This is an optimization exercise on Yosys and OpenROAD, whose aim is a short achievable clock period and few clock cycles, not a production implementation. The RTL was checked by simulation tests, not by an equivalence proof against the original design. The series may have gaps, and a smaller design here may also do less where the tests do not look. No activity file was given, so power comes from the tool's default toggle rates.

==> flow/design.v <==
`timescale 1ns/1ps
module pgm_cntr(pc_out, sign_ext_imme, inst_out, zero_flag, clock, reset);
output [31:0] pc_out;
input [31:0] sign_ext_imme;
input [31:0] inst_out;
input zero_flag, clock, reset;
reg [31:0] pc_out;
always@(posedge (clock) or posedge (reset))
 begin
   if(reset)
     begin
       pc_out <= 32'b0;
     end
   else
    begin
    if(zero_flag == 1'b0 && (inst_out[5:0] == 6'b010110))  
      pc_out <= sign_ext_imme;
   else if(zero_flag == 1'b1 && (inst_out[5:0] == 6'b000110))  
      pc_out <= sign_ext_imme; 
     else
      pc_out <= pc_out + 32'b100;
    end
 end
endmodule
`timescale 1ns/1ps
module reg_file (read_data_1, read_data_2, inst_out, WB_result, WB_reg, reset, clock, reg_write);
output [31:0] read_data_1, read_data_2;
input [31:0] WB_result,inst_out;
input [4:0] WB_reg;
input reset, clock, reg_write;
reg [31:0] read_data_1, read_data_2;
reg [31:0] register [0:31];  
always@(*)
 begin
	read_data_1 = register[inst_out[31:27]];
	read_data_2 = register[inst_out[26:22]];
 end
always@(posedge (clock) or posedge (reset))
 begin
  if(reset)
    begin 
		register [0] <= 32'b0;
                register [1] <= 32'b0;
		register [2] <= 32'b0;
		register [3] <= 32'b0;
		register [4] <= 32'b0;
		register [5] <= 32'b0;
		register [6] <= 32'b0;
		register [7] <= 32'b0;
		register [8] <= 32'b0;
		register [9] <= 32'b0;
		register [10] <= 32'b0;
		register [11] <= 32'b0;
		register [12] <= 32'b0;
		register [13] <= 32'b0;
		register [14] <= 32'b0;
		register [15] <= 32'b0;
		register [16] <= 32'b0;
		register [17] <= 32'b0;
		register [18] <= 32'b0;
		register [19] <= 32'b0;
		register [20] <= 32'b0;
		register [21] <= 32'b0;
		register [22] <= 32'b0;
		register [23] <= 32'b0;
		register [24] <= 32'b0;
		register [25] <= 32'b0;
		register [26] <= 32'b0;
		register [27] <= 32'b0;
		register [28] <= 32'b0;
		register [29] <= 32'b0;
		register [30] <= 32'b0;
		register [31] <= 32'b0;
	 end
	else if(reg_write)
          register[WB_reg] <= WB_result;
 end
  endmodule
`timescale 1ns/1ps
module ctrl_unit (reg_write,mem_write,mem_read,ALU_Src,RegDst,mem_to_reg,inst_out,reset);
output reg_write,mem_write,mem_read,ALU_Src,RegDst,mem_to_reg;
input [31:0]inst_out;
input reset;
reg reg_write,mem_write,mem_read,ALU_Src,RegDst,mem_to_reg;
always@(*)
 begin
      begin
	case(inst_out[5:0])
	6'b110100:                          
	begin
	  reg_write <= 1'b1;
	  mem_write <= 1'b0;
	  mem_read <= 1'b0;
	  ALU_Src <= 1'b1;
          RegDst <= 1'b0;
	  mem_to_reg <= 1'b0;
	end
	6'b010100:                          
	begin 
	  reg_write <= 1'b1;
	  mem_write <= 1'b0;
	  mem_read <= 1'b0;
	  ALU_Src <= 1'b1;
	  RegDst <= 1'b0;
	  mem_to_reg <= 1'b0;	
	end
	6'b010111:                       
	begin
	  reg_write <= 1'b1;
	  mem_write <= 1'b0;
	  mem_read <= 1'b1;
	  ALU_Src <= 1'b1;
	  RegDst <= 1'b0;
	  mem_to_reg <= 1'b1;
	end
	6'b111010:                       
	begin
	  reg_write <= 1'b1;
	  mem_write <= 1'b0;
	  mem_read <= 1'b0;
	  ALU_Src <= 1'b0;
	  RegDst <= 1'b1;
	  mem_to_reg <= 1'b0;
	end
	6'b000100:                       
	begin
	  reg_write <= 1'b1;
	  mem_write <= 1'b0;
	  mem_read <= 1'b0;
	  ALU_Src <= 1'b1;
	  RegDst <= 1'b0;
	  mem_to_reg <= 1'b0;
	end
	6'b010110:                       
	begin
	  reg_write <= 1'b0;
	  mem_write <= 1'b0;
	  mem_read <= 1'b0;
	  ALU_Src <= 1'b0;
	  RegDst <= 1'b0;
	  mem_to_reg <= 1'b0;
	end
	6'b010101:                       
	begin
	  reg_write <= 1'b0;
	  mem_write <= 1'b1;
	  mem_read <= 1'b0;
	  ALU_Src <= 1'b1;
	  RegDst <= 1'b0;
	  mem_to_reg <= 1'b0;
	end
        6'b000110:                       
	begin
	  reg_write <= 1'b0;
	  mem_write <= 1'b0;
	  mem_read <= 1'b0;
	  ALU_Src <= 1'b0;
	  RegDst <= 1'b0;
	  mem_to_reg <= 1'b0;
	end
	default:                         
	begin
	  reg_write <= 1'b0;
	  mem_write <= 1'b0;
	  mem_read <= 1'b0;
	  ALU_Src <= 1'b0;
	  RegDst <= 1'b0;
	  mem_to_reg <= 1'b0;
	end
	endcase
   end
end
endmodule
`timescale 1ns/1ps
module sign_ext(sign_ext_imme,inst_out,reset);
output [31:0] sign_ext_imme;
input [31:0] inst_out;
input reset;
reg [31:0] sign_ext_imme;
always@(*)
 begin
   if(inst_out[5:0] == 6'b110100)         
       sign_ext_imme = {inst_out[21:6], 16'b0};
   else if(inst_out[5:0] == 6'b010100)    
       sign_ext_imme = {16'b0, inst_out[21:6]};
   else
     begin
       sign_ext_imme [15:0] = inst_out[21:6];
       sign_ext_imme[31:16] = {16{inst_out[21]}};
     end
 end
endmodule
`timescale 1ns/1ps
module ALU_unit (ALU_result, zero_flag, read_data_1, mux_data_out, ALU_ctrl, reset);
output [31:0] ALU_result;
output zero_flag;
input [31:0] read_data_1, mux_data_out;
input [2:0] ALU_ctrl;
input reset;
reg [31:0] ALU_result;
reg zero_flag;
always@(*)
 begin
       case(ALU_ctrl)
	         3'b001: ALU_result = read_data_1 + mux_data_out;
		 3'b010: ALU_result = read_data_1 - mux_data_out;
		 3'b011: ALU_result = read_data_1 * mux_data_out;
		 3'b100: ALU_result = read_data_1 | mux_data_out;
		 3'b101: ALU_result = {31'b0, read_data_1 < mux_data_out};
	         default: ALU_result = 32'b0;
	endcase
 end
always@(*)
 begin
  if(ALU_result==0)
   zero_flag = 1'b1;
  else
   zero_flag = 1'b0;
 end
endmodule
`timescale 1ns/1ps
module ALU_ctrl(ALU_ctrl, inst_out, reset);
output [2:0] ALU_ctrl;
input [31:0] inst_out;
input reset;
reg [2:0] ALU_ctrl;
always@(*)
 begin
   if(inst_out[5:0] == 6'b110100)  
      ALU_ctrl = 3'b100;
   else if(inst_out[5:0] == 6'b010100)   
      ALU_ctrl = 3'b100;
   else if (inst_out[5:0] == 6'b010111)   
      ALU_ctrl = 3'b001;
   else if (inst_out[5:0] == 6'b111010 && inst_out[10:6] == 5'b00000 && inst_out[16:11] == 6'b110001)   
      ALU_ctrl = 3'b001;
   else if (inst_out[5:0] == 6'b111010 && inst_out[10:6] == 5'b00000 && inst_out[16:11] == 6'b100111)      
      ALU_ctrl = 3'b011;
   else if (inst_out[5:0] == 6'b000100)   
      ALU_ctrl = 3'b001;
  else if (inst_out[5:0] == 6'b010110)   
      ALU_ctrl = 3'b101;
  else if (inst_out[5:0] == 6'b010101)   
      ALU_ctrl = 3'b001;
  else if (inst_out[5:0] == 6'b000110)   
      ALU_ctrl = 3'b001;
  else
      ALU_ctrl = 3'b000;
 end
endmodule
`timescale 1ns/1ps
module mux_ALU(mux_data_out, read_data_2, sign_ext_imme, ALU_Src);
output [31:0] mux_data_out;
input [31:0] read_data_2, sign_ext_imme;
input ALU_Src;
assign mux_data_out = ALU_Src ? sign_ext_imme : read_data_2;
endmodule
`timescale 1ns/1ps
module mux_inst_type(WB_reg, inst_out, RegDst);
output [4:0] WB_reg;
input [31:0] inst_out;
input RegDst;
assign WB_reg = RegDst ? inst_out[21:17] : inst_out[26:22];
endmodule
`timescale 1ns/1ps
module mux_write_back(WB_result,ALU_result,read_mem_data,mem_to_reg);
output [31:0] WB_result;
input [31:0] read_mem_data;
input [31:0] ALU_result;
input mem_to_reg;
assign WB_result = mem_to_reg ? read_mem_data : ALU_result;
endmodule
`timescale 1ns/1ps
module NIOS_II(pc_out, inst_in, dmem_addr, dmem_wdata, dmem_we, dmem_re, dmem_rdata, clock, reset);
output [31:0] pc_out;
input  [31:0] inst_in;
output [31:0] dmem_addr;
output [31:0] dmem_wdata;
output dmem_we;
output dmem_re;
input  [31:0] dmem_rdata;
input clock;
input reset;
wire [31:0] pc_out, sign_ext_imme, inst_out, read_data_1, read_data_2, WB_result, ALU_result, mux_data_out, read_mem_data;
wire [4:0] WB_reg;
wire [2:0] ALU_ctrl;
wire zero_flag, reg_write, mem_write, mem_read, ALU_Src, RegDst, mem_to_reg;
assign inst_out = inst_in;
assign dmem_addr     = ALU_result;
assign dmem_wdata    = read_data_2;
assign dmem_we       = mem_write;
assign dmem_re       = mem_read;
assign read_mem_data = dmem_rdata;
pgm_cntr P1(.pc_out(pc_out), .sign_ext_imme(sign_ext_imme), .inst_out(inst_out), .zero_flag(zero_flag), .clock(clock), .reset(reset));
reg_file R2(.read_data_1(read_data_1), .read_data_2(read_data_2), .inst_out(inst_out), .WB_result(WB_result), .WB_reg(WB_reg), .reset(reset), .clock(clock), .reg_write(reg_write));
ctrl_unit C1(.reg_write(reg_write), .mem_write(mem_write), .mem_read(mem_read), .ALU_Src(ALU_Src), .RegDst(RegDst), .mem_to_reg(mem_to_reg), .inst_out(inst_out), .reset(reset));
sign_ext S1(.sign_ext_imme(sign_ext_imme), .inst_out(inst_out), .reset(reset));
ALU_unit A2(.ALU_result(ALU_result), .zero_flag(zero_flag), .read_data_1(read_data_1), .mux_data_out(mux_data_out), .ALU_ctrl(ALU_ctrl), .reset(reset));
ALU_ctrl A1(.ALU_ctrl(ALU_ctrl), .inst_out(inst_out), .reset(reset));
mux_ALU M1(.mux_data_out(mux_data_out), .read_data_2(read_data_2), .sign_ext_imme(sign_ext_imme), .ALU_Src(ALU_Src));
mux_inst_type M2(.WB_reg(WB_reg), .inst_out(inst_out), .RegDst(RegDst));
mux_write_back M3(.WB_result(WB_result), .ALU_result(ALU_result), .read_mem_data(read_mem_data), .mem_to_reg(mem_to_reg));
endmodule
==> flow/run.sh <==
#!/bin/bash
# synth_recipe.tcl (not shown) runs the flow's synth.tcl, then flattens the netlist and writes it again
# the make line also repeats each setting of config.mk as NAME=value (left out here)
make -C /OpenROAD-flow-scripts/flow DESIGN_CONFIG=/design/flow/config.mk WORK_HOME=/design/flow/orfs CLKGATE_MAP_FILE= SYNTH_SCRIPT=/design/flow/synth_recipe.tcl finish
==> flow/config.mk <==
export PLATFORM = sky130hd
export DESIGN_NAME = NIOS_II
export DESIGN_NICKNAME = NIOS_II
export VERILOG_FILES = /design/flow/design.v
export SDC_FILE = /design/flow/constraint.sdc
export NUM_CORES = 4
export LEC_CHECK = 0
export CAP_MARGIN = 20
export CORE_MARGIN = 2
export CORE_UTILIZATION = 35
export SLEW_MARGIN = 20
==> flow/constraint.sdc <==
create_clock -name core_clock -period 17.5 [get_ports {clock}]
set_input_delay 3.5000 -clock core_clock [delete_from_list [all_inputs] [get_ports {clock}]]
set_output_delay 3.5000 -clock core_clock [all_outputs]
set_load 0.01 [all_outputs]
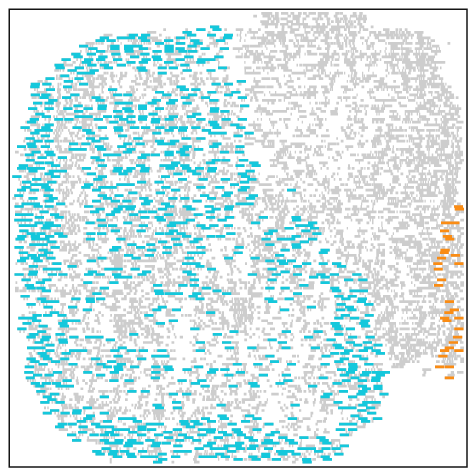
*Register map, names as in the netlist, run 1*
Drawn at 1 px/um. Other cells in gray.
[cyan] R2.register | sequential cells: 1,024 | where: all over the die
[orange] P1.pc_out | sequential cells: 32
Register Area: 26,430 um^2
Core Util, Final: 0.4273
Seq power: 2.53 mW
sequential share of cell area: 0.3032

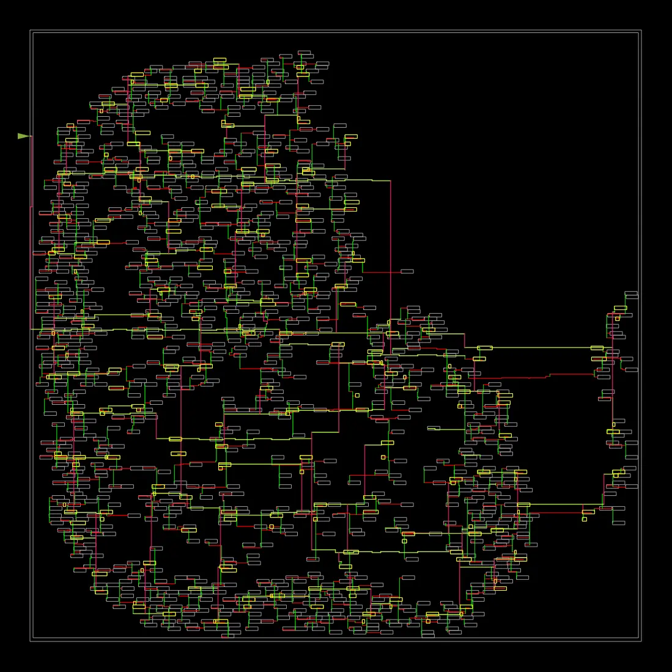
*Clock routing, run 1*
Clk power: 2.91 mW
clkbuf count: 148
CTS Sinks: 1,056
Clock Latency Late Sink: 870 ps
FFs & Latches: 1,056

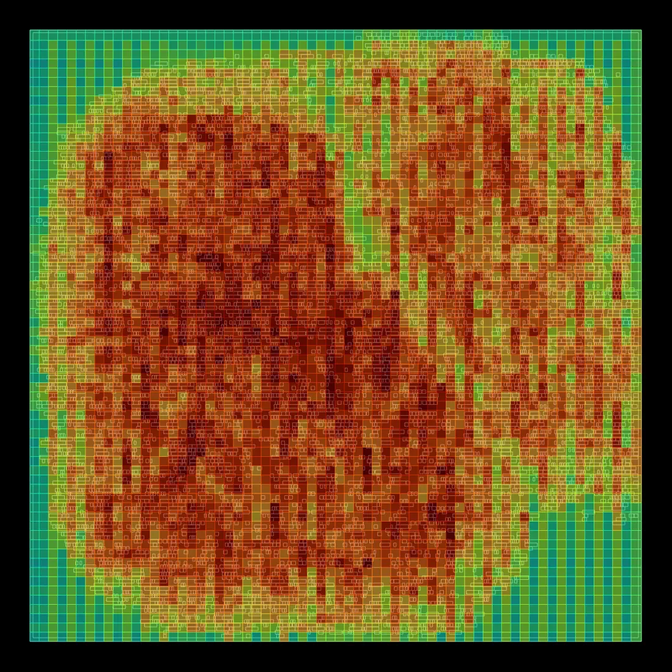
*Routing congestion, run 1*
M3 GR Usage: 0.1458
Avg WL per Cell: 38.34 um

==> impl_results.md, run 1 <==
- Status: timing/DRC/antenna clean
- First-pass GRT wire length: 601,300 um
- Clock Tree Buf Depth: 3
- Kind of cell adding the most delay to the critical path: adder cells
- Rel. slew slack: 0.1217
- IO Pins: 164
- Avg Cell Area, Syn: slightly below 9 um^2
- Crit path DAT: 13,830 ps
- Warnings from Yosys: 7
- WL final: between 400,000 and 500,000 um
- Ys async rst share: 1.000
- Sw Share: 0.2800
- Fin nets: 9,437
- Final period utilization: 0.9905
- Worst setup path class: in2out
- Global routing's busiest layer: met2
- GPL Wtd Cong: 1.077
- Setup violators final: 0
- Total number of vias: 73,900
- Die Footprint: 208,200 um^2
- GRT Total Usage: 0.4162
- Synth top cells by count: 1,442 x nand2_1, 1,056 x dfrtp_1, 1,055 x o21ai_0
- Worst Setup Start Kind: primary input
- Yosys reg bits: 1,056
- Via density: about 6.4
- Setup Skew: between 100 and 150 ps
- P_sw: 1.719 mW
- Worst Hold Class: reg2reg
- Worst slew pin tran: approximately 1300 ps
- Number of synthesized flops with an enable pin: 0
- Reg power frac: 0.413
- Initial Util: 0.3510
- HPWL after detailed placement: about 320,000 um
- Final worst path period need: approximately 17,000 ps
- Remaining Overflow, GRT: 0
- Cell accounting for the most synthesized area: dfrtp_1
- First drt pass iteration count: 7
- CTS tree: done
- Fin. Hold Viols: 0
- Met2 Track Usage GR: 0.6044
- Initial DRC count: 11,470
- Most used DFF post-synth: dfrtp_1
- Grt met1 use: 0.5217
- Max-Cap Viols: 0
- Die W: ~460 um
- Post-synth top area share: 0.3691
- Crit end category: output pin
- DR DRC count: 0
- Cell seen most often among critical-path stages: buf_4
- Clk slew on worst S/H paths: 50 ps
- Combinational Power Share: 0.113
- Clk root buf: clkbuf_16
- P_int: 4.419 mW
- Clock share of power: 0.474
- Number of global-route vias before repair: 70,580
- Largest stage delay, worst path: 580 ps
- Bufs and invs on worst path: 14
- Total CTS buffers: 121
- # rows: 166
- Synth Instances: 8,283
- Largest fanout on the critical path: 11
- Highest-delay cell along the critical path: clkdlybuf4s50_1
- Pre-CTS setup slack: -497.1 ps
- Area of the mapped netlist: 71,590 um^2
- Final Max Slew Viols: 0
- Initial antenna violation count: 46
- Total chip power: about 6.1 mW
- Most numerous cell in the Yosys netlist: nand2_1
- Area contributors post-synth: dfrtp_1 37%, fa_1 11%, nand2_1 7.6%, o21ai_0 7.4%, a22oi_1 6.2%
- RSZ-0062 raised after global routing: yes
- H-tree level count: 3
- Worst vdd ir: 0.09778 mV
- Largest net degree at the start of global routing: 181
- CORE AREA: 204,000 um^2
- Die Ht: around 460 um
- Max frequency: a little under 60 MHz
- Unique masters post-synth: 92
- Req. time, crit path: ~14,000 ps
- Port bufs: roughly 160
- Slack of the critical path: 165.6 ps
- Synthesis-to-finish area growth: 21.73%
- Remaining antenna violation count: 0
- PD cells: 70.43 nW/um^2
- Register area share after synthesis: 0.3691
- Synth Net Count: between 8,000 and 9,000
- Leak: 38.98 nW
- Share of layout cells above drive strength 1: 0.1482
Testbench counts for the RTL of run 1, summed over its fixed seeds: cycles 48,113.
## run 1: cell usage in the layout, fill, tap and decap left out, types with 123 or more instances in the layout
cell type / synthesis / final
fa_1: 410 / 410
ha_1: 218 / 218
nand2_1: 1442 / 1408
clkdlybuf4s50_1: 0 / 153
clkbuf_16: 0 / 123
o21ai_0: 1055 / 1050
nand3_1: 313 / 312
buf_4: 11 / 740
inv_1: 610 / 608
a22oi_1: 593 / 592
dfrtp_1: 1056 / 1056
nor2_1: 496 / 442
and3_1: 127 / 126
a21oi_1: 141 / 130
nand4_1: 166 / 166
## run 1: logic make-up (layout without fill, tap and decap cells)
kind of cell               Yosys count  count (layout)  share of synthesized area
and+or+nand+nor                   2850            2850                     0.1778
AOI/OAI and AO/OA                 2245            2245                     0.2009
buffers and inverters             1290            1853                    0.07049
DFF                               1056            1056                     0.3691
adders and majority gates          628             628                     0.1528
xor gates and xnor gates           129             129                    0.01695
muxes                               85              85                    0.01202
other                                0              34                          0
## run 1: power by group through the flow
stage	Clock (mW)	Combinational, mW	Sequential [mW]
5_1_grt	3.01	0.707	2.54
3_3_place_gp	0	0.661	2.57
2_1_floorplan	0	0.253	2.59
3_5_place_dp	0	0.664	2.58
4_1_cts	2.91	0.667	2.53
6_report	2.91	0.695	2.53
## run 1: metal layers
metal	up-vias	routed length (um)
met5	-	301
met4	28	37190
met3	1834	55680
met2	5946	184000
met1	36520	166400
li1	29580	-
## run 1: flip-flops by register name, indices dropped and copies added (netlist names)
signal       count
R2.register   1024
P1.pc_out       32
## run 1: final timing paths
path,start,end,slack (ps),depth (start not counted)
max in group asynchronous,reset,R2.register[12][23],11220,5
max reg2reg,R2.register[17][4],P1.pc_out[3],5490,42
min in group asynchronous,reset,P1.pc_out[30],3140,2
min reg2reg,P1.pc_out[1],P1.pc_out[1],480,1
max,inst_in[23],dmem_addr[27],170,37
min,P1.pc_out[1],P1.pc_out[1],480,1
## run 1: layout make-up
class | count | area [um^2]
flip-flops and latches | 1056 | 26430
clock buffers | 148 | 3269
multi-input cells | 5937 | 41280
inverters | 626 | 2369
repair buffers | 1001 | 9153
diodes | 34 | 85.08
clock inverters | 78 | 1204
fillers | 20180 | 116800
well taps | 2688 | 3363
## run 1: through the flow
stage          TNS [ps]  hold WS (ps)  cell area [um^2]  cells    util
2_1_floorplan   -592980         449.8             71590   8283       -
3_3_place_gp      -1690         468.2             82100  11280  0.4025
3_5_place_dp      -1530         476.5             82120  11280  0.4026
4_1_cts               0         488.6             86630  11510  0.4247
5_1_grt          -75.67         520.9             87070  11540  0.4269
6_report              0         482.0             87150  11570  0.4273
## run 1: what timing repair did
| action | in CTS | in global routing |
|---|---|---|
| setup buffers | 0 | 18 |
| endpoints found under the setup margin | 6 | 7 |
| hold buffers | 0 | 0 |
| pin swaps | 0 | 9 |
| gates cloned | 0 | 0 |
| resized for setup | 8 | 20 |
==> run 2: too many edits to list; what changed since run 1 <==
flow/design.v: 303 -> 1931 lines; modules unchanged: 0
  mul_s1: new, 1464 lines
  mul_s2: new, 123 lines
  mul_fuse: new, 185 lines
  mul_pipe: new, 9 lines
  NIOS_II: edited, 30 -> 149 lines
  removed: pgm_cntr, reg_file, ctrl_unit, sign_ext, ALU_unit, ALU_ctrl, mux_ALU, mux_inst_type, mux_write_back
==> module mul_s2 as of run 2 <==
module mul_s2(input [121:0] r, output [31:0] p);
  wire s2_1 = r[6] ^ r[7];
  wire s2_2 = r[6] & r[7];
  wire s2_3 = r[10] ^ r[11] ^ r[12];
  wire s2_4 = (r[10] & r[11]) | (r[10] & r[12]) | (r[11] & r[12]);
  wire s2_5 = r[14] ^ r[15] ^ r[16];
  wire s2_6 = (r[14] & r[15]) | (r[14] & r[16]) | (r[15] & r[16]);
  wire s2_7 = r[18] ^ r[19] ^ r[20];
  wire s2_8 = (r[18] & r[19]) | (r[18] & r[20]) | (r[19] & r[20]);
  wire s2_9 = r[22] ^ r[23] ^ r[24];
  wire s2_10 = (r[22] & r[23]) | (r[22] & r[24]) | (r[23] & r[24]);
  wire s2_11 = r[26] ^ r[27] ^ r[28];
  wire s2_12 = (r[26] & r[27]) | (r[26] & r[28]) | (r[27] & r[28]);
  wire s2_13 = r[30] ^ r[31] ^ r[32];
  wire s2_14 = (r[30] & r[31]) | (r[30] & r[32]) | (r[31] & r[32]);
  wire s2_15 = r[34] ^ r[35] ^ r[36];
  wire s2_16 = (r[34] & r[35]) | (r[34] & r[36]) | (r[35] & r[36]);
  wire s2_17 = r[38] ^ r[39] ^ r[40];
  wire s2_18 = (r[38] & r[39]) | (r[38] & r[40]) | (r[39] & r[40]);
  wire s2_19 = r[42] ^ r[43] ^ r[44];
  wire s2_20 = (r[42] & r[43]) | (r[42] & r[44]) | (r[43] & r[44]);
  wire s2_21 = r[46] ^ r[47] ^ r[48];
  wire s2_22 = (r[46] & r[47]) | (r[46] & r[48]) | (r[47] & r[48]);
  wire s2_23 = r[50] ^ r[51] ^ r[52];
  wire s2_24 = (r[50] & r[51]) | (r[50] & r[52]) | (r[51] & r[52]);
  wire s2_25 = r[54] ^ r[55] ^ r[56];
  wire s2_26 = (r[54] & r[55]) | (r[54] & r[56]) | (r[55] & r[56]);
  wire s2_27 = r[58] ^ r[59] ^ r[60];
  wire s2_28 = (r[58] & r[59]) | (r[58] & r[60]) | (r[59] & r[60]);
  wire s2_29 = r[62] ^ r[63] ^ r[64];
  wire s2_30 = (r[62] & r[63]) | (r[62] & r[64]) | (r[63] & r[64]);
  wire s2_31 = r[66] ^ r[67] ^ r[68];
  wire s2_32 = (r[66] & r[67]) | (r[66] & r[68]) | (r[67] & r[68]);
  wire s2_33 = r[70] ^ r[71] ^ r[72];
  wire s2_34 = (r[70] & r[71]) | (r[70] & r[72]) | (r[71] & r[72]);
  wire s2_35 = r[74] ^ r[75] ^ r[76];
  wire s2_36 = (r[74] & r[75]) | (r[74] & r[76]) | (r[75] & r[76]);
  wire s2_37 = r[78] ^ r[79] ^ r[80];
  wire s2_38 = (r[78] & r[79]) | (r[78] & r[80]) | (r[79] & r[80]);
  wire s2_39 = r[82] ^ r[83] ^ r[84];
  wire s2_40 = (r[82] & r[83]) | (r[82] & r[84]) | (r[83] & r[84]);
  wire s2_41 = r[86] ^ r[87] ^ r[88];
  wire s2_42 = (r[86] & r[87]) | (r[86] & r[88]) | (r[87] & r[88]);
  wire s2_43 = r[90] ^ r[91] ^ r[92];
  wire s2_44 = (r[90] & r[91]) | (r[90] & r[92]) | (r[91] & r[92]);
  wire s2_45 = r[94] ^ r[95] ^ r[96];
  wire s2_46 = (r[94] & r[95]) | (r[94] & r[96]) | (r[95] & r[96]);
  wire s2_47 = r[98] ^ r[99] ^ r[100];
  wire s2_48 = (r[98] & r[99]) | (r[98] & r[100]) | (r[99] & r[100]);
  wire s2_49 = r[102] ^ r[103] ^ r[104];
  wire s2_50 = (r[102] & r[103]) | (r[102] & r[104]) | (r[103] & r[104]);
  wire s2_51 = r[106] ^ r[107] ^ r[108];
  wire s2_52 = (r[106] & r[107]) | (r[106] & r[108]) | (r[107] & r[108]);
  wire s2_53 = r[110] ^ r[111] ^ r[112];
  wire s2_54 = (r[110] & r[111]) | (r[110] & r[112]) | (r[111] & r[112]);
  wire s2_55 = r[114] ^ r[115] ^ r[116];
  wire s2_56 = (r[114] & r[115]) | (r[114] & r[116]) | (r[115] & r[116]);
  wire s2_57 = r[118] ^ r[119] ^ r[120];
  wire s2_58 = (r[118] & r[119]) | (r[118] & r[120]) | (r[119] & r[120]);
  wire s2_59 = r[3] ^ r[4];
  wire s2_60 = r[3] & r[4];
  wire s2_61 = r[8] ^ r[9] ^ s2_1;
  wire s2_62 = (r[8] & r[9]) | (r[8] & s2_1) | (r[9] & s2_1);
  wire s2_63 = r[13] ^ s2_2 ^ s2_3;
  wire s2_64 = (r[13] & s2_2) | (r[13] & s2_3) | (s2_2 & s2_3);
  wire s2_65 = r[17] ^ s2_4 ^ s2_5;
  wire s2_66 = (r[17] & s2_4) | (r[17] & s2_5) | (s2_4 & s2_5);
  wire s2_67 = r[21] ^ s2_6 ^ s2_7;
  wire s2_68 = (r[21] & s2_6) | (r[21] & s2_7) | (s2_6 & s2_7);
  wire s2_69 = r[25] ^ s2_8 ^ s2_9;
  wire s2_70 = (r[25] & s2_8) | (r[25] & s2_9) | (s2_8 & s2_9);
  wire s2_71 = r[29] ^ s2_10 ^ s2_11;
  wire s2_72 = (r[29] & s2_10) | (r[29] & s2_11) | (s2_10 & s2_11);
  wire s2_73 = r[33] ^ s2_12 ^ s2_13;
  wire s2_74 = (r[33] & s2_12) | (r[33] & s2_13) | (s2_12 & s2_13);
  wire s2_75 = r[37] ^ s2_14 ^ s2_15;
  wire s2_76 = (r[37] & s2_14) | (r[37] & s2_15) | (s2_14 & s2_15);
  wire s2_77 = r[41] ^ s2_16 ^ s2_17;
  wire s2_78 = (r[41] & s2_16) | (r[41] & s2_17) | (s2_16 & s2_17);
  wire s2_79 = r[45] ^ s2_18 ^ s2_19;
  wire s2_80 = (r[45] & s2_18) | (r[45] & s2_19) | (s2_18 & s2_19);
  wire s2_81 = r[49] ^ s2_20 ^ s2_21;
  wire s2_82 = (r[49] & s2_20) | (r[49] & s2_21) | (s2_20 & s2_21);
  wire s2_83 = r[53] ^ s2_22 ^ s2_23;
  wire s2_84 = (r[53] & s2_22) | (r[53] & s2_23) | (s2_22 & s2_23);
  wire s2_85 = r[57] ^ s2_24 ^ s2_25;
  wire s2_86 = (r[57] & s2_24) | (r[57] & s2_25) | (s2_24 & s2_25);
  wire s2_87 = r[61] ^ s2_26 ^ s2_27;
  wire s2_88 = (r[61] & s2_26) | (r[61] & s2_27) | (s2_26 & s2_27);
  wire s2_89 = r[65] ^ s2_28 ^ s2_29;
  wire s2_90 = (r[65] & s2_28) | (r[65] & s2_29) | (s2_28 & s2_29);
  wire s2_91 = r[69] ^ s2_30 ^ s2_31;
  wire s2_92 = (r[69] & s2_30) | (r[69] & s2_31) | (s2_30 & s2_31);
  wire s2_93 = r[73] ^ s2_32 ^ s2_33;
  wire s2_94 = (r[73] & s2_32) | (r[73] & s2_33) | (s2_32 & s2_33);
  wire s2_95 = r[77] ^ s2_34 ^ s2_35;
  wire s2_96 = (r[77] & s2_34) | (r[77] & s2_35) | (s2_34 & s2_35);
  wire s2_97 = r[81] ^ s2_36 ^ s2_37;
  wire s2_98 = (r[81] & s2_36) | (r[81] & s2_37) | (s2_36 & s2_37);
  wire s2_99 = r[85] ^ s2_38 ^ s2_39;
  wire s2_100 = (r[85] & s2_38) | (r[85] & s2_39) | (s2_38 & s2_39);
  wire s2_101 = r[89] ^ s2_40 ^ s2_41;
  wire s2_102 = (r[89] & s2_40) | (r[89] & s2_41) | (s2_40 & s2_41);
  wire s2_103 = r[93] ^ s2_42 ^ s2_43;
  wire s2_104 = (r[93] & s2_42) | (r[93] & s2_43) | (s2_42 & s2_43);
  wire s2_105 = r[97] ^ s2_44 ^ s2_45;
  wire s2_106 = (r[97] & s2_44) | (r[97] & s2_45) | (s2_44 & s2_45);
  wire s2_107 = r[101] ^ s2_46 ^ s2_47;
  wire s2_108 = (r[101] & s2_46) | (r[101] & s2_47) | (s2_46 & s2_47);
  wire s2_109 = r[105] ^ s2_48 ^ s2_49;
  wire s2_110 = (r[105] & s2_48) | (r[105] & s2_49) | (s2_48 & s2_49);
  wire s2_111 = r[109] ^ s2_50 ^ s2_51;
  wire s2_112 = (r[109] & s2_50) | (r[109] & s2_51) | (s2_50 & s2_51);
  wire s2_113 = r[113] ^ s2_52 ^ s2_53;
  wire s2_114 = (r[113] & s2_52) | (r[113] & s2_53) | (s2_52 & s2_53);
  wire s2_115 = r[117] ^ s2_54 ^ s2_55;
  wire s2_116 = (r[117] & s2_54) | (r[117] & s2_55) | (s2_54 & s2_55);
  wire s2_117 = r[121] ^ s2_56 ^ s2_57;
  wire s2_118 = (r[121] & s2_56) | (r[121] & s2_57) | (s2_56 & s2_57);
  wire [31:0] x = {s2_116, s2_114, s2_112, s2_110, s2_108, s2_106, s2_104, s2_102, s2_100, s2_98, s2_96, s2_94, s2_92, s2_90, s2_88, s2_86, s2_84, s2_82, s2_80, s2_78, s2_76, s2_74, s2_72, s2_70, s2_68, s2_66, s2_64, s2_62, s2_60, r[5], r[1], r[0]};
  wire [31:0] y = {s2_117, s2_115, s2_113, s2_111, s2_109, s2_107, s2_105, s2_103, s2_101, s2_99, s2_97, s2_95, s2_93, s2_91, s2_89, s2_87, s2_85, s2_83, s2_81, s2_79, s2_77, s2_75, s2_73, s2_71, s2_69, s2_67, s2_65, s2_63, s2_61, s2_59, r[2], 1'b0};
  assign p = x + y;
endmodule
==> module mul_pipe as of run 2 <==
module mul_pipe(input clock, input [31:0] a, input [31:0] b, input [31:0] z,
                output [31:0] p, output [31:0] pf);
  wire [121:0] r1;
  reg  [121:0] rows;
  mul_s1 u_s1(.a(a), .b(b), .r(r1));
  always @(posedge clock) rows <= r1;
  mul_s2 u_s2(.r(rows), .p(p));
  mul_fuse u_f(.r(rows), .z(z), .p(pf));
endmodule
==> module NIOS_II as of run 2 <==
module NIOS_II(pc_out, inst_in, dmem_addr, dmem_wdata, dmem_we, dmem_re, dmem_rdata, clock, reset);
output [31:0] pc_out;
input  [31:0] inst_in;
output [31:0] dmem_addr;
output [31:0] dmem_wdata;
output dmem_we;
output dmem_re;
input  [31:0] dmem_rdata;
input clock;
input reset;
localparam [5:0] OP_ORHI = 6'h34, OP_ORI = 6'h14, OP_ADDI = 6'h04, OP_LDW = 6'h17,
                 OP_STW = 6'h15, OP_BLT = 6'h16, OP_BR = 6'h06, OP_RT = 6'h3A;
reg  [31:0] fpc;                  
reg  [31:0] ir;                   
reg         d_v;                  
reg  [31:0] d_pc4;                
reg         e_v, e_wr, e_add, e_or, e_ldw, e_mul, e_fuse, e_blt, e_br;
reg  [4:0]  e_rd;
reg  [31:0] e_a, e_y, e_b;        
reg  [31:0] e_ma, e_mb, e_fz;     
reg  [31:0] e_pc4;
reg         m_v, m_wr, m_mul;
reg  [4:0]  m_rd;
reg  [31:0] m_res;
reg  [31:0] rf [0:31];
reg  [31:0] r_daddr, r_wdata;
reg         r_we, r_re;
assign pc_out     = fpc;
assign dmem_addr  = r_daddr;
assign dmem_wdata = r_wdata;
assign dmem_we    = r_we;
assign dmem_re    = r_re;
wire [5:0]  f_op   = inst_in[5:0];
wire        f_br   = (f_op == OP_BLT) || (f_op == OP_BR);
wire [31:0] f_tgt  = {{16{inst_in[21]}}, inst_in[21:6]};
wire [5:0]  d_op   = ir[5:0];
wire [4:0]  d_ra   = ir[31:27];
wire [4:0]  d_rb   = ir[26:22];
wire [4:0]  d_rc   = ir[21:17];
wire [15:0] d_imm  = ir[21:6];
wire        d_rt   = d_op == OP_RT;
wire        d_radd = d_rt && ir[16:11] == 6'h31 && ir[10:6] == 5'd0;
wire        d_rmul = d_rt && ir[16:11] == 6'h27 && ir[10:6] == 5'd0;
wire        d_orhi = d_op == OP_ORHI;
wire        d_ori  = d_op == OP_ORI;
wire        d_addi = d_op == OP_ADDI;
wire        d_ldw  = d_op == OP_LDW;
wire        d_stw  = d_op == OP_STW;
wire        d_blt  = d_op == OP_BLT;
wire        d_brq  = d_op == OP_BR;
wire        d_usea = d_orhi | d_ori | d_addi | d_ldw | d_stw | d_blt | d_brq | d_radd | d_rmul;
wire        d_useb = d_stw | d_blt | d_brq | d_radd | d_rmul;
wire        d_wr   = d_orhi | d_ori | d_addi | d_ldw | d_rt;
wire [4:0]  d_rd   = d_rt ? d_rc : d_rb;
wire [31:0] d_simm = {{16{d_imm[15]}}, d_imm};
wire eh_a = e_v && e_wr && e_rd == d_ra && d_usea;
wire eh_b = e_v && e_wr && e_rd == d_rb && d_useb;
wire mh_a = m_v && m_wr && m_rd == d_ra;
wire mh_b = m_v && m_wr && m_rd == d_rb;
wire fuse_a = e_mul && eh_a && !eh_b && (d_radd || d_addi);
wire fuse_b = e_mul && eh_b && !eh_a && d_radd;
wire d_fuse = fuse_a || fuse_b;
wire stall_e = (eh_a || eh_b) && (e_mul || e_fuse) && !d_fuse;
wire stall_ag = (d_ldw || d_stw) && (eh_a || (mh_a && m_mul));
wire stall = d_v && (stall_e || stall_ag);
wire [31:0] e_res;                
wire [31:0] m_final;              
wire [31:0] mul_p, mul_pf;
wire [31:0] rf_a = rf[d_ra];
wire [31:0] rf_b = rf[d_rb];
wire [31:0] m_a  = mh_a ? m_final : rf_a;
wire [31:0] m_b  = mh_b ? m_final : rf_b;
wire [31:0] v_a  = eh_a ? e_res : m_a;
wire [31:0] v_b  = eh_b ? e_res : m_b;
wire [31:0] ag_a = mh_a ? m_res : rf_a;           
wire [31:0] d_addr = ag_a + d_simm;
wire [31:0] d_y = d_addi ? d_simm :
                  d_orhi ? {d_imm, 16'h0} :
                  d_ori  ? {16'h0, d_imm} : v_b;
wire [31:0] e_sum  = e_a + e_y;
wire        e_lt   = e_a < e_b;
wire        e_take = e_blt ? e_lt : (e_sum == 32'h0);
wire        misp   = e_v && (e_blt || e_br) && !e_take;
wire [31:0] e_alu  = e_add ? e_sum : e_or ? (e_a | e_y) : 32'h0;
assign e_res = e_ldw ? dmem_rdata : e_alu;
mul_pipe u_mul(.clock(clock), .a(e_ma), .b(e_mb), .z(e_fz), .p(mul_p), .pf(mul_pf));
assign m_final = m_mul ? mul_p : m_res;
wire d_go = d_v && !stall && !misp;
always @(posedge clock or posedge reset) begin
  if (reset) begin
    fpc  <= 32'h0;
    d_v  <= 1'b0;
    e_v  <= 1'b0;
    m_v  <= 1'b0;
    r_we <= 1'b0;
    r_re <= 1'b0;
  end else begin
    if (misp)
      fpc <= e_pc4;
    else if (!stall)
      fpc <= f_br ? f_tgt : fpc + 32'd4;
    if (misp)
      d_v <= 1'b0;
    else if (!stall)
      d_v <= 1'b1;
    e_v  <= d_go;
    r_we <= d_go && d_stw;
    r_re <= d_go && d_ldw;
    m_v  <= e_v && e_wr;
  end
end
always @(posedge clock) begin
  if (!stall && !misp) begin
    ir    <= inst_in;
    d_pc4 <= fpc + 32'd4;
  end
  e_wr   <= d_wr;
  e_rd   <= d_rd;
  e_add  <= d_radd | d_addi;
  e_or   <= d_orhi | d_ori;
  e_ldw  <= d_ldw;
  e_mul  <= d_rmul;
  e_fuse <= d_fuse;
  e_blt  <= d_blt;
  e_br   <= d_brq;
  e_a    <= v_a;
  e_y    <= d_y;
  e_b    <= v_b;
  e_ma   <= v_a;
  e_mb   <= v_b;
  e_fz   <= fuse_a ? (d_addi ? d_simm : v_b) : v_a;
  e_pc4  <= d_pc4;
  r_daddr <= d_addr;
  r_wdata <= v_b;
  m_wr   <= e_wr;
  m_rd   <= e_rd;
  m_mul  <= e_mul;
  m_res  <= e_fuse ? mul_pf : e_res;
end
integer i;
always @(posedge clock or posedge reset) begin
  if (reset) begin
    for (i = 0; i < 32; i = i + 1)
      rf[i] <= 32'h0;
  end else if (m_v && m_wr) begin
    rf[m_rd] <= m_final;
  end
end
endmodule
--- a/flow/config.mk
+++ b/flow/config.mk
@@ -6,6 +6,8 @@
 export NUM_CORES = 4
 export LEC_CHECK = 0
+export ABC_CLOCK_PERIOD_IN_PS = 4000
 export CAP_MARGIN = 20
 export CORE_MARGIN = 2
 export CORE_UTILIZATION = 35
+export SETUP_SLACK_MARGIN = 5
 export SLEW_MARGIN = 20
==> run 2 against run 1 <==
Compared with the run above: final area up 13%; largest cell class unchanged; non-clock buffer count is 602 lower; critical endpoint is now r_daddr[31]; clock power rose by 31%; sequential cell count up 435; die area up 20%; highest routed layer unchanged; critical path depth is 18 lower; still clean on timing, DRC and antenna.
==> impl_results.md, run 2 <==
- CORE AREA: 245,500 um^2 (+20%)
- HPWL after detailed placement: 280,900 um (-12%)
- Worst setup path class: reg2reg
- First-pass GRT wire length: 602,300 um (+0.16%)
- Worst Setup Start Kind: flip-flop
- Largest registers: rf x1024, u_mul.rows x122
- PD cells: 82.36 nW/um^2 (+17%)
- Post-cts sizing count: 0 (-8)
- Worst vdd ir: 0.08241 mV (-16%)
- Setup bufs post-CTS: 0 (unchanged)
- Die Footprint: 250,500 um^2 (+20%)
- Post-synth top area share: 0.3077 (-0.06145)
- Max-Cap Viols: 0 (unchanged)
- CTS Sinks: 1,491 (+41%)
- Worst Hold Class: reg2reg
- Unique masters post-synth: 87 (-5.4%)
- RSZ-0062 raised after global routing: no
- Clk slew on worst S/H paths: 60 ps (about the same)
- Footprint of the multi-input gates: 46,290 um^2 (+12%)
- Number of global-route vias before repair: 77,970 (+10%)
- Die W: 500.5 um (+9.7%)
- Clk root buf: clkbuf_16
- DR DRC count: 0 (unchanged)
- Share of layout cells above drive strength 1: 0.07736 (-0.07084)
- Max reg flops: 1,024 (unchanged)
- Fin. Hold Viols: 0 (unchanged)
- Avg Cell Area, Syn: 9.001 um^2 (+4.1%)
- Final period utilization: 0.4184 (-0.5722)
- Via density: 6.320 (-1.1%)
- Avg WL per Cell: 33.79 um (-12%)
- H-tree level count: 4 (+1)
- Largest fanout on the critical path: 19 (+8)
- Synth Instances: 9,587 (+16%)
- GPL Wtd Cong: 1.021 (-5.1%)
- Initial Util: 0.3515 (+0.0005294)
- Reg2Reg Setup Slack: 10,180 ps (+4690 ps)
- Warnings from Yosys: 3 (-4)
- Port bufs: 163 (unchanged)
- Final worst path period need: 7322 ps (-10,010 ps)
- Register area share after synthesis: 0.4149 (+0.04574)
- Commonest non-fill, non-tap cells in the layout: 1,587 x nand2_1, 1,179 x o21ai_0, 1,061 x dfrtp_1
- Synthesis-to-finish area growth: 13.65%
- Cell accounting for the most synthesized area: dfrtp_1
- CTS tree: done
- Ys async rst share: 0.7116 (-0.2884)
- Crit end category: flip-flop
- Most numerous cell in the Yosys netlist: nand2_1
- IO Pins: 164 (unchanged)
- Initial antenna violation count: 27 (-41%)
- Most flop-heavy register: rf
- Status: timing/DRC/antenna clean
- Number of synthesized flops with an enable pin: 64 (+64)
- Yosys reg bits: 1,491 (+41%)
- # rows: 182 (+9.6%)
- Setup TNS: 0 ps (unchanged)
- Max frequency: 136.6 MHz (+140%)
- Fin nets: 10,240 (+8.5%)
- First drt pass iteration count: 14 (+7)
- Final Max Slew Viols: 0 (unchanged)
- Area contributors post-synth: dfrtp_1 31%, fa_1 11%, dfxtp_1 8.5%, a22oi_1 8.3%, nand2_1 7.0%
- Setup violators final: 0 (unchanged)
- Area of the mapped netlist: 86,290 um^2 (+21%)
- Clock Tree Buf Depth: 3 (unchanged)
- Req. time, crit path: 18,280 ps (+4280 ps)
- Cts-stage hold buffer count: 0 (unchanged)
- Final Hold Slack: 319.8 ps (-162.2 ps)
- Finished Layout Cells: 12,850 (+11%)
- Placed cell count: 12,520 (+11%)
- Crit path DAT: 8100 ps (-5730 ps)
- Leak: 42.15 nW (+8.2%)
- Remaining Overflow, GRT: 0 (unchanged)
- Fillers: 24,060 (+19%)
- Most used DFF post-synth: dfrtp_1
- Commonest non-fill, non-tap cell in the layout: nand2_1
- Initial DRC count: 13,330 (+16%)
- Die Ht: 500.5 um (+9.7%)
- Rel. slew slack: 0.1216 (about the same)
- Worst slew pin tran: 1312 ps (+5.200 ps)
- Synth top cells by count: 1,611 x nand2_1, 1,186 x o21ai_0, 1,061 x dfrtp_1
- Synth Net Count: 10,350 (+15%)
- Largest net degree at the start of global routing: 162 (-10%)
- Remaining antenna violation count: 0 (unchanged)
- GRT Total Usage: 0.3379 (-0.07834)
Testbench counts for the RTL of run 2, summed over its fixed seeds: cycles 49,750.
[run 2: changes by cell type in the layout (fill, tap and decap cells not counted), sizes merged, moves of 169 or more]
| cell | previous run | this run |
|---|---|---|
| buf | 845 | 235 |
| nand2 | 1442 | 1611 |
| a22oi | 593 | 952 |
| nor2 | 496 | 670 |
| dfxtp | 0 | 366 |
| nand3 | 313 | 72 |
[run 2: cell type report]
cell class              instances  area share
diodes                         13   0.0003317
clock buffers                 226     0.04879
clock inverters                88     0.01170
inverters                     674     0.02584
multi-input cells            6739      0.4720
flip-flops and latches       1491      0.3651
well taps                    3220     0.04108
repair buffers                399     0.03516
[run 2: where the power goes]
part / internal [mW] / switching, mW
logic: 0.208 / 0.366
clock network: 2.14 / 1.67
registers: 3.59 / 0.112
total: 5.93 / 2.14
[run 2: cells by family after synthesis]
group,synth area share
AO/OA/AOI/OAI,0.2133
XOR/XNOR,0.01979
adder cells (fa/ha/maj),0.1418
buffers and inverters,0.05968
flip-flops,0.4149
multiplexers,0.01009
AND/OR/NAND/NOR,0.1404
[run 2: critical path, cell delays in order, from the launching register on]
cell and delay, ps:
edfxtp_1 510, nand2b_1 610, nor2_4 890, buf_4 630, a22oi_1 150, nand2_1 100, nor3_1 50, a21oi_1 700
a21o_1 150, ha_1 170, inv_1 60, o21bai_1 190, a21boi_0 230, o21ai_0 720, a21boi_0 460, o41ai_1 770
a211oi_1 250, o31ai_1 300, a21oi_1 130, xnor2_1 140
[run 2: path summary, 6_finish.rpt]
check / from / endpoint / cells after the start
worst min register to register: d_pc4[5] / e_pc4[5] / 0
worst min-delay path: d_pc4[5] / e_pc4[5] / 0
worst max-delay path: ir[30] / r_daddr[31] / 19
min in group asynchronous: reset / rf[1][19] / 2
max in group asynchronous: reset / rf[19][14] / 5
worst max register to register: ir[30] / r_daddr[31] / 19
[run 2: layer usage]
layer / wire length, um / share of wire / GRT usage
met5: 375 / 0.00086 / 0
met4: 41340 / 0.095 / 0.2465
met3: 59480 / 0.14 / 0.1273
met2: 178900 / 0.41 / 0.4901
met1: 154100 / 0.35 / 0.4089
[run 2: through the flow]
step / total power, mW / setup slack [ps] / utilization / cell area, um^2
final: 8.077 / 10180 / 0.3995 / 98070
after global placement: 4.304 / 10180 / 0.3750 / 92050
after global routing: 8.271 / 10070 / 0.3994 / 98030
after floorplan: 4.001 / -631.5 / - / 86290
after detailed placement: 4.317 / 10130 / 0.3750 / 92060
after CTS: 8.080 / 10600 / 0.3992 / 98000
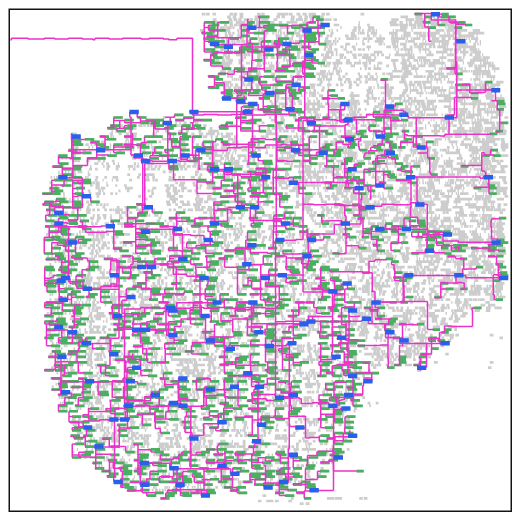
*Clock network drawn from the DEF, run 2*
Drawn at 1 px/um.
[blue] cells driving clock nets | count: 168
[green] flip-flops | count: 1,491
[magenta] clock wires | length: 21.0 mm
flops lie: all over the die
clock share of power: 0.471
Setup Skew: 104.0 ps
Clock Latency Late Sink: 910 ps
Clk power: 3.80 mW

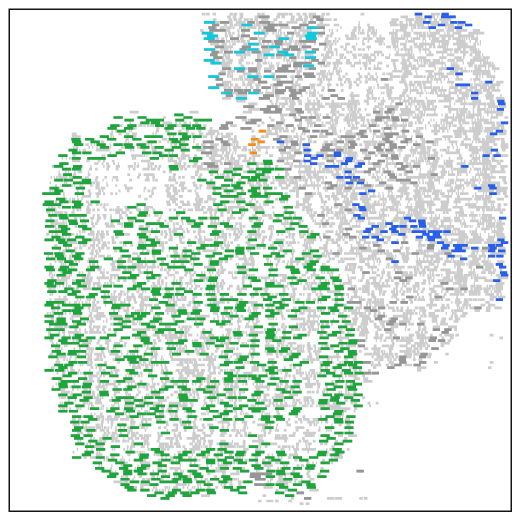
*Register map, names as in the netlist, run 2*
Drawn at 1 px/um. Other sequential cells in the stronger gray, the rest of the logic in the fainter gray.
[green] rf | sequential cells: 1,024
[blue] u_mul.rows | sequential cells: 122
[cyan] d_pc4 | sequential cells: 32 | where: north
[orange] e_rd | sequential cells: 5 | where: north
not colored: 308
Register Area: 35,800 um^2
sequential share of cell area: 0.3651
Core Util, Final: 0.3995
Seq power: 3.70 mW

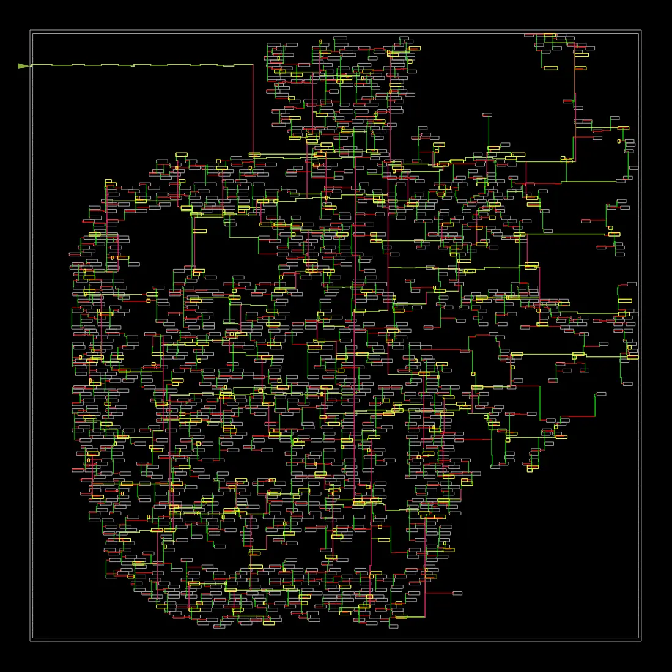
*Clock routing, run 2*
total CTS buffers: 168
FFs & Latches: 1,491

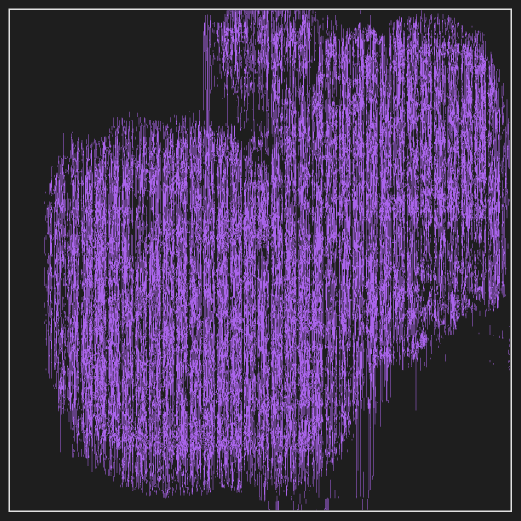
*Signal wires on met2, run 2*
Drawn at 1 px/um.
wire length on this layer: 179 mm
nets with wire on the layer: 8,145
share of all routed wire: 41%
WL final: 434,200 um
met2 Track Usage GR: 0.4901
total number of vias: 81,210

==> inputs of run 3 (changes only) <==
--- a/flow/design.v
+++ b/flow/design.v
@@ -1806,4 +1806,5 @@
 reg  [31:0] m_res;
 reg  [31:0] rf [0:31];
+reg  [31:0] rf_v;                 
 reg  [31:0] r_daddr, r_wdata;
 reg         r_we, r_re;
@@ -1836,8 +1837,10 @@
 wire [4:0]  d_rd   = d_rt ? d_rc : d_rb;
 wire [31:0] d_simm = {{16{d_imm[15]}}, d_imm};
-wire eh_a = e_v && e_wr && e_rd == d_ra && d_usea;
-wire eh_b = e_v && e_wr && e_rd == d_rb && d_useb;
-wire mh_a = m_v && m_wr && m_rd == d_ra;
-wire mh_b = m_v && m_wr && m_rd == d_rb;
+reg  ma_e, ma_m, mb_e, mb_m;      
+reg  [31:0] sel_a, sel_b;         
+wire eh_a = e_v && e_wr && ma_e && d_usea;
+wire eh_b = e_v && e_wr && mb_e && d_useb;
+wire mh_a = m_v && ma_m;
+wire mh_b = m_v && mb_m;
 wire fuse_a = e_mul && eh_a && !eh_b && (d_radd || d_addi);
 wire fuse_b = e_mul && eh_b && !eh_a && d_radd;
@@ -1849,6 +1852,14 @@
 wire [31:0] m_final;              
 wire [31:0] mul_p, mul_pf;
-wire [31:0] rf_a = rf[d_ra];
-wire [31:0] rf_b = rf[d_rb];
+reg  [31:0] rf_a, rf_b;
+integer k;
+always @(*) begin
+  rf_a = 32'h0;
+  rf_b = 32'h0;
+  for (k = 0; k < 32; k = k + 1) begin
+    rf_a = rf_a | (rf[k] & {32{sel_a[k] & rf_v[k]}});
+    rf_b = rf_b | (rf[k] & {32{sel_b[k] & rf_v[k]}});
+  end
+end
 wire [31:0] m_a  = mh_a ? m_final : rf_a;
 wire [31:0] m_b  = mh_b ? m_final : rf_b;
@@ -1862,5 +1873,6 @@
 wire [31:0] e_sum  = e_a + e_y;
 wire        e_lt   = e_a < e_b;
-wire        e_take = e_blt ? e_lt : (e_sum == 32'h0);
+wire [31:0] e_zx   = (e_a ^ e_b) ^ {(e_a[30:0] | e_b[30:0]), 1'b0};
+wire        e_take = e_blt ? e_lt : (e_zx == 32'h0);
 wire        misp   = e_v && (e_blt || e_br) && !e_take;
 wire [31:0] e_alu  = e_add ? e_sum : e_or ? (e_a | e_y) : 32'h0;
@@ -1889,11 +1901,22 @@
     r_we <= d_go && d_stw;
     r_re <= d_go && d_ldw;
-    m_v  <= e_v && e_wr;
+    m_v  <= e_v && e_wr;    
   end
 end
 always @(posedge clock) begin
-  if (!stall && !misp) begin
+  if (!stall) begin
     ir    <= inst_in;
     d_pc4 <= fpc + 32'd4;
+    sel_a <= 32'h1 << inst_in[31:27];
+    sel_b <= 32'h1 << inst_in[26:22];
+    ma_e  <= inst_in[31:27] == d_rd;
+    mb_e  <= inst_in[26:22] == d_rd;
+    ma_m  <= inst_in[31:27] == e_rd;
+    mb_m  <= inst_in[26:22] == e_rd;
+  end else begin
+    ma_e  <= d_ra == d_rd;
+    mb_e  <= d_rb == d_rd;
+    ma_m  <= ma_e;
+    mb_m  <= mb_e;
   end
   e_wr   <= d_wr;
@@ -1920,12 +1943,13 @@
   m_res  <= e_fuse ? mul_pf : e_res;
 end
-integer i;
 always @(posedge clock or posedge reset) begin
-  if (reset) begin
-    for (i = 0; i < 32; i = i + 1)
-      rf[i] <= 32'h0;
-  end else if (m_v && m_wr) begin
+  if (reset)
+    rf_v <= 32'h0;
+  else if (m_v)
+    rf_v[m_rd] <= 1'b1;
+end
+always @(posedge clock) begin
+  if (m_v)
     rf[m_rd] <= m_final;
-  end
 end
 endmodule
==> flow/flow/run.sh (new file) <==
#!/bin/bash
set -euo pipefail
export SETUP_SLACK_MARGIN=${SETUP_SLACK_MARGIN_OVERRIDE:-12.5}
bash standard.sh finish > standard.log 2>&1
==> flow/standard.sh (new file) <==
#!/bin/bash
# synth_recipe.tcl (not shown) runs the flow's synth.tcl, then flattens the netlist and writes it again
# the make line also repeats each setting of config.mk as NAME=value (left out here)
make -C /OpenROAD-flow-scripts/flow DESIGN_CONFIG=/design/flow/config.mk WORK_HOME=/design/flow/orfs CLKGATE_MAP_FILE= SYNTH_SCRIPT=/design/flow/synth_recipe.tcl "${@:-finish}"
--- a/flow/config.mk
+++ b/flow/config.mk
@@ -10,4 +10,3 @@
 export CORE_MARGIN = 2
 export CORE_UTILIZATION = 35
-export SETUP_SLACK_MARGIN = 5
 export SLEW_MARGIN = 20
removed: flow/run.sh
==> run 3 against run 2 <==
Compared with the run above: critical path depth rose by 1; combinational power increased by 110%; largest power group is now sequential cells; register-to-register slack improved by 2300 ps; non-clock buffer count up 77; critical path type unchanged; count of clock-buffer cells in the layout shrank 19; sequential cell count is 99 higher; sequential share of layout area grew 8.0 points; die area down 1.1%; clock power shrank 1%.
==> impl_results.md, run 3 <==
- Critical path, cell by cell: and2_4, buf_6, a21oi_1, nand2_1, a221oi_1, nand4_1, nor3_1, nand2_1, o21a_1, ha_1, a21o_1, a21oi_1, nor2b_1, o21a_1, o21a_1, o21ai_0, nand2_1, a21oi_1, o21ai_0, xor2_1
- GRT Total Usage: 0.3076 (-0.03028)
- Placed cell areas: 91,390 um^2 (-0.73%)
- CORE AREA: 242,800 um^2 (-1.1%)
- Rel. slew slack: 0.2187 (+0.09710)
- Setup violators final: 0 (unchanged)
- DR DRC count: 0 (unchanged)
- Status: timing/DRC/antenna clean
- Bufs and invs on worst path: 1 (-1)
- Largest fanout on the critical path: 28 (+9)
- Setup TNS: 0 ps (unchanged)
- # rows: 181 (-0.55%)
- Area contributors post-synth: edfxtp_1 41%, fa_1 11%, dfxtp_1 8.7%, ha_1 3.9%, a22oi_1 3.8%
- Die Ht: 497.7 um (-0.57%)
- Max reg flops: 1,024 (unchanged)
- Total chip power: 9.331 mW (+16%)
- Kind of cell adding the most delay to the critical path: compound AO/OA/AOI/OAI gates
- Die W: 497.7 um (-0.57%)
- Min-Delay Path Depth: 0 (unchanged)
- Yosys reg bits: 1,590 (+6.6%)
- Port bufs: 163 (unchanged)
- First-pass GRT wire length: 537,600 um (-11%)
- H-tree level count: 4 (unchanged)
- Highest-delay cell along the critical path: a221oi_1
- Number of global-route vias before repair: 68,150 (-13%)
- Cell accounting for the most synthesized area: edfxtp_1
- Initial antenna violation count: 24 (-11%)
- Final worst path period need: 5028 ps (-2293 ps)
- Commonest non-fill, non-tap cells in the layout: 1,152 x edfxtp_1, 661 x inv_1, 634 x nor2_1
- Final Max Slew Viols: 0 (unchanged)
- Final period utilization: 0.2873 (-0.1311)
- Worst path depth: 20 (+1)
- Remaining antenna violation count: 0 (unchanged)
- Initial DRC count: 13,350 (+0.14%)
- Final Hold Slack: 324.2 ps (+4.371 ps)
- Total CTS buffers: 168 (unchanged)
- Synth Instances: 7,313 (-24%)
- Largest registers: rf x1024, u_mul.rows x122
- Largest stage delay, worst path: 530 ps (-360 ps)
- Fillers: 22,820 (-5.2%)
- First drt pass iteration count: 20 (+6)
- Warnings from Yosys: 2 (-1)
- Area of the mapped netlist: 85,300 um^2 (-1.1%)
- Final Cell Area: 98,500 um^2 (+0.44%)
- RSZ-0062 raised after global routing: yes
- Fin nets: 8,334 (-19%)
- PD cells: 94.73 nW/um^2 (+15%)
- Worst slew pin tran: 1172 ps (-139.9 ps)
- CTS tree: done
- Clock Tree Buf Depth: 3 (unchanged)
- Most numerous cell in the Yosys netlist: edfxtp_1
- Pre-CTS setup slack: 11,350 ps (+1221 ps)
- Max-Cap Viols: 0 (unchanged)
- Worst setup path class: reg2reg
- Crit end category: flip-flop
- Share of layout cells above drive strength 1: 0.1278 (+0.05042)
- Finished Layout Cells: 10,890 (-15%)
- Leak: 37.25 nW (-12%)
- Initial Util: 0.3513 (about the same)
- Worst Setup Start Kind: flip-flop
- Unique masters post-synth: 102 (+17%)
- Synth Net Count: 8,114 (-22%)
- WL final: 393,400 um (-9.4%)
- Die Footprint: 247,700 um^2 (-1.1%)
- Synthesis-to-finish area growth: 15.48%
- Avg WL per Cell: 36.14 um (+7.0%)
- Avg Cell Area, Syn: 11.66 um^2 (+30%)
- Clk slew on worst S/H paths: 60 ps (about the same)
- Setup Skew: 75.37 ps (-28.61 ps)
- Placed cell count: 10,470 (-16%)
- Number of synthesized flops with an enable pin: 1,152 (+1700%)
- Clk root buf: clkbuf_16
- Synth top cells by count: 1,152 x edfxtp_1, 670 x nor2_1, 664 x inv_1
- Total number of vias: 70,570 (-13%)
- Slack of the critical path: 12,470 ps (+2293 ps)
- HPWL after detailed placement: 243,600 um (-13%)
- Worst vdd ir: 0.1128 mV (+37%)
- Max frequency: 198.9 MHz (+46%)
- Crit path DAT: 5740 ps (-2360 ps)
- Largest net degree at the start of global routing: 112 (-31%)
- Commonest non-fill, non-tap cell in the layout: edfxtp_1
- Fin. Hold Viols: 0 (unchanged)
- Cts-stage hold buffer count: 0 (unchanged)
- Register area share after synthesis: 0.5124 (+0.09753)
- IO Pins: 164 (unchanged)
- Worst R2R Path Depth: 20 (+1)
- Post-synth top area share: 0.4056 (+0.09787)
- Req. time, crit path: 18,220 ps (-60 ps)
- Most used DFF post-synth: edfxtp_1
- Ys async rst share: 0.04340 (-0.6682)
- Core Util, Final: 0.4057 (+0.006244)
- Worst Hold Class: reg2reg
- Most flop-heavy register: rf
- GPL Wtd Cong: 0.9758 (-4.5%)
- Remaining Overflow, GRT: 0 (unchanged)
Testbench counts for the RTL of run 3, summed over its fixed seeds: cycles 49,750.
run 3: cell types whose count changed after synthesis, sizes merged, moves of 232 or more:
cell / delta
o21ai: -1009
clkbuf: -300
a22oi: -515
edfxtp: +1088
dfrtp: -992
nand2: -1269
a221oi: +232
run 3: worst reg2reg max path, cell delays in order, from the launching register on:
cell and delay [ps]:
dfrtp_2 500, and2_4 290, buf_6 340, a21oi_1 210, nand2_1 60, a221oi_1 530
nand4_1 160, nor3_1 270, nand2_1 380, o21a_1 320, ha_1 380, a21o_1 250
a21oi_1 160, nor2b_1 70, o21a_1 160, o21a_1 160, o21ai_0 150, nand2_1 70
a21oi_1 120, o21ai_0 130, xor2_1 170
run 3: routing by layer:
| metal | share of wire | up-vias | global-route usage |
|---|---|---|---|
| met4 | 0.075 | 32 | 0.1736 |
| met2 | 0.41 | 6767 | 0.4495 |
| met3 | 0.16 | 1942 | 0.1247 |
| li1 | - | 27240 | - |
| met1 | 0.35 | 34580 | 0.3839 |
| met5 | 0.0012 | - | 0.005595 |
run 3: power breakdown:
part           internal [mW]  switching, mW
logic                  0.451          0.779
registers               4.21          0.131
clock network           2.18           1.59
total                   6.83           2.50
run 3: kinds of logic after synthesis:
family                     count (synthesis)  synth area share
and+or+nand+nor                         1679           0.09081
AOI/OAI and AO/OA                       1874            0.1635
DFF                                     1590            0.5124
xor gates and xnor gates                 214           0.02213
buffers and inverters                   1120           0.04951
muxes                                    101           0.01270
adders and majority gates                735            0.1489
run 3: worst paths after layout:
path                               end      start  slack [ps]
max                        r_daddr[29]        m_v       12470
min                          e_pc4[24]  d_pc4[24]         320
max reg2reg                r_daddr[29]        m_v       12470
min reg2reg                  e_pc4[24]  d_pc4[24]         320
max in group asynchronous       fpc[9]      reset       13670
min in group asynchronous      fpc[18]      reset        3250
run 3: area by class of cell:
class / instances / area (um^2) / area share
well taps: 3202 / 4006 / 0.04067
multi-input cells: 4604 / 38180 / 0.3877
repair buffers: 476 / 4043 / 0.04104
clock buffers: 207 / 4524 / 0.04593
inverters: 691 / 2613 / 0.02652
flip-flops and latches: 1590 / 43830 / 0.4450
diodes: 16 / 40.04 / 0.0004065
repair inverters: 2 / 15.01 / 0.0001524
clock inverters: 99 / 1242 / 0.01261
run 3: what timing repair did:
item | in CTS | in global routing
endpoints found under the setup margin | 299 | 117
setup buffers | 67 | 26
gates resized for setup | 462 | 105
cloned | 1 | 2
pin swaps | 4 | 16
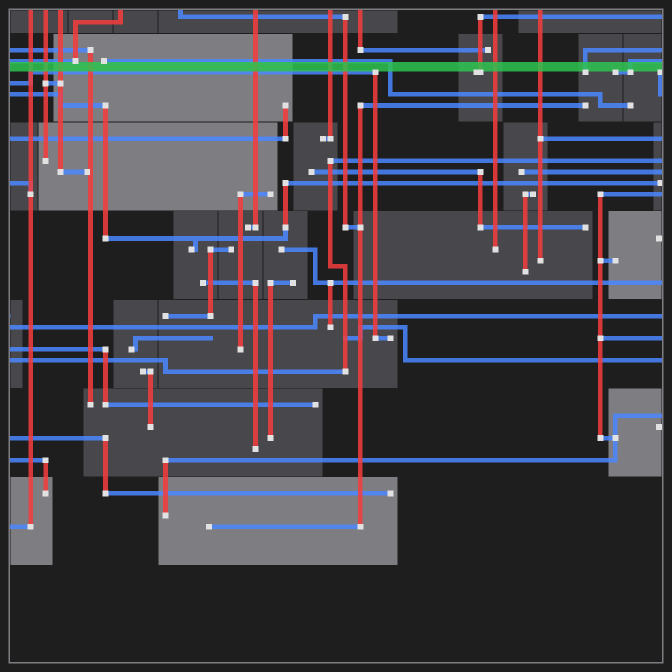
*Layout detail, run 3*
Window x 363 to 383, y 114 to 134 um. Cells in gray, sequential cells in the stronger gray; small squares are vias.
[red] met2
[blue] met1
[green] met3
sequential cells in the window: 3
cells with their middle in the window: 15
most frequent: inv_1 (7), fa_1 (3), dfxtp_1 (3)
netlist names of flops here include: u_mul.rows (2), e_fz (1)

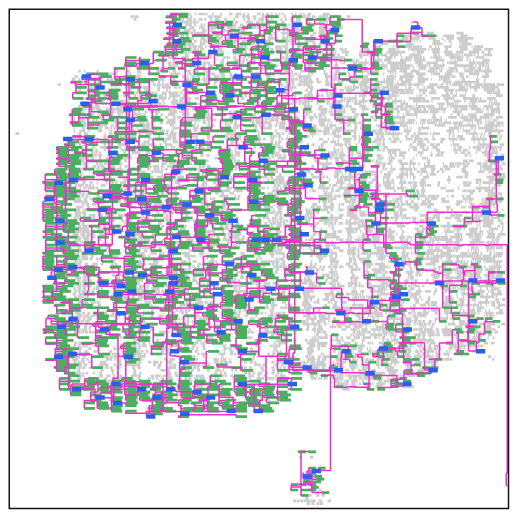
*Clock network drawn from the DEF, run 3*
Drawn at 1 px/um.
[green] flip-flops | count: 1,590
[magenta] clock wires | length: 19,800 um
[blue] cells driving clock nets | count: 168
flops lie: all over the die
clock share of power: 0.403
Clock Latency Late Sink: 870 ps

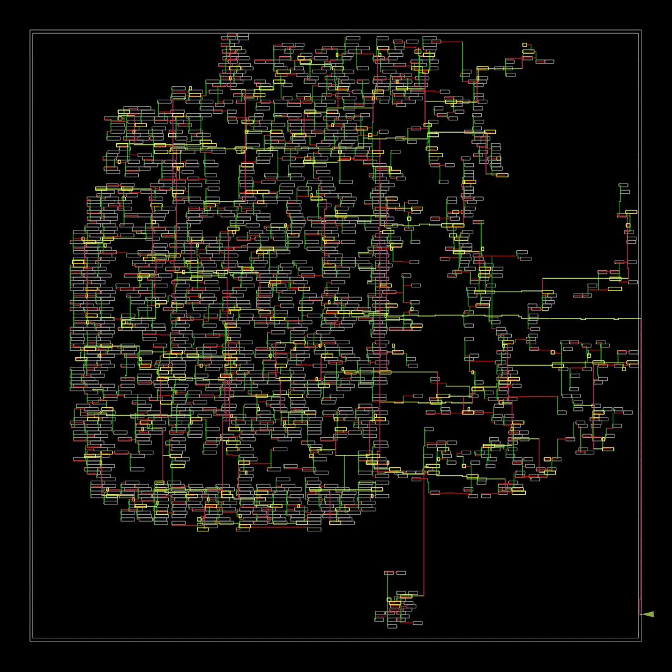
*Clock routing, run 3*
clkbuf count: 207
CTS Sinks: 1,590

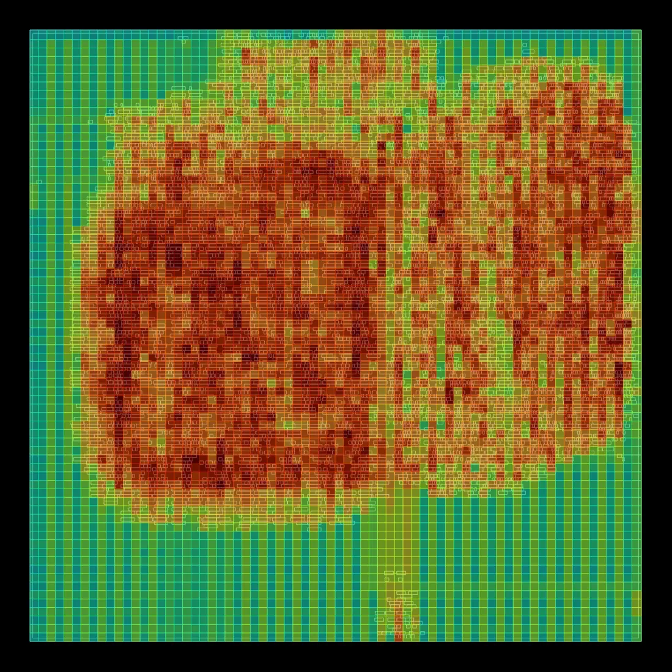
*Routing congestion, run 3*
global routing's busiest layer: met2
grt met1 use: 0.3839
M3 GR Usage: 0.1247

==> inputs of run 4 (changes only) <==
--- a/flow/design.v
+++ b/flow/design.v
@@ -1839,4 +1839,5 @@
 reg  ma_e, ma_m, mb_e, mb_m;      
 reg  [31:0] sel_a, sel_b;         
+reg  [31:0] rs_a, rs_b;           
 wire eh_a = e_v && e_wr && ma_e && d_usea;
 wire eh_b = e_v && e_wr && mb_e && d_useb;
@@ -1858,6 +1859,6 @@
   rf_b = 32'h0;
   for (k = 0; k < 32; k = k + 1) begin
-    rf_a = rf_a | (rf[k] & {32{sel_a[k] & rf_v[k]}});
-    rf_b = rf_b | (rf[k] & {32{sel_b[k] & rf_v[k]}});
+    rf_a = rf_a | (rf[k] & {32{rs_a[k]}});
+    rf_b = rf_b | (rf[k] & {32{rs_b[k]}});
   end
 end
@@ -1910,4 +1911,6 @@
     sel_a <= 32'h1 << inst_in[31:27];
     sel_b <= 32'h1 << inst_in[26:22];
+    rs_a  <= (32'h1 << inst_in[31:27]) & rfv_next;
+    rs_b  <= (32'h1 << inst_in[26:22]) & rfv_next;
     ma_e  <= inst_in[31:27] == d_rd;
     mb_e  <= inst_in[26:22] == d_rd;
@@ -1915,4 +1918,6 @@
     mb_m  <= inst_in[26:22] == e_rd;
   end else begin
+    rs_a  <= sel_a & rfv_next;
+    rs_b  <= sel_b & rfv_next;
     ma_e  <= d_ra == d_rd;
     mb_e  <= d_rb == d_rd;
@@ -1943,4 +1948,5 @@
   m_res  <= e_fuse ? mul_pf : e_res;
 end
+wire [31:0] rfv_next = rf_v | ({31'h0, m_v} << m_rd);
 always @(posedge clock or posedge reset) begin
   if (reset)
==> flow/flow/run.sh (replaced) <==
#!/bin/bash
set -euo pipefail
export SETUP_SLACK_MARGIN=${SETUP_SLACK_MARGIN_OVERRIDE:-12.8}
bash standard.sh finish > standard.log 2>&1
--- a/flow/config.mk
+++ b/flow/config.mk
@@ -9,4 +9,5 @@
 export CAP_MARGIN = 20
 export CORE_MARGIN = 2
-export CORE_UTILIZATION = 35
+export CORE_UTILIZATION = 55
+export PLACE_DENSITY = 0.65
 export SLEW_MARGIN = 20
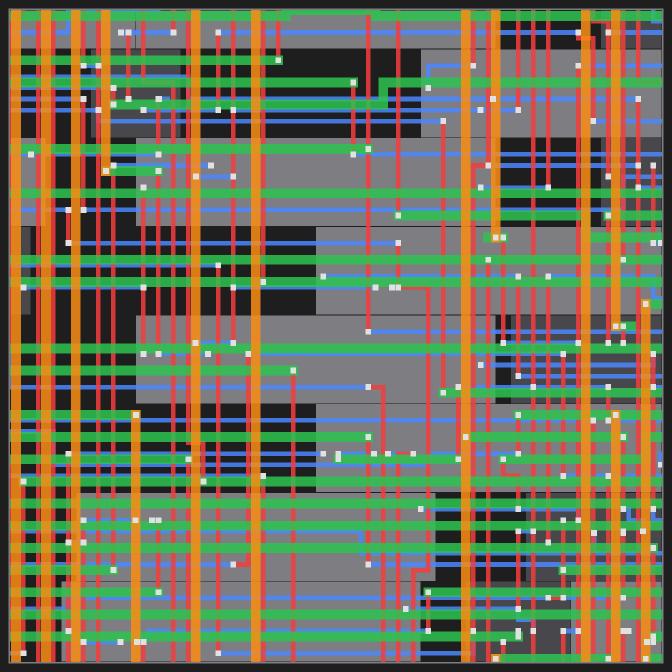
*Layout detail, run 4*
Window x 291 to 311, y 90 to 110 um. Cells in gray, sequential cells in the stronger gray; small squares are vias.
[blue] met1
[green] met3
[red] met2
[orange] met4
netlist names of flops here include: rf (7)
cells with their middle in the window: 12
most frequent: edfxtp_1 (7), a22oi_1 (3)
sequential cells in the window: 7

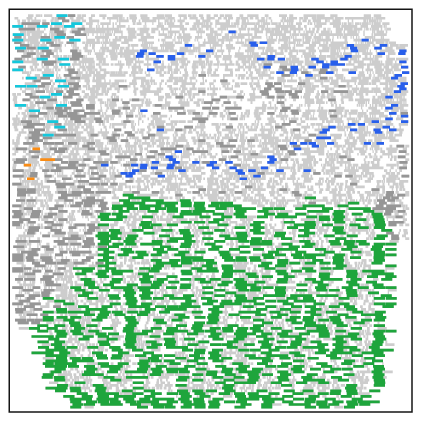
*Register map, names as in the netlist, run 4*
Drawn at 1 px/um. Other sequential cells in the stronger gray, the rest of the logic in the fainter gray.
[green] rf | sequential cells: 1,024
[cyan] d_pc4 | sequential cells: 32 | where: north-west
[blue] u_mul.rows | sequential cells: 122
[orange] e_rd | sequential cells: 5
not colored: 471
sequential share of cell area: 0.4558
Core Util, Final: 0.6343
Register Area: 45,270 um^2
Seq power: 4.49 mW

==> run 4 against run 3 <==
Compared with the run above: still clean on timing, DRC and antenna; sequential cell count up 64; cell count down 8.1%; non-clock buffer count down 13; count of clock-buffer cells in the layout up 15; combinational power up 11%; sequential share of layout area up 1.1 points; critical path depth down 18; final area up 0.83%; core utilization up 23 points; hold slack better by 14 ps; largest power group unchanged; highest routed layer unchanged.
==> impl_results.md, run 4 <==
- Ys async rst share: 0.04172 (-0.001679)
- Most used DFF post-synth: edfxtp_1
- Crit path DAT: 1450 ps (-4290 ps)
- WL final: 404,300 um (+2.8%)
- Total number of vias: 74,810 (+6.0%)
- Worst vdd ir: 0.1266 mV (+12%)
- Synth Instances: 7,541 (+3.1%)
- GRT Total Usage: 0.4880 (+0.1804)
- Most flop-heavy register: rf
- Remaining antenna violation count: 0 (unchanged)
- # rows: 145 (-20%)
- Max-Cap Viols: 0 (unchanged)
- GPL Wtd Cong: 1.059 (+8.6%)
- Final Cell Area: 99,320 um^2 (+0.83%)
- Cell accounting for the most synthesized area: edfxtp_1
- Placed cell count: 9,559 (-8.7%)
- Number of synthesized flops with an enable pin: 1,152 (unchanged)
- First drt pass iteration count: 10 (-50%)
- Synth Net Count: 8,342 (+2.8%)
- Synth top cells by count: 1,152 x edfxtp_1, 749 x a22oi_1, 682 x nor2_1
- Total chip power: 9.766 mW (+4.7%)
- Setup TNS: 0 ps (unchanged)
- Avg Cell Area, Syn: 11.51 um^2 (-1.3%)
- Clock Tree Buf Depth: 3 (unchanged)
- Via density: 7.476
- Status: timing/DRC/antenna clean
- Remaining Overflow, GRT: 0 (unchanged)
- CTS tree: done
- Final period utilization: 0.2826 (-0.004760)
- Share of layout cells above drive strength 1: 0.1309 (+0.003135)
- Synthesis-to-finish area growth: 14.40%
- Area of the mapped netlist: 86,810 um^2 (+1.8%)
- First-pass GRT wire length: 546,400 um (+1.6%)
- Largest net degree at the start of global routing: 132 (+18%)
- Slack of the critical path: 12,550 ps (+83.30 ps)
- Number of global-route vias before repair: 70,220 (+3.0%)
- Largest fanout on the critical path: 2 (-93%)
- Die Ht: 401.3 um (-19%)
- PD cells: 98.33 nW/um^2 (+3.8%)
- Unique masters post-synth: 103 (+0.98%)
- Crit end category: output pin
- Initial antenna violation count: 27 (+13%)
- Clk root buf: clkbuf_16
- Port bufs: 163 (unchanged)
- RSZ-0062 raised after global routing: yes
- Worst Setup Start Kind: flip-flop
- Final worst path period need: 4945 ps (-83.30 ps)
- H-tree level count: 4 (unchanged)
- Worst setup path class: reg2out
- Commonest non-fill, non-tap cells in the layout: 1,152 x edfxtp_1, 749 x a22oi_1, 656 x nor2_1
- CORE AREA: 156,600 um^2 (-36%)
- Fin. Hold Viols: 0 (unchanged)
- IO Pins: 164 (unchanged)
- Req. time, crit path: 14,000 ps (-4220 ps)
- Most numerous cell in the Yosys netlist: edfxtp_1
- Rel. slew slack: 0.05547 (-0.1632)
- HPWL after detailed placement: 246,500 um (+1.2%)
- Post-synth top area share: 0.3985 (-0.007084)
- Final Max Slew Viols: 0 (unchanged)
- Area contributors post-synth: edfxtp_1 40%, fa_1 11%, dfxtp_1 10%, a22oi_1 6.5%, ha_1 3.9%
- Register area share after synthesis: 0.5182 (+0.005808)
- Pre-CTS setup slack: 11,450 ps (+98.80 ps)
- Max frequency: 202.2 MHz (+1.7%)
- Worst Hold Class: reg2reg
- Die W: 401.3 um (-19%)
- Finished Layout Cells: 10,010 (-8.1%)
- Total CTS buffers: 175 (+4.2%)
- Largest registers: rf x1024, u_mul.rows x122
- Clk slew on worst S/H paths: 60 ps (about the same)
- DR DRC count: 0 (unchanged)
- Leak: 36.95 nW (-0.80%)
- Cts-stage hold buffer count: 0 (unchanged)
- Avg WL per Cell: 40.41 um (+12%)
- Max reg flops: 1,024 (unchanged)
- Setup violators final: 0 (unchanged)
- Warnings from Yosys: 2 (unchanged)
- Yosys reg bits: 1,654 (+4.0%)
- Placed cell areas: 91,320 um^2 (about the same)
- Die Footprint: 161,000 um^2 (-35%)
- Fin nets: 8,585 (+3.0%)
- Initial Util: 0.5545 (+0.2031)
- Initial DRC count: 15,650 (+17%)
- Commonest non-fill, non-tap cell in the layout: edfxtp_1
- Final Hold Slack: 338.6 ps (+14.45 ps)
- Worst slew pin tran: 1417 ps (+244.8 ps)
Testbench counts for the RTL of run 4, summed over its fixed seeds: cycles 49,750.
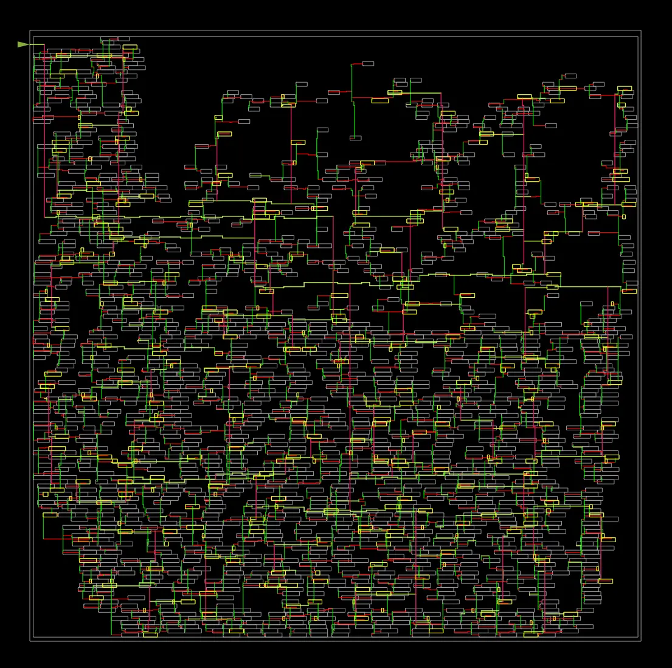
*Clock routing, run 4*
FFs & Latches: 1,654
CTS Sinks: 1,654

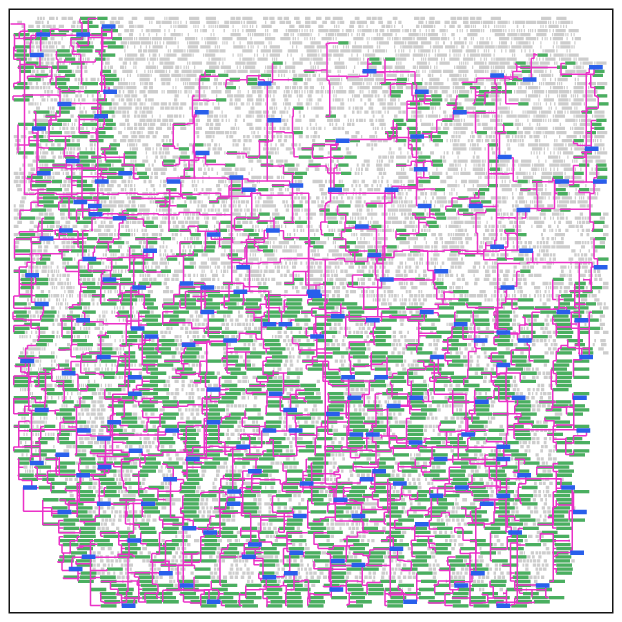
*Clock network drawn from the DEF, run 4*
Drawn at 1.5 px/um.
[blue] cells driving clock nets | count: 175
[green] flip-flops | count: 1,654
[magenta] clock wires | length: 20.0 mm
routed clock nets: 176
Setup Skew: 58.25 ps
Clock Latency Late Sink: 860 ps
Clk power: 3.92 mW

run 4: final cells by class:
| cell class | count | area [um^2] |
|---|---|---|
| clock buffers | 222 | 4783 |
| inverters | 690 | 2644 |
| multi-input cells | 4800 | 38610 |
| well taps | 2058 | 2575 |
| repair buffers | 463 | 4200 |
| clock inverters | 107 | 1209 |
| fillers | 12290 | 57250 |
| flip-flops and latches | 1654 | 45270 |
| diodes | 12 | 30.03 |
run 4: report_power, final:
group	switching (mW)	leakage, nW	internal [mW]
registers	0.146	14.9	4.34
clock network	1.67	2.94	2.25
logic	0.856	19.1	0.502
run 4: path summary, 6_finish.rpt:
path | startpoint | slack (ps) | endpoint | depth (start not counted)
max | r_wdata[1] | 12550 | dmem_wdata[1] | 2
max in group asynchronous | reset | 13460 | m_v | 3
min reg2reg | d_pc4[29] | 340 | e_pc4[29] | 0
max reg2reg | u_mul.rows[22] | 12690 | m_res[31] | 17
min | d_pc4[29] | 340 | e_pc4[29] | 0
min in group asynchronous | reset | 3300 | fpc[22] | 3
run 4: logic make-up (layout without fill, tap and decap cells):
| group | count (synthesis) | in the layout | synth area share |
|---|---|---|---|
| buffers and inverters | 1090 | 1482 | 0.04832 |
| AOI/OAI and AO/OA | 1970 | 1971 | 0.1613 |
| other | 0 | 12 | 0 |
| adders and majority gates | 735 | 735 | 0.1463 |
| xor gates and xnor gates | 244 | 244 | 0.02462 |
| and+or+nand+nor | 1784 | 1785 | 0.09346 |
| DFF | 1654 | 1654 | 0.5182 |
| muxes | 64 | 65 | 0.007783 |
run 4: critical path, cell delays in order (launching register included):
cell	delay [ps]
dfxtp_4	370
buf_12	150
buf_6	120
run 4: per-layer routing:
metal	vias up	GRT usage	part of all wire
li1	28110	-	-
met1	36120	0.6352	0.34
met2	8313	0.6284	0.37
met4	42	0.2976	0.085
met3	2223	0.2661	0.20
met5	-	0.003271	0.0011
run 4: what timing repair did:
action	4_1_cts	5_1_grt
setup endpoints to repair	436	327
setup buffers	75	25
gates resized for setup	664	160
pin swaps	13	19
cloned	3	3
==> inputs of run 5 (changes only) <==
--- a/flow/design.v
+++ b/flow/design.v
@@ -1837,16 +1837,16 @@
 wire [4:0]  d_rd   = d_rt ? d_rc : d_rb;
 wire [31:0] d_simm = {{16{d_imm[15]}}, d_imm};
-reg  ma_e, ma_m, mb_e, mb_m;      
+reg  ma_e, mb_e;                  
+reg  mha_alu, mha_mul, mhb_alu, mhb_mul;    
 reg  [31:0] sel_a, sel_b;         
 reg  [31:0] rs_a, rs_b;           
-wire eh_a = e_v && e_wr && ma_e && d_usea;
-wire eh_b = e_v && e_wr && mb_e && d_useb;
-wire mh_a = m_v && ma_m;
-wire mh_b = m_v && mb_m;
+reg  e_w;                         
+wire eh_a = e_w && ma_e;
+wire eh_b = e_w && mb_e;
 wire fuse_a = e_mul && eh_a && !eh_b && (d_radd || d_addi);
 wire fuse_b = e_mul && eh_b && !eh_a && d_radd;
 wire d_fuse = fuse_a || fuse_b;
 wire stall_e = (eh_a || eh_b) && (e_mul || e_fuse) && !d_fuse;
-wire stall_ag = (d_ldw || d_stw) && (eh_a || (mh_a && m_mul));
+wire stall_ag = (d_ldw || d_stw) && (eh_a || mha_mul);
 wire stall = d_v && (stall_e || stall_ag);
 wire [31:0] e_res;                
@@ -1863,13 +1863,24 @@
   end
 end
-wire [31:0] m_a  = mh_a ? m_final : rf_a;
-wire [31:0] m_b  = mh_b ? m_final : rf_b;
+wire [31:0] ag_a = (m_res & {32{mha_alu}}) | rf_a;     
+wire [31:0] m_a  = ag_a | (mul_p & {32{mha_mul}});
+wire [31:0] m_b  = (m_res & {32{mhb_alu}}) | (mul_p & {32{mhb_mul}}) | rf_b;
 wire [31:0] v_a  = eh_a ? e_res : m_a;
 wire [31:0] v_b  = eh_b ? e_res : m_b;
-wire [31:0] ag_a = mh_a ? m_res : rf_a;           
 wire [31:0] d_addr = ag_a + d_simm;
-wire [31:0] d_y = d_addi ? d_simm :
-                  d_orhi ? {d_imm, 16'h0} :
-                  d_ori  ? {16'h0, d_imm} : v_b;
+reg         y_imm;                
+wire [31:0] d_immv = d_addi ? d_simm : d_orhi ? {d_imm, 16'h0} : {16'h0, d_imm};
+wire [31:0] d_y = y_imm ? d_immv : v_b;
+wire [5:0]  f_opc  = inst_in[5:0];
+wire        f_rt   = f_opc == OP_RT;
+wire        f_usea = f_opc == OP_ORHI || f_opc == OP_ORI || f_opc == OP_ADDI || f_opc == OP_LDW ||
+                     f_opc == OP_STW || f_opc == OP_BLT || f_opc == OP_BR ||
+                     (f_rt && inst_in[10:6] == 5'd0 && (inst_in[16:11] == 6'h31 || inst_in[16:11] == 6'h27));
+wire        f_useb = f_opc == OP_STW || f_opc == OP_BLT || f_opc == OP_BR ||
+                     (f_rt && inst_in[10:6] == 5'd0 && (inst_in[16:11] == 6'h31 || inst_in[16:11] == 6'h27));
+wire        nm_a   = stall ? ma_e : inst_in[31:27] == e_rd;    
+wire        nm_b   = stall ? mb_e : inst_in[26:22] == e_rd;
+wire        nmh_a  = e_w && nm_a;
+wire        nmh_b  = e_w && nm_b;
 wire [31:0] e_sum  = e_a + e_y;
 wire        e_lt   = e_a < e_b;
@@ -1887,4 +1898,5 @@
     d_v  <= 1'b0;
     e_v  <= 1'b0;
+    e_w  <= 1'b0;
     m_v  <= 1'b0;
     r_we <= 1'b0;
@@ -1900,4 +1912,5 @@
       d_v <= 1'b1;
     e_v  <= d_go;
+    e_w  <= d_go && d_wr;
     r_we <= d_go && d_stw;
     r_re <= d_go && d_ldw;
@@ -1911,18 +1924,19 @@
     sel_a <= 32'h1 << inst_in[31:27];
     sel_b <= 32'h1 << inst_in[26:22];
-    rs_a  <= (32'h1 << inst_in[31:27]) & rfv_next;
-    rs_b  <= (32'h1 << inst_in[26:22]) & rfv_next;
-    ma_e  <= inst_in[31:27] == d_rd;
-    mb_e  <= inst_in[26:22] == d_rd;
-    ma_m  <= inst_in[31:27] == e_rd;
-    mb_m  <= inst_in[26:22] == e_rd;
+    rs_a  <= (32'h1 << inst_in[31:27]) & rfv_next & {32{!nmh_a}};
+    rs_b  <= (32'h1 << inst_in[26:22]) & rfv_next & {32{!nmh_b}};
+    ma_e  <= inst_in[31:27] == d_rd && f_usea;
+    mb_e  <= inst_in[26:22] == d_rd && f_useb;
+    y_imm <= f_opc == OP_ADDI || f_opc == OP_ORHI || f_opc == OP_ORI;
   end else begin
-    rs_a  <= sel_a & rfv_next;
-    rs_b  <= sel_b & rfv_next;
-    ma_e  <= d_ra == d_rd;
-    mb_e  <= d_rb == d_rd;
-    ma_m  <= ma_e;
-    mb_m  <= mb_e;
+    rs_a  <= sel_a & rfv_next & {32{!nmh_a}};
+    rs_b  <= sel_b & rfv_next & {32{!nmh_b}};
+    ma_e  <= d_ra == d_rd && d_usea;
+    mb_e  <= d_rb == d_rd && d_useb;
   end
+  mha_alu <= nmh_a && !e_mul;
+  mha_mul <= nmh_a && e_mul;
+  mhb_alu <= nmh_b && !e_mul;
+  mhb_mul <= nmh_b && e_mul;
   e_wr   <= d_wr;
   e_rd   <= d_rd;
==> run 5 against run 4 <==
Compared with the run above: wire length increased by 0.73%; die area is 0.78% higher; critical endpoint is now dmem_wdata[2]; highest routed layer unchanged; critical path type unchanged; still clean; global-route usage is 0.39 points higher.
==> impl_results.md, run 5 <==
- Critical path, cell by cell: buf_12, buf_6
- Die Ht: 402.9 um (+0.39%)
- Synthesis-to-finish area growth: 14.62%
- Largest stage delay, worst path: 360 ps (about the same)
- Commonest non-fill, non-tap cell in the layout: edfxtp_1
- CORE AREA: 158,200 um^2 (+1.0%)
- Synth Net Count: 8,361 (+0.23%)
- Setup TNS: 0 ps (unchanged)
- Most used DFF post-synth: edfxtp_1
- Clock Tree Buf Depth: 3 (unchanged)
- Setup violators final: 0 (unchanged)
- Cell accounting for the most synthesized area: edfxtp_1
- Max frequency: 201.7 MHz (-0.28%)
- Avg Cell Area, Syn: 11.57 um^2 (+0.54%)
- Req. time, crit path: 14,000 ps (about the same)
- Rel. slew slack: 0.1448 (+0.08933)
- Register Area: 45,340 um^2 (+0.15%)
- Worst Setup Start Kind: flip-flop
- Via density: 7.493 (+0.23%)
- Most flop-heavy register: rf
- Post-synth top area share: 0.3957 (-0.002779)
- Initial DRC count: 15,970 (+2.0%)
- Largest net degree at the start of global routing: 95 (-28%)
- Die Footprint: 162,300 um^2 (+0.78%)
- First drt pass iteration count: 10 (unchanged)
- Clk slew on worst S/H paths: 60 ps (about the same)
- Final Hold Slack: 338.9 ps (+0.3080 ps)
- Number of synthesized flops with an enable pin: 1,153 (+0.087%)
- IO Pins: 164 (unchanged)
- HPWL after detailed placement: 251,900 um (+2.2%)
- First-pass GRT wire length: 552,700 um (+1.1%)
- Final worst path period need: 4959 ps (+14.00 ps)
- Remaining antenna violation count: 0 (unchanged)
- Most numerous cell in the Yosys netlist: edfxtp_1
- DR DRC count: 0 (unchanged)
- Final period utilization: 0.2834 (+0.0008000)
- Warnings from Yosys: 2 (unchanged)
- Highest-delay cell along the critical path: dfxtp_4
- Leak: 38.11 nW (+3.1%)
- Total chip power: 9.696 mW (-0.71%)
- # rows: 146 (+0.69%)
- CTS tree: done
- Synth Instances: 7,560 (+0.25%)
- Share of layout cells above drive strength 1: 0.1367 (+0.005766)
- Largest registers: rf x1024, u_mul.rows x122
- PD cells: 96.68 nW/um^2 (-1.7%)
- Unique masters post-synth: 90 (-13%)
- Max reg flops: 1,024 (unchanged)
- Total number of vias: 75,470 (+0.88%)
- Crit path DAT: 1460 ps (about the same)
- Initial Util: 0.5531 (-0.001371)
- Fillers: 12,240 (-0.33%)
- Clk root buf: clkbuf_16
- Final Max Slew Viols: 0 (unchanged)
- Area of the mapped netlist: 87,500 um^2 (+0.79%)
- Worst setup path class: reg2out
- Worst Hold Class: reg2reg
- Kind of cell adding the most delay to the critical path: flip-flops
- Worst slew pin tran: 1283 ps (-134.0 ps)
- Crit end category: output pin
- Port bufs: 163 (unchanged)
- H-tree level count: 4 (unchanged)
- Number of global-route vias before repair: 70,460 (+0.34%)
- Worst vdd ir: 0.1105 mV (-13%)
- Register area share after synthesis: 0.5152 (-0.002974)
- Remaining Overflow, GRT: 0 (unchanged)
- Final Cell Area: 100,300 um^2 (+0.98%)
- Ys async rst share: 0.04222 (+0.0005025)
- Area contributors post-synth: edfxtp_1 40%, fa_1 11%, dfxtp_1 10%, a22oi_1 4.4%, ha_1 3.8%
- Initial antenna violation count: 25 (-7.4%)
- GPL Wtd Cong: 1.046 (-1.2%)
- Die W: 402.9 um (+0.39%)
- Commonest non-fill, non-tap cells in the layout: 1,153 x edfxtp_1, 683 x nor2_1, 671 x inv_1
- Cts-stage hold buffer count: 0 (unchanged)
- Status: timing/DRC/antenna clean
- Yosys reg bits: 1,658 (+0.24%)
- WL final: 407,300 um (+0.73%)
- Synth top cells by count: 1,153 x edfxtp_1, 719 x nor2_1, 673 x inv_1
- RSZ-0062 raised after global routing: yes
- Fin. Hold Viols: 0 (unchanged)
- Fin nets: 8,617 (+0.37%)
- Max-Cap Viols: 0 (unchanged)
- Placed cell areas: 92,250 um^2 (+1.0%)
- Largest fanout on the critical path: 2 (unchanged)
- Bufs and invs on worst path: 2 (unchanged)
- Footprint of the multi-input gates: 39,310 um^2 (+1.8%)
Testbench counts for the RTL of run 5, summed over its fixed seeds: cycles 49,750.
==> run 5: cell count changes after synthesis, moves of 41 or more <==
cell      previous run  this run
a221oi_1            83       244
a22o_1              87       239
a22oi_1            749       516
nand2_1            471       319
nor3_1              76       223
nor4_1              75        19
o21ai_0            190       134
xor2_1              56        97
==> run 5: through the flow <==
stage | instances | worst slack [ps]
6_report | 10070 | 12540
2_1_floorplan | 7560 | 12500
4_1_cts | 10010 | 12520
5_1_grt | 10040 | 12540
3_3_place_gp | 9605 | 11230
3_5_place_dp | 9605 | 11450
==> run 5: final timing paths <==
| check | start | to | slack, ps | depth (start not counted) |
|---|---|---|---|---|
| min in group asynchronous | reset | fpc[19] | 3230 | 3 |
| max in group asynchronous | reset | fpc[4] | 13710 | 3 |
| setup / recovery | r_wdata[2] | dmem_wdata[2] | 12540 | 2 |
| setup reg to reg | rs_a[28] | r_daddr[28] | 12730 | 18 |
| hold / removal | d_pc4[23] | e_pc4[23] | 340 | 0 |
| hold reg to reg | d_pc4[23] | e_pc4[23] | 340 | 0 |
==> run 5: power by group <==
| part | switching [mW] | total, mW | internal, mW |
|---|---|---|---|
| registers | 0.141 | 4.51 | 4.37 |
| clock network | 1.68 | 3.84 | 2.16 |
| logic | 0.838 | 1.34 | 0.506 |
| total | 2.66 | 9.70 | 7.03 |
==> run 5: cell type report <==
| type | instances | area share |
|---|---|---|
| tap | 2072 | 0.02585 |
| timing repair buffer | 486 | 0.04464 |
| inverter | 700 | 0.02647 |
| multi-input combinational | 4797 | 0.3919 |
| sequential | 1658 | 0.4521 |
| antenna | 32 | 0.0007984 |
| clock buffer | 225 | 0.04734 |
| clock inverter | 101 | 0.01092 |
==> run 5: kinds of logic (layout without fill, tap and decap cells) <==
logic type	count (synthesis)	in the layout	share of synthesized area
other	0	32	0
and+or+nand+nor	1754	1755	0.09220
xor gates and xnor gates	250	250	0.02502
buffers and inverters	1114	1512	0.04835
adders and majority gates	735	735	0.1452
muxes	100	103	0.01240
AOI/OAI and AO/OA	1949	1954	0.1616
DFF	1658	1658	0.5152
==> run 5: per-layer routing <==
metal	vias to the layer above	routed length, um	GRT usage
met3	2376	76460	0.2412
met2	8413	157300	0.6569
met1	36240	133400	0.6235
met5	-	1022	0.001784
met4	46	39140	0.3353
li1	28390	-	-
==> run 5: timing repair <==
action,4_1_cts,5_1_grt
setup buffers,73,22
gates cloned,5,7
endpoints found under the setup margin,582,727
pin swaps,7,18
gates resized for setup,641,164
hold endpoints to repair,0,0
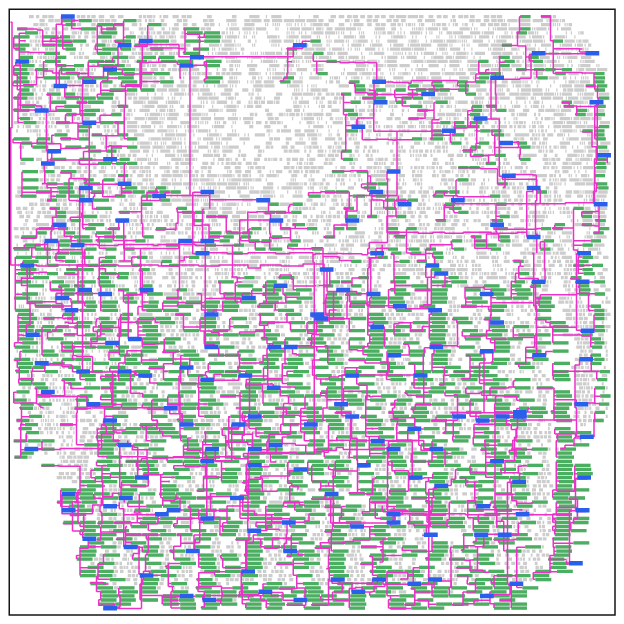
*Clock network drawn from the DEF, run 5*
Drawn at 1.5 px/um.
[blue] cells driving clock nets | count: 173
[green] flip-flops | count: 1,658
[magenta] clock wires | length: 20.2 mm
routed clock nets: 174
flops lie: all over the die
Clk power: 3.84 mW
Setup Skew: 43.52 ps
clock share of power: 0.396
Clock Latency Late Sink: 870 ps

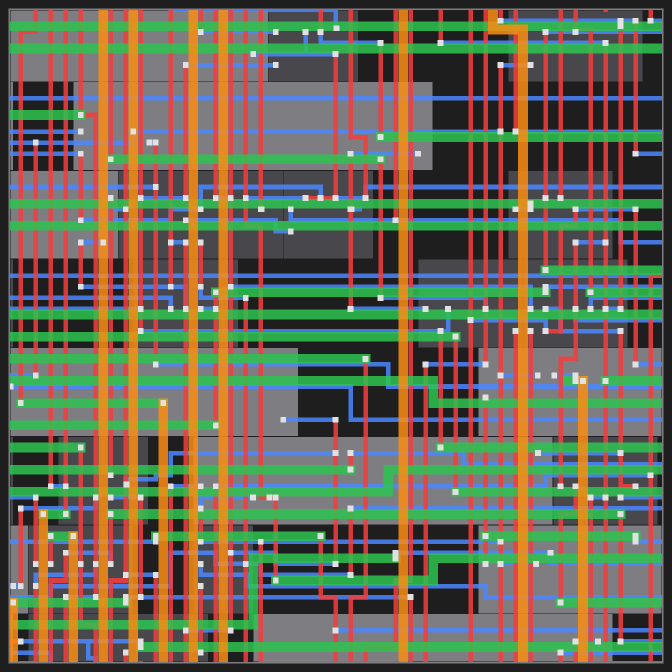
*Layout detail, run 5*
Window x 292 to 312, y 91 to 111 um. Cells in gray, sequential cells in the stronger gray; small squares are vias.
[green] met3
[blue] met1
[red] met2
[orange] met4
sequential cells in the window: 7
cells with their middle in the window: 22
netlist names of flops here include: rf (7)
most frequent: edfxtp_1 (7), a221oi_1 (4), a22oi_1 (4)

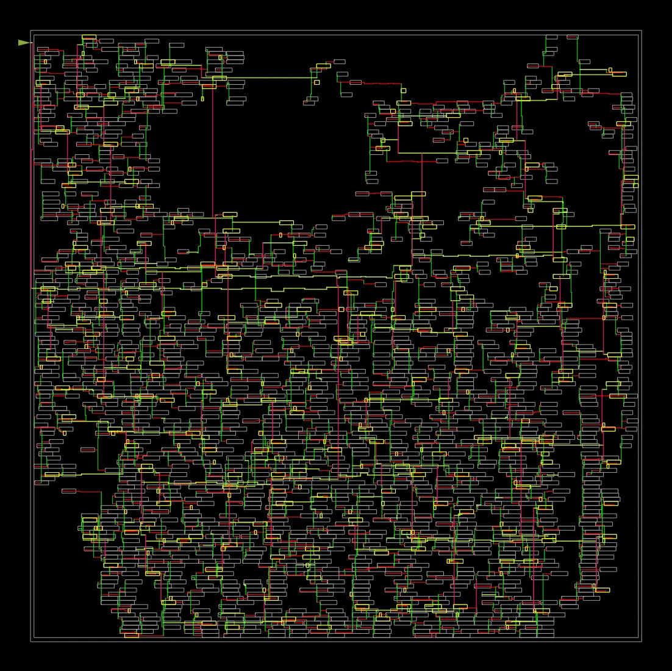
*Clock routing, run 5*
CTS Sinks: 1,658
total CTS buffers: 173
FFs & Latches: 1,658

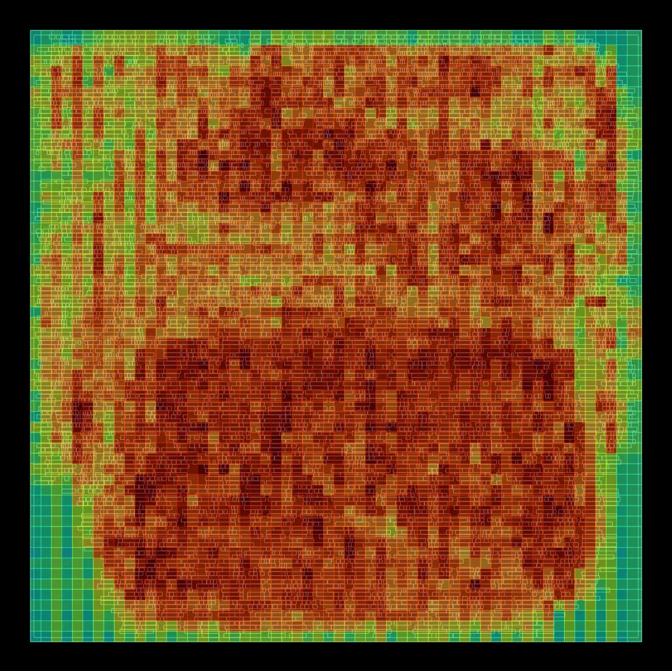
*Routing congestion, run 5*
GRT Total Usage: 0.4919
grt met1 use: 0.6235
Core Util, Final: 0.6340
Avg WL per Cell: 40.44 um
met2 Track Usage GR: 0.6569

==> inputs of run 6 (changes only) <==
--- a/flow/design.v
+++ b/flow/design.v
@@ -1794,12 +1794,13 @@
                  OP_STW = 6'h15, OP_BLT = 6'h16, OP_BR = 6'h06, OP_RT = 6'h3A;
 reg  [31:0] fpc;                  
+reg  [31:0] npc;                  
 reg  [31:0] ir;                   
 reg         d_v;                  
-reg  [31:0] d_pc4;                
+reg  [31:0] d_pc4, d_pc8;         
 reg         e_v, e_wr, e_add, e_or, e_ldw, e_mul, e_fuse, e_blt, e_br;
 reg  [4:0]  e_rd;
 reg  [31:0] e_a, e_y, e_b;        
 reg  [31:0] e_ma, e_mb, e_fz;     
-reg  [31:0] e_pc4;
+reg  [31:0] e_pc4, e_pc8;
 reg         m_v, m_wr, m_mul;
 reg  [4:0]  m_rd;
@@ -1817,4 +1818,5 @@
 wire        f_br   = (f_op == OP_BLT) || (f_op == OP_BR);
 wire [31:0] f_tgt  = {{16{inst_in[21]}}, inst_in[21:6]};
+wire [31:0] f_tgt4 = f_tgt + 32'd4;
 wire [5:0]  d_op   = ir[5:0];
 wire [4:0]  d_ra   = ir[31:27];
@@ -1896,4 +1898,5 @@
   if (reset) begin
     fpc  <= 32'h0;
+    npc  <= 32'h4;
     d_v  <= 1'b0;
     e_v  <= 1'b0;
@@ -1903,8 +1906,11 @@
     r_re <= 1'b0;
   end else begin
-    if (misp)
+    if (misp) begin
       fpc <= e_pc4;
-    else if (!stall)
-      fpc <= f_br ? f_tgt : fpc + 32'd4;
+      npc <= e_pc8;
+    end else if (!stall) begin
+      fpc <= f_br ? f_tgt : npc;
+      npc <= f_br ? f_tgt4 : npc + 32'd4;
+    end
     if (misp)
       d_v <= 1'b0;
@@ -1921,5 +1927,6 @@
   if (!stall) begin
     ir    <= inst_in;
-    d_pc4 <= fpc + 32'd4;
+    d_pc4 <= npc;
+    d_pc8 <= npc + 32'd4;
     sel_a <= 32'h1 << inst_in[31:27];
     sel_b <= 32'h1 << inst_in[26:22];
@@ -1950,11 +1957,16 @@
   e_a    <= v_a;
   e_y    <= d_y;
-  e_b    <= v_b;
-  e_ma   <= v_a;
-  e_mb   <= v_b;
+  if (d_blt || d_brq)
+    e_b  <= v_b;
+  if (d_rmul) begin
+    e_ma <= v_a;
+    e_mb <= v_b;
+  end
   e_fz   <= fuse_a ? (d_addi ? d_simm : v_b) : v_a;
   e_pc4  <= d_pc4;
+  e_pc8  <= d_pc8;
   r_daddr <= d_addr;
-  r_wdata <= v_b;
+  if (d_stw)
+    r_wdata <= v_b;
   m_wr   <= e_wr;
   m_rd   <= e_rd;
==> run 6 against run 5 <==
Compared with the run above: sequential share of layout area increased by 1.9 points; still clean; die area increased by 8.3%; sequential power increased by 12%; sequential cell count increased by 188; register-to-register slack got worse by 80 ps; core utilization decreased by 0.56 points; critical path depth decreased by 1; area after synthesis increased by 8.4%; hold slack got worse by 8.1 ps.
==> impl_results.md, run 6 <==
- Max reg flops: 1,024 (unchanged)
- Area contributors post-synth: edfxtp_1 42%, fa_1 9.9%, dfxtp_1 9.1%, a22oi_1 3.8%, ha_1 3.4%
- Setup violators final: 0 (unchanged)
- Unique masters post-synth: 90 (unchanged)
- CTS tree: done
- First-pass GRT wire length: 564,400 um (+2.1%)
- Clock Tree Buf Depth: 3 (unchanged)
- Avg WL per Cell: 38.74 um (-4.2%)
- Largest registers: rf x1024, u_mul.rows x122
- Kind of cell adding the most delay to the critical path: flip-flops
- H-tree level count: 4 (unchanged)
- GRT Total Usage: 0.4627 (-0.02922)
- Highest-delay cell along the critical path: edfxtp_1
- Cell accounting for the most synthesized area: edfxtp_1
- Most flop-heavy register: rf
- Synth Instances: 7,925 (+4.8%)
- DR DRC count: 0 (unchanged)
- Slack of the critical path: 12,480 ps (-64.90 ps)
- Min-Delay Path Depth: 0 (unchanged)
- CORE AREA: 171,500 um^2 (+8.4%)
- Worst Hold Class: reg2reg
- Post-synth top area share: 0.4151 (+0.01941)
- Register area share after synthesis: 0.5334 (+0.01819)
- Via density: 7.199 (-3.9%)
- Pre-CTS setup slack: 10,560 ps (-892.9 ps)
- Worst vdd ir: 0.1359 mV (+23%)
- Final worst path period need: 5024 ps (+64.90 ps)
- CTS Sinks: 1,846 (+11%)
- Critical path, cell by cell: buf_6
- Fillers: 13,420 (+9.6%)
- Largest fanout on the critical path: 1 (-1)
- Number of global-route vias before repair: 73,900 (+4.9%)
- Area of the mapped netlist: 94,840 um^2 (+8.4%)
- WL final: 409,700 um (+0.60%)
- Leak: 41.92 nW (+10%)
- Die Footprint: 175,800 um^2 (+8.3%)
- Commonest non-fill, non-tap cells in the layout: 1,311 x edfxtp_1, 697 x inv_1, 485 x a22oi_1
- Largest net degree at the start of global routing: 103 (+8.4%)
- Warnings from Yosys: 2 (unchanged)
- HPWL after detailed placement: 247,500 um (-1.7%)
- Worst setup path class: reg2out
- Placed cell count: 10,140 (+5.6%)
- Number of synthesized flops with an enable pin: 1,311 (+14%)
- Max frequency: 199.0 MHz (-1.3%)
- RSZ-0062 raised after global routing: yes
- Remaining Overflow, GRT: 0 (unchanged)
- First drt pass iteration count: 12 (+2)
- IO Pins: 164 (unchanged)
- Port bufs: 163 (unchanged)
- GPL Wtd Cong: 0.9980 (-4.6%)
- Yosys reg bits: 1,846 (+11%)
- Final Max Slew Viols: 0 (unchanged)
- Fin nets: 8,880 (+3.1%)
- # rows: 152 (+4.1%)
- Bufs and invs on worst path: 1 (-1)
- Worst Setup Start Kind: flip-flop
- Total CTS buffers: 191 (+10%)
- Most used DFF post-synth: edfxtp_1
- Die W: 419.3 um (+4.1%)
- Setup TNS: 0 ps (unchanged)
- Req. time, crit path: 14,000 ps (about the same)
- Most numerous cell in the Yosys netlist: edfxtp_1
- Synth Net Count: 8,712 (+4.2%)
- Crit path DAT: 1520 ps (+60 ps)
- Worst R2R Path Depth: 15 (-3)
- Status: timing/DRC/antenna clean
- Crit end category: output pin
- Avg Cell Area, Syn: 11.97 um^2 (+3.4%)
- Clk root buf: clkbuf_16
- Fin. Hold Viols: 0 (unchanged)
- Initial DRC count: 15,300 (-4.2%)
Testbench counts for the RTL of run 6, summed over its fixed seeds: cycles 49,750.
[run 6: changes by cell type in the layout (fill, tap and decap cells not counted), moves of 30 or more]
cell / change
nor2_1: -392
edfxtp_1: +158
a22oi_1: -31
buf_2: +30
dfrtp_1: +49
buf_4: -50
nand2_1: +88
and2_1: +422
xnor2_1: +41
[run 6: cell type report]
type / count / area [um^2] / area share
Clock inverter: 93 / 1051 / 0.009749
Clock buffer: 260 / 5435 / 0.05042
Antenna cell: 15 / 37.54 / 0.0003482
Multi-Input combinational cell: 4926 / 41260 / 0.3827
Sequential cell: 1846 / 50740 / 0.4707
Tap cell: 2310 / 2890 / 0.02681
Inverter: 700 / 2643 / 0.02451
Timing Repair Buffer: 428 / 3752 / 0.03481
[run 6: routing by layer]
metal	share of wire	global-route usage	routed length, um	vias to the layer above
met5	0.0011	0.01084	465	-
met4	0.097	0.3318	39600	32
met3	0.15	0.1867	63270	2310
met2	0.41	0.6641	169700	7118
met1	0.33	0.5645	136700	37250
li1	-	-	-	29440
[run 6: worst paths after layout]
path / startpoint / endpoint / slack, ps
setup / recovery: r_wdata[1] / dmem_wdata[1] / 12480
hold / removal: d_pc4[9] / e_pc4[9] / 330
setup reg to reg: u_mul.rows[10] / e_ma[20] / 12650
hold reg to reg: d_pc4[9] / e_pc4[9] / 330
max in group asynchronous: reset / fpc[8] / 13050
min in group asynchronous: reset / fpc[27] / 3220
[run 6: metrics by stage]
stage / power (mW) / hold slack [ps] / cell area, um^2
3_3_place_gp: 5.695 / 324.4 / 99630
3_5_place_dp: 5.709 / 326.9 / 99640
2_1_floorplan: 5.404 / 323.3 / 95240
6_report: 9.925 / 330.8 / 107800
5_1_grt: 10.15 / 339.6 / 107800
4_1_cts: 9.869 / 324.3 / 106900
[run 6: cell families (layout without fill, tap and decap cells)]
group / count (synthesis) / after routing / share of synthesized area
xor+xnor: 261 / 261 / 0.02410
flops: 1846 / 1846 / 0.5334
compound gates: 1988 / 1990 / 0.1528
buf+inv: 1155 / 1481 / 0.04749
other cells: 0 / 15 / 0
fa+ha+maj: 721 / 721 / 0.1321
mux: 79 / 79 / 0.009050
simple gates: 1875 / 1875 / 0.1010
[run 6: what timing repair did]
item,CTS,global route
endpoints found under the setup margin,504,582
setup buffers,32,28
pin swaps,24,32
gates resized for setup,599,135
gates cloned,4,2
[run 6: where the power goes]
group	total [mW]	leakage [nW]	switching [mW]	internal, mW
Combinational	0.631	20.2	0.361	0.270
Sequential	5.03	18.5	0.160	4.87
Clock	4.26	3.17	1.81	2.45
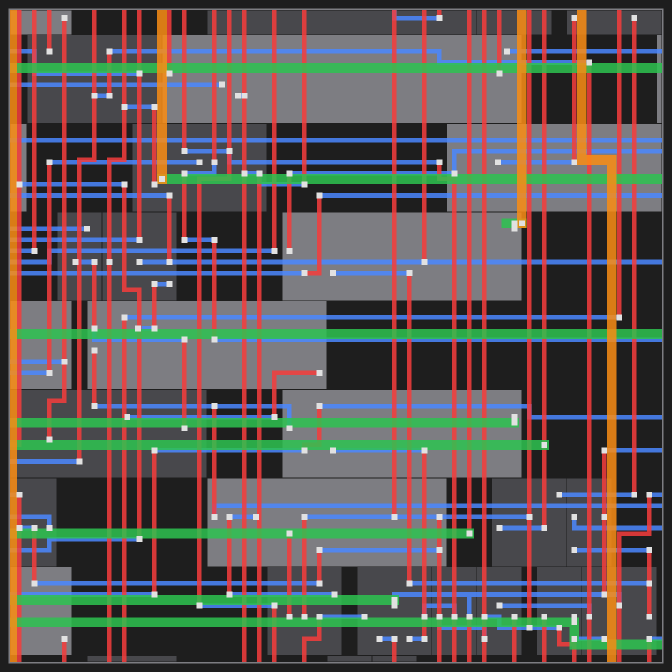
*Layout detail, run 6*
Window x 304 to 324, y 95 to 115 um. Cells in gray, sequential cells in the stronger gray; small squares are vias.
[orange] met4
[green] met3
[red] met2
[blue] met1
netlist names of flops here include: u_mul.rows (3), e_fz (2)
sequential cells in the window: 6
cells with their middle in the window: 19
most frequent: dfxtp_1 (5), and2_1 (3)

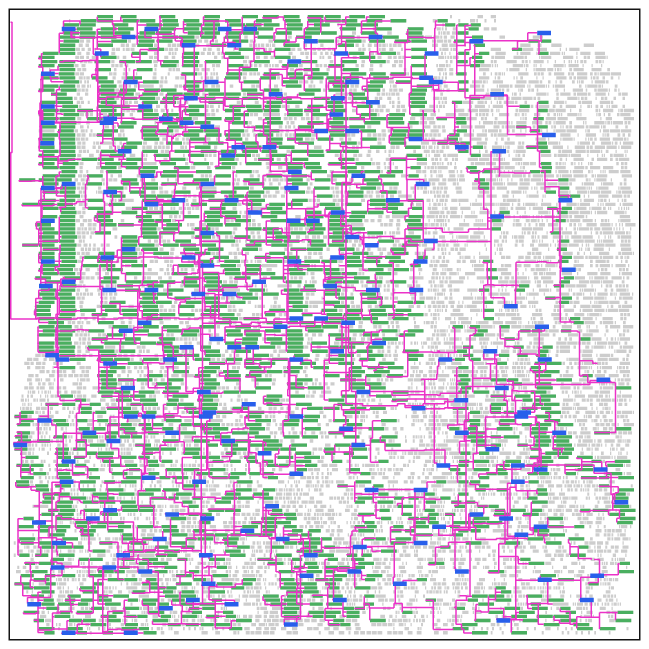
*Clock network drawn from the DEF, run 6*
Drawn at 1.5 px/um.
[magenta] clock wires | length: 22.2 mm
[blue] cells driving clock nets | count: 191
[green] flip-flops | count: 1,846
routed clock nets: 192
flops lie: all over the die
Setup Skew: 37.78 ps
Clk power: 4.26 mW
Clock Latency Late Sink: 880 ps

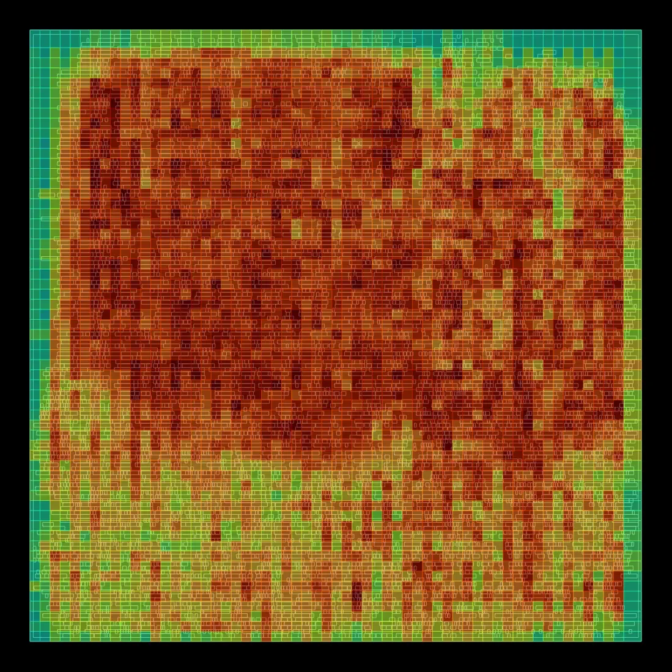
*Routing congestion, run 6*
met2 Track Usage GR: 0.6641
grt met1 use: 0.5645
M3 GR Usage: 0.1867
Core Util, Final: 0.6284

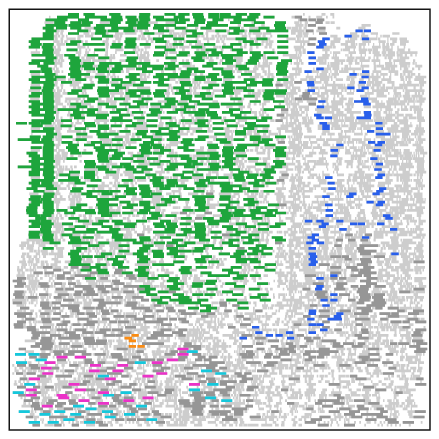
*Register map, names as in the netlist, run 6*
Drawn at 1 px/um. Other sequential cells in the stronger gray, the rest of the logic in the fainter gray.
[orange] e_rd | sequential cells: 5
[blue] u_mul.rows | sequential cells: 122
[green] rf | sequential cells: 1,024
[magenta] d_pc8 | sequential cells: 30 | where: south-west
[cyan] d_pc4 | sequential cells: 32
not colored: 633
Seq power: 5.03 mW
sequential share of cell area: 0.4707
Register Area: 50,740 um^2

==> inputs of run 7 (changes only) <==
--- a/flow/design.v
+++ b/flow/design.v
@@ -1895,4 +1895,7 @@
 assign m_final = m_mul ? mul_p : m_res;
 wire d_go = d_v && !stall && !misp;
+wire [31:0] e_yz  = (e_a ^ e_y) ^ {(e_a[30:0] | e_y[30:0]), 1'b0};
+wire        early = d_v && d_blt && eh_b && !eh_a && e_add && !e_fuse &&
+                    !mha_mul && (ag_a == 32'h0) && (e_yz == 32'h0);
 always @(posedge clock or posedge reset) begin
   if (reset) begin
@@ -1909,9 +1912,12 @@
       fpc <= e_pc4;
       npc <= e_pc8;
+    end else if (early) begin
+      fpc <= d_pc4;
+      npc <= d_pc8;
     end else if (!stall) begin
       fpc <= f_br ? f_tgt : npc;
       npc <= f_br ? f_tgt4 : npc + 32'd4;
     end
-    if (misp)
+    if (misp || early)
       d_v <= 1'b0;
     else if (!stall)
@@ -1953,20 +1959,16 @@
   e_mul  <= d_rmul;
   e_fuse <= d_fuse;
-  e_blt  <= d_blt;
+  e_blt  <= d_blt && !early;
   e_br   <= d_brq;
   e_a    <= v_a;
   e_y    <= d_y;
-  if (d_blt || d_brq)
-    e_b  <= v_b;
-  if (d_rmul) begin
-    e_ma <= v_a;
-    e_mb <= v_b;
-  end
+  e_b    <= (d_blt || d_brq) ? v_b : 32'h0;
+  e_ma   <= d_rmul ? v_a : 32'h0;
+  e_mb   <= d_rmul ? v_b : 32'h0;
   e_fz   <= fuse_a ? (d_addi ? d_simm : v_b) : v_a;
   e_pc4  <= d_pc4;
   e_pc8  <= d_pc8;
   r_daddr <= d_addr;
-  if (d_stw)
-    r_wdata <= v_b;
+  r_wdata <= v_b;
   m_wr   <= e_wr;
   m_rd   <= e_rd;
--- a/flow/config.mk
+++ b/flow/config.mk
@@ -9,5 +9,4 @@
 export CAP_MARGIN = 20
 export CORE_MARGIN = 2
-export CORE_UTILIZATION = 55
-export PLACE_DENSITY = 0.65
+export CORE_UTILIZATION = 45
 export SLEW_MARGIN = 20
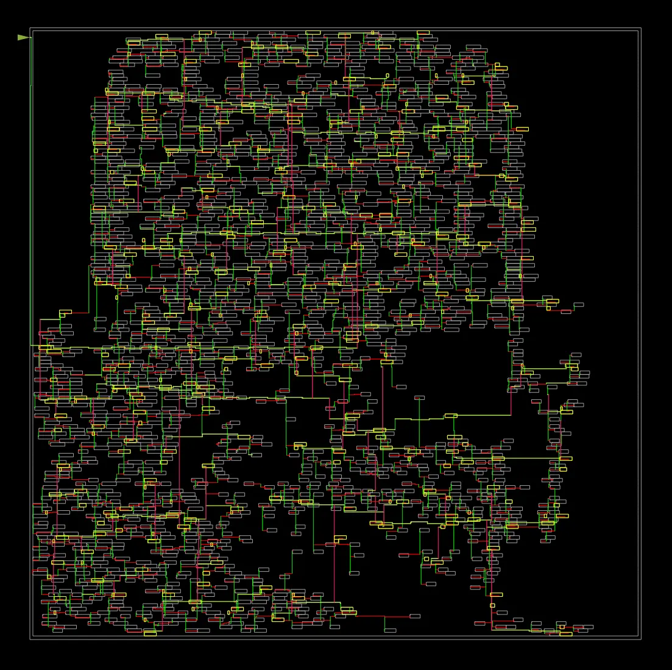
*Clock routing, run 7*
Setup Skew: 43.03 ps
CTS Sinks: 1,846
Clock Latency Late Sink: 910 ps

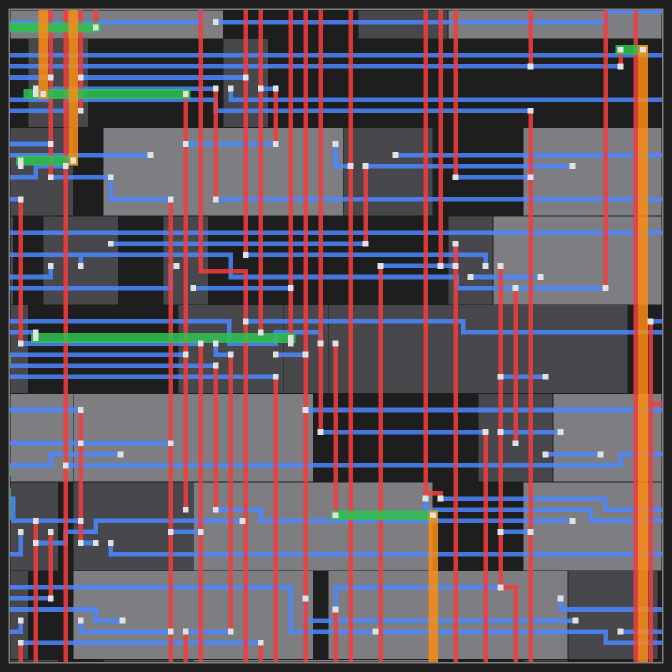
*Layout detail, run 7*
Window x 338 to 358, y 106 to 126 um. Cells in gray, sequential cells in the stronger gray; small squares are vias.
[blue] met1
[orange] met4
[green] met3
[red] met2
sequential cells in the window: 8
cells with their middle in the window: 22
netlist names of flops here include: e_ma (4), e_fz (2), e_mb (2)
most frequent: dfxtp_1 (8)

==> run 7 against run 6 <==
Compared with the run above: register-to-register slack improved by 40 ps; total power increased by 5.5%; synthesized cell count increased by 4.4%; sequential share of layout area decreased by 1.6 points; largest power group unchanged.
==> impl_results.md, run 7 <==
- Synth top cells by count: 1,183 x edfxtp_1, 727 x inv_1, 676 x a22oi_1
- Worst Setup Start Kind: flip-flop
- Final worst path period need: 5026 ps (+1.600 ps)
- Post-synthesis mux area share: 0.01057 (+0.001524)
- WL final: 439,000 um (+7.2%)
- Clk slew on worst S/H paths: 60 ps
- Largest net degree at the start of global routing: 147 (+43%)
- First drt pass iteration count: 13 (+1)
- Slack of the critical path: 12,470 ps (-1.600 ps)
- Synth Instances: 8,270 (+4.4%)
- Most numerous cell in the Yosys netlist: edfxtp_1
- Register area share after synthesis: 0.5164 (-0.01702)
- CORE AREA: 211,500 um^2 (+23%)
- Unique masters post-synth: 86 (-4.4%)
- Avg Cell Area, Syn: 11.55 um^2 (-3.5%)
- DR DRC count: 0 (unchanged)
- Remaining antenna violation count: 0
- Largest family of logic cells by synthesized area: compound AO/OA/AOI/OAI gates
- First-pass GRT wire length: 593,400 um (+5.1%)
- Critical path, cell by cell: buf_2
- Reg2reg start: rs_a[21]
- # rows: 169 (+11%)
- Compound-Gate Fraction of Synth Area: 0.1555 (+0.002730)
- Area of the mapped netlist: 95,480 um^2 (+0.68%)
- Die W: 464.6 um (+11%)
- Warnings from Yosys: 2 (unchanged)
- Number of synthesized flops with an enable pin: 1,183 (-9.8%)
- PD cells: 95.91 nW/um^2
- Adder-cell share of the synthesized area: 0.1312 (-0.0008914)
- Initial antenna violation count: 31
- Final period utilization: 0.2872
- Status: timing/DRC/antenna clean
- Bufs and invs on worst path: 1 (unchanged)
- Total CTS buffers: 192 (+0.52%)
- HPWL after detailed placement: 264,400 um (+6.9%)
- Clk root buf: clkbuf_16
- H-tree level count: 4 (unchanged)
- Req. time, crit path: 14,000 ps (about the same)
- Critical path origin: fpc[9]
- Kind of cell adding the most delay to the critical path: flip-flops
- Worst vdd ir: 0.08319 mV (-39%)
- Area contributors post-synth: edfxtp_1 37%, dfxtp_1 12%, fa_1 9.8%, a22oi_1 5.3%, ha_1 3.3%
- CTS tree: done
- Die Footprint: 215,900 um^2 (+23%)
- Commonest non-fill, non-tap cell in the layout: edfxtp_1
- Number of global-route vias before repair: 75,280 (+1.9%)
- Total number of vias: 78,990
- Final Hold Slack: 358.0 ps (+27.25 ps)
- Leak: 41.04 nW (-2.1%)
- Most used DFF post-synth: edfxtp_1
- Share of layout cells above drive strength 1: 0.1237
- Largest registers: rf x1024, u_mul.rows x122
- Final Max Slew Viols: 0 (unchanged)
- IO Pins: 164 (unchanged)
- Placed cell areas: 100,700 um^2 (+1.1%)
- Worst slew pin tran: 1204 ps
- Fin nets: 9,195 (+3.5%)
- Worst Hold Class: reg2reg
- XOR/XNOR Fraction of Synth Area: 0.02574 (+0.001633)
- Post-synth top area share: 0.3720 (-0.04306)
- Die Ht: 464.6 um
- GRT Total Usage: 0.3925 (-0.07016)
- Cts-stage hold buffer count: 0
- Max frequency: 199.0 MHz (about the same)
- Synth Net Count: 9,057 (+4.0%)
- Simple-Gate Fraction of Synth Area: 0.1113 (+0.01023)
- Fin. Hold Viols: 0 (unchanged)
- Setup violators final: 0 (unchanged)
- Max-Cap Viols: 0
- Rel. slew slack: 0.1972
- Clock Tree Buf Depth: 3 (unchanged)
- Commonest non-fill, non-tap cells in the layout: 1,183 x edfxtp_1, 726 x inv_1, 675 x a22oi_1
- Highest-delay cell along the critical path: dfrtp_1
- Max reg flops: 1,024 (unchanged)
- RSZ-0062 raised after global routing: yes
- Initial DRC count: 15,870 (+3.8%)
- Largest fanout on the critical path: 2 (+1)
- Core Util, Final: 0.5162 (-0.1122)
- Most flop-heavy register: rf
- GPL Wtd Cong: 1.028 (+3.0%)
- Cell accounting for the most synthesized area: edfxtp_1
- Yosys reg bits: 1,846 (unchanged)
- Pre-CTS setup slack: 11,390 ps (+836.1 ps)
- Crit end category: output pin
- Total chip power: 10.47 mW (+5.5%)
- Largest stage delay, worst path: 450 ps
- Avg WL per Cell: 38.39 um (-0.90%)
- Initial Util: 0.4516
- Finished Layout Cells: about 11,000
- Worst setup path class: reg2out
- Setup TNS: 0 ps (unchanged)
- Crit path DAT: 1530 ps (about the same)
- Remaining Overflow, GRT: 0 (unchanged)
- Via density: 6.906 (-4.1%)
- Synthesis-to-finish area growth: 14.33%
- Ys async rst share: 0.05525
- Final Cell Area: 109,200 um^2 (+1.3%)
- Placed cell count: 10,960 (+8.1%)
- Hold_sp: d_pc8[31]
- Port bufs: 163 (unchanged)
Testbench counts for the RTL of run 7, summed over its fixed seeds: cycles 49,133.
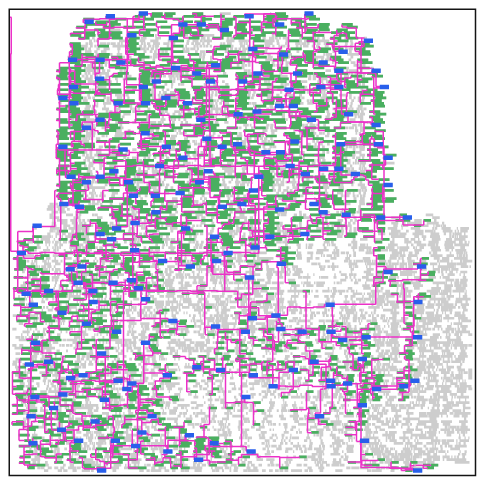
*Clock network drawn from the DEF, run 7*
Drawn at 1 px/um.
[green] flip-flops | count: 1,846
[blue] cells driving clock nets | count: 192
[magenta] clock wires | length: 22.9 mm
routed clock nets: 193
clock share of power: 0.407

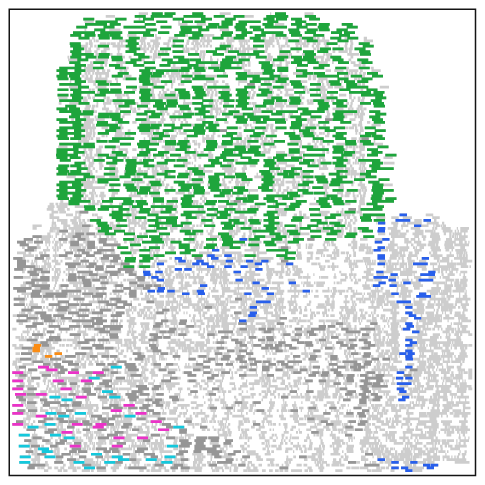
*Register map, names as in the netlist, run 7*
Drawn at 1 px/um. Other sequential cells in the stronger gray, the rest of the logic in the fainter gray.
[magenta] d_pc8 | sequential cells: 30 | where: south-west
[green] rf | sequential cells: 1,024
[orange] e_rd | sequential cells: 5 | where: south-west
[cyan] d_pc4 | sequential cells: 32 | where: south-west
[blue] u_mul.rows | sequential cells: 122
not colored: 633
sequential share of cell area: 0.4547
Register Area: 49,640 um^2

[run 7: cell families after synthesis]
kind of cell             count (synthesis)
buffers and inverters                 1215
multiplexers                            95
AND/OR/NAND/NOR                       2054
adder cells (fa/ha/maj)                721
XOR/XNOR                               279
AO/OA/AOI/OAI                         2060
flip-flops                            1846
[run 7: final cells by class]
cell class                      count  area (um^2)
Antenna cell                       44        110.1
Clock buffer                      266         5383
Clock inverter                     92         1061
Fill cell                       18510       102300
Inverter                          728         2763
Multi-Input combinational cell   5209        42460
Sequential cell                  1846        49640
Tap cell                         2821         3530
Timing Repair Buffer              431         4218
[run 7: path summary, 6_finish.rpt]
path | cells past startpoint | slack (ps) | to
worst max-delay path | 1 | 12470 | pc_out[9]
worst min-delay path | 0 | 360 | e_pc8[31]
worst max register to register | 14 | 12690 | fpc[27]
worst min register to register | 0 | 360 | e_pc8[31]
max in group asynchronous | 3 | 13230 | r_re
min in group asynchronous | 2 | 3090 | rf_v[0]
[run 7: layer usage]
metal	wire length, um	vias to the layer above	track usage
met2	179900	7461	0.5586
li1	-	30490	-
met5	452	-	0.001337
met3	65760	2198	0.1511
met4	38790	22	0.2550
met1	154100	38810	0.4969
[run 7: where the power goes]
group | internal [mW] | switching, mW
clock | 2.43 | 1.83
sequential | 4.90 | 0.245
combinational | 0.455 | 0.610
[run 7: what timing repair did]
item                       in CTS  in global routing
pin swaps                       9                 16
setup endpoints to repair     719                651
cloned                          4                  0
resized for setup             698                116
buffers inserted               37                 30

==> afterwards: timing with drivers on the ports <==
In the flow no input, the clock included, has a driving cell. The finished layouts below were timed again as built, in two steps.
Step 1, drivers: a clkbuf_16 drives clock and a buf_2 each remaining input, both assumed.
Step 2 moves the port delays by t, midway between the first and last clock arrival at a register: inputs arrive t later, outputs are due t later. That takes back most of the time a late clock gives input paths.
Three values: ideal, step 1, step 2; two values: the first two.
run	shift t [ns]	setup slack, ns	hold WS [ns]
run 1	0.901	0.166 / 0.050 / 0.050	0.482 / 0.482 / 0.482
run 2	0.952	10.178 / 10.178 / 10.178	0.320 / 0.320 / 0.320
run 3	0.931	12.472 / 12.441 / 11.727	0.324 / 0.324 / 0.324
run 4	0.916	12.555 / 12.466 / 11.869	0.339 / 0.339 / 0.339
run 5	0.935	12.541 / 12.452 / 11.953	0.339 / 0.339 / 0.339
run 6	0.950	12.476 / 12.390 / 11.789	0.331 / 0.331 / 0.331
run 7	0.972	12.474 / 12.395 / 11.888	0.358 / 0.358 / 0.358
After both steps setup and hold are still met in every run listed. The setup slack of run 3, which loses most, moves by -0.031 ns with the drivers and by -0.745 ns with both steps.
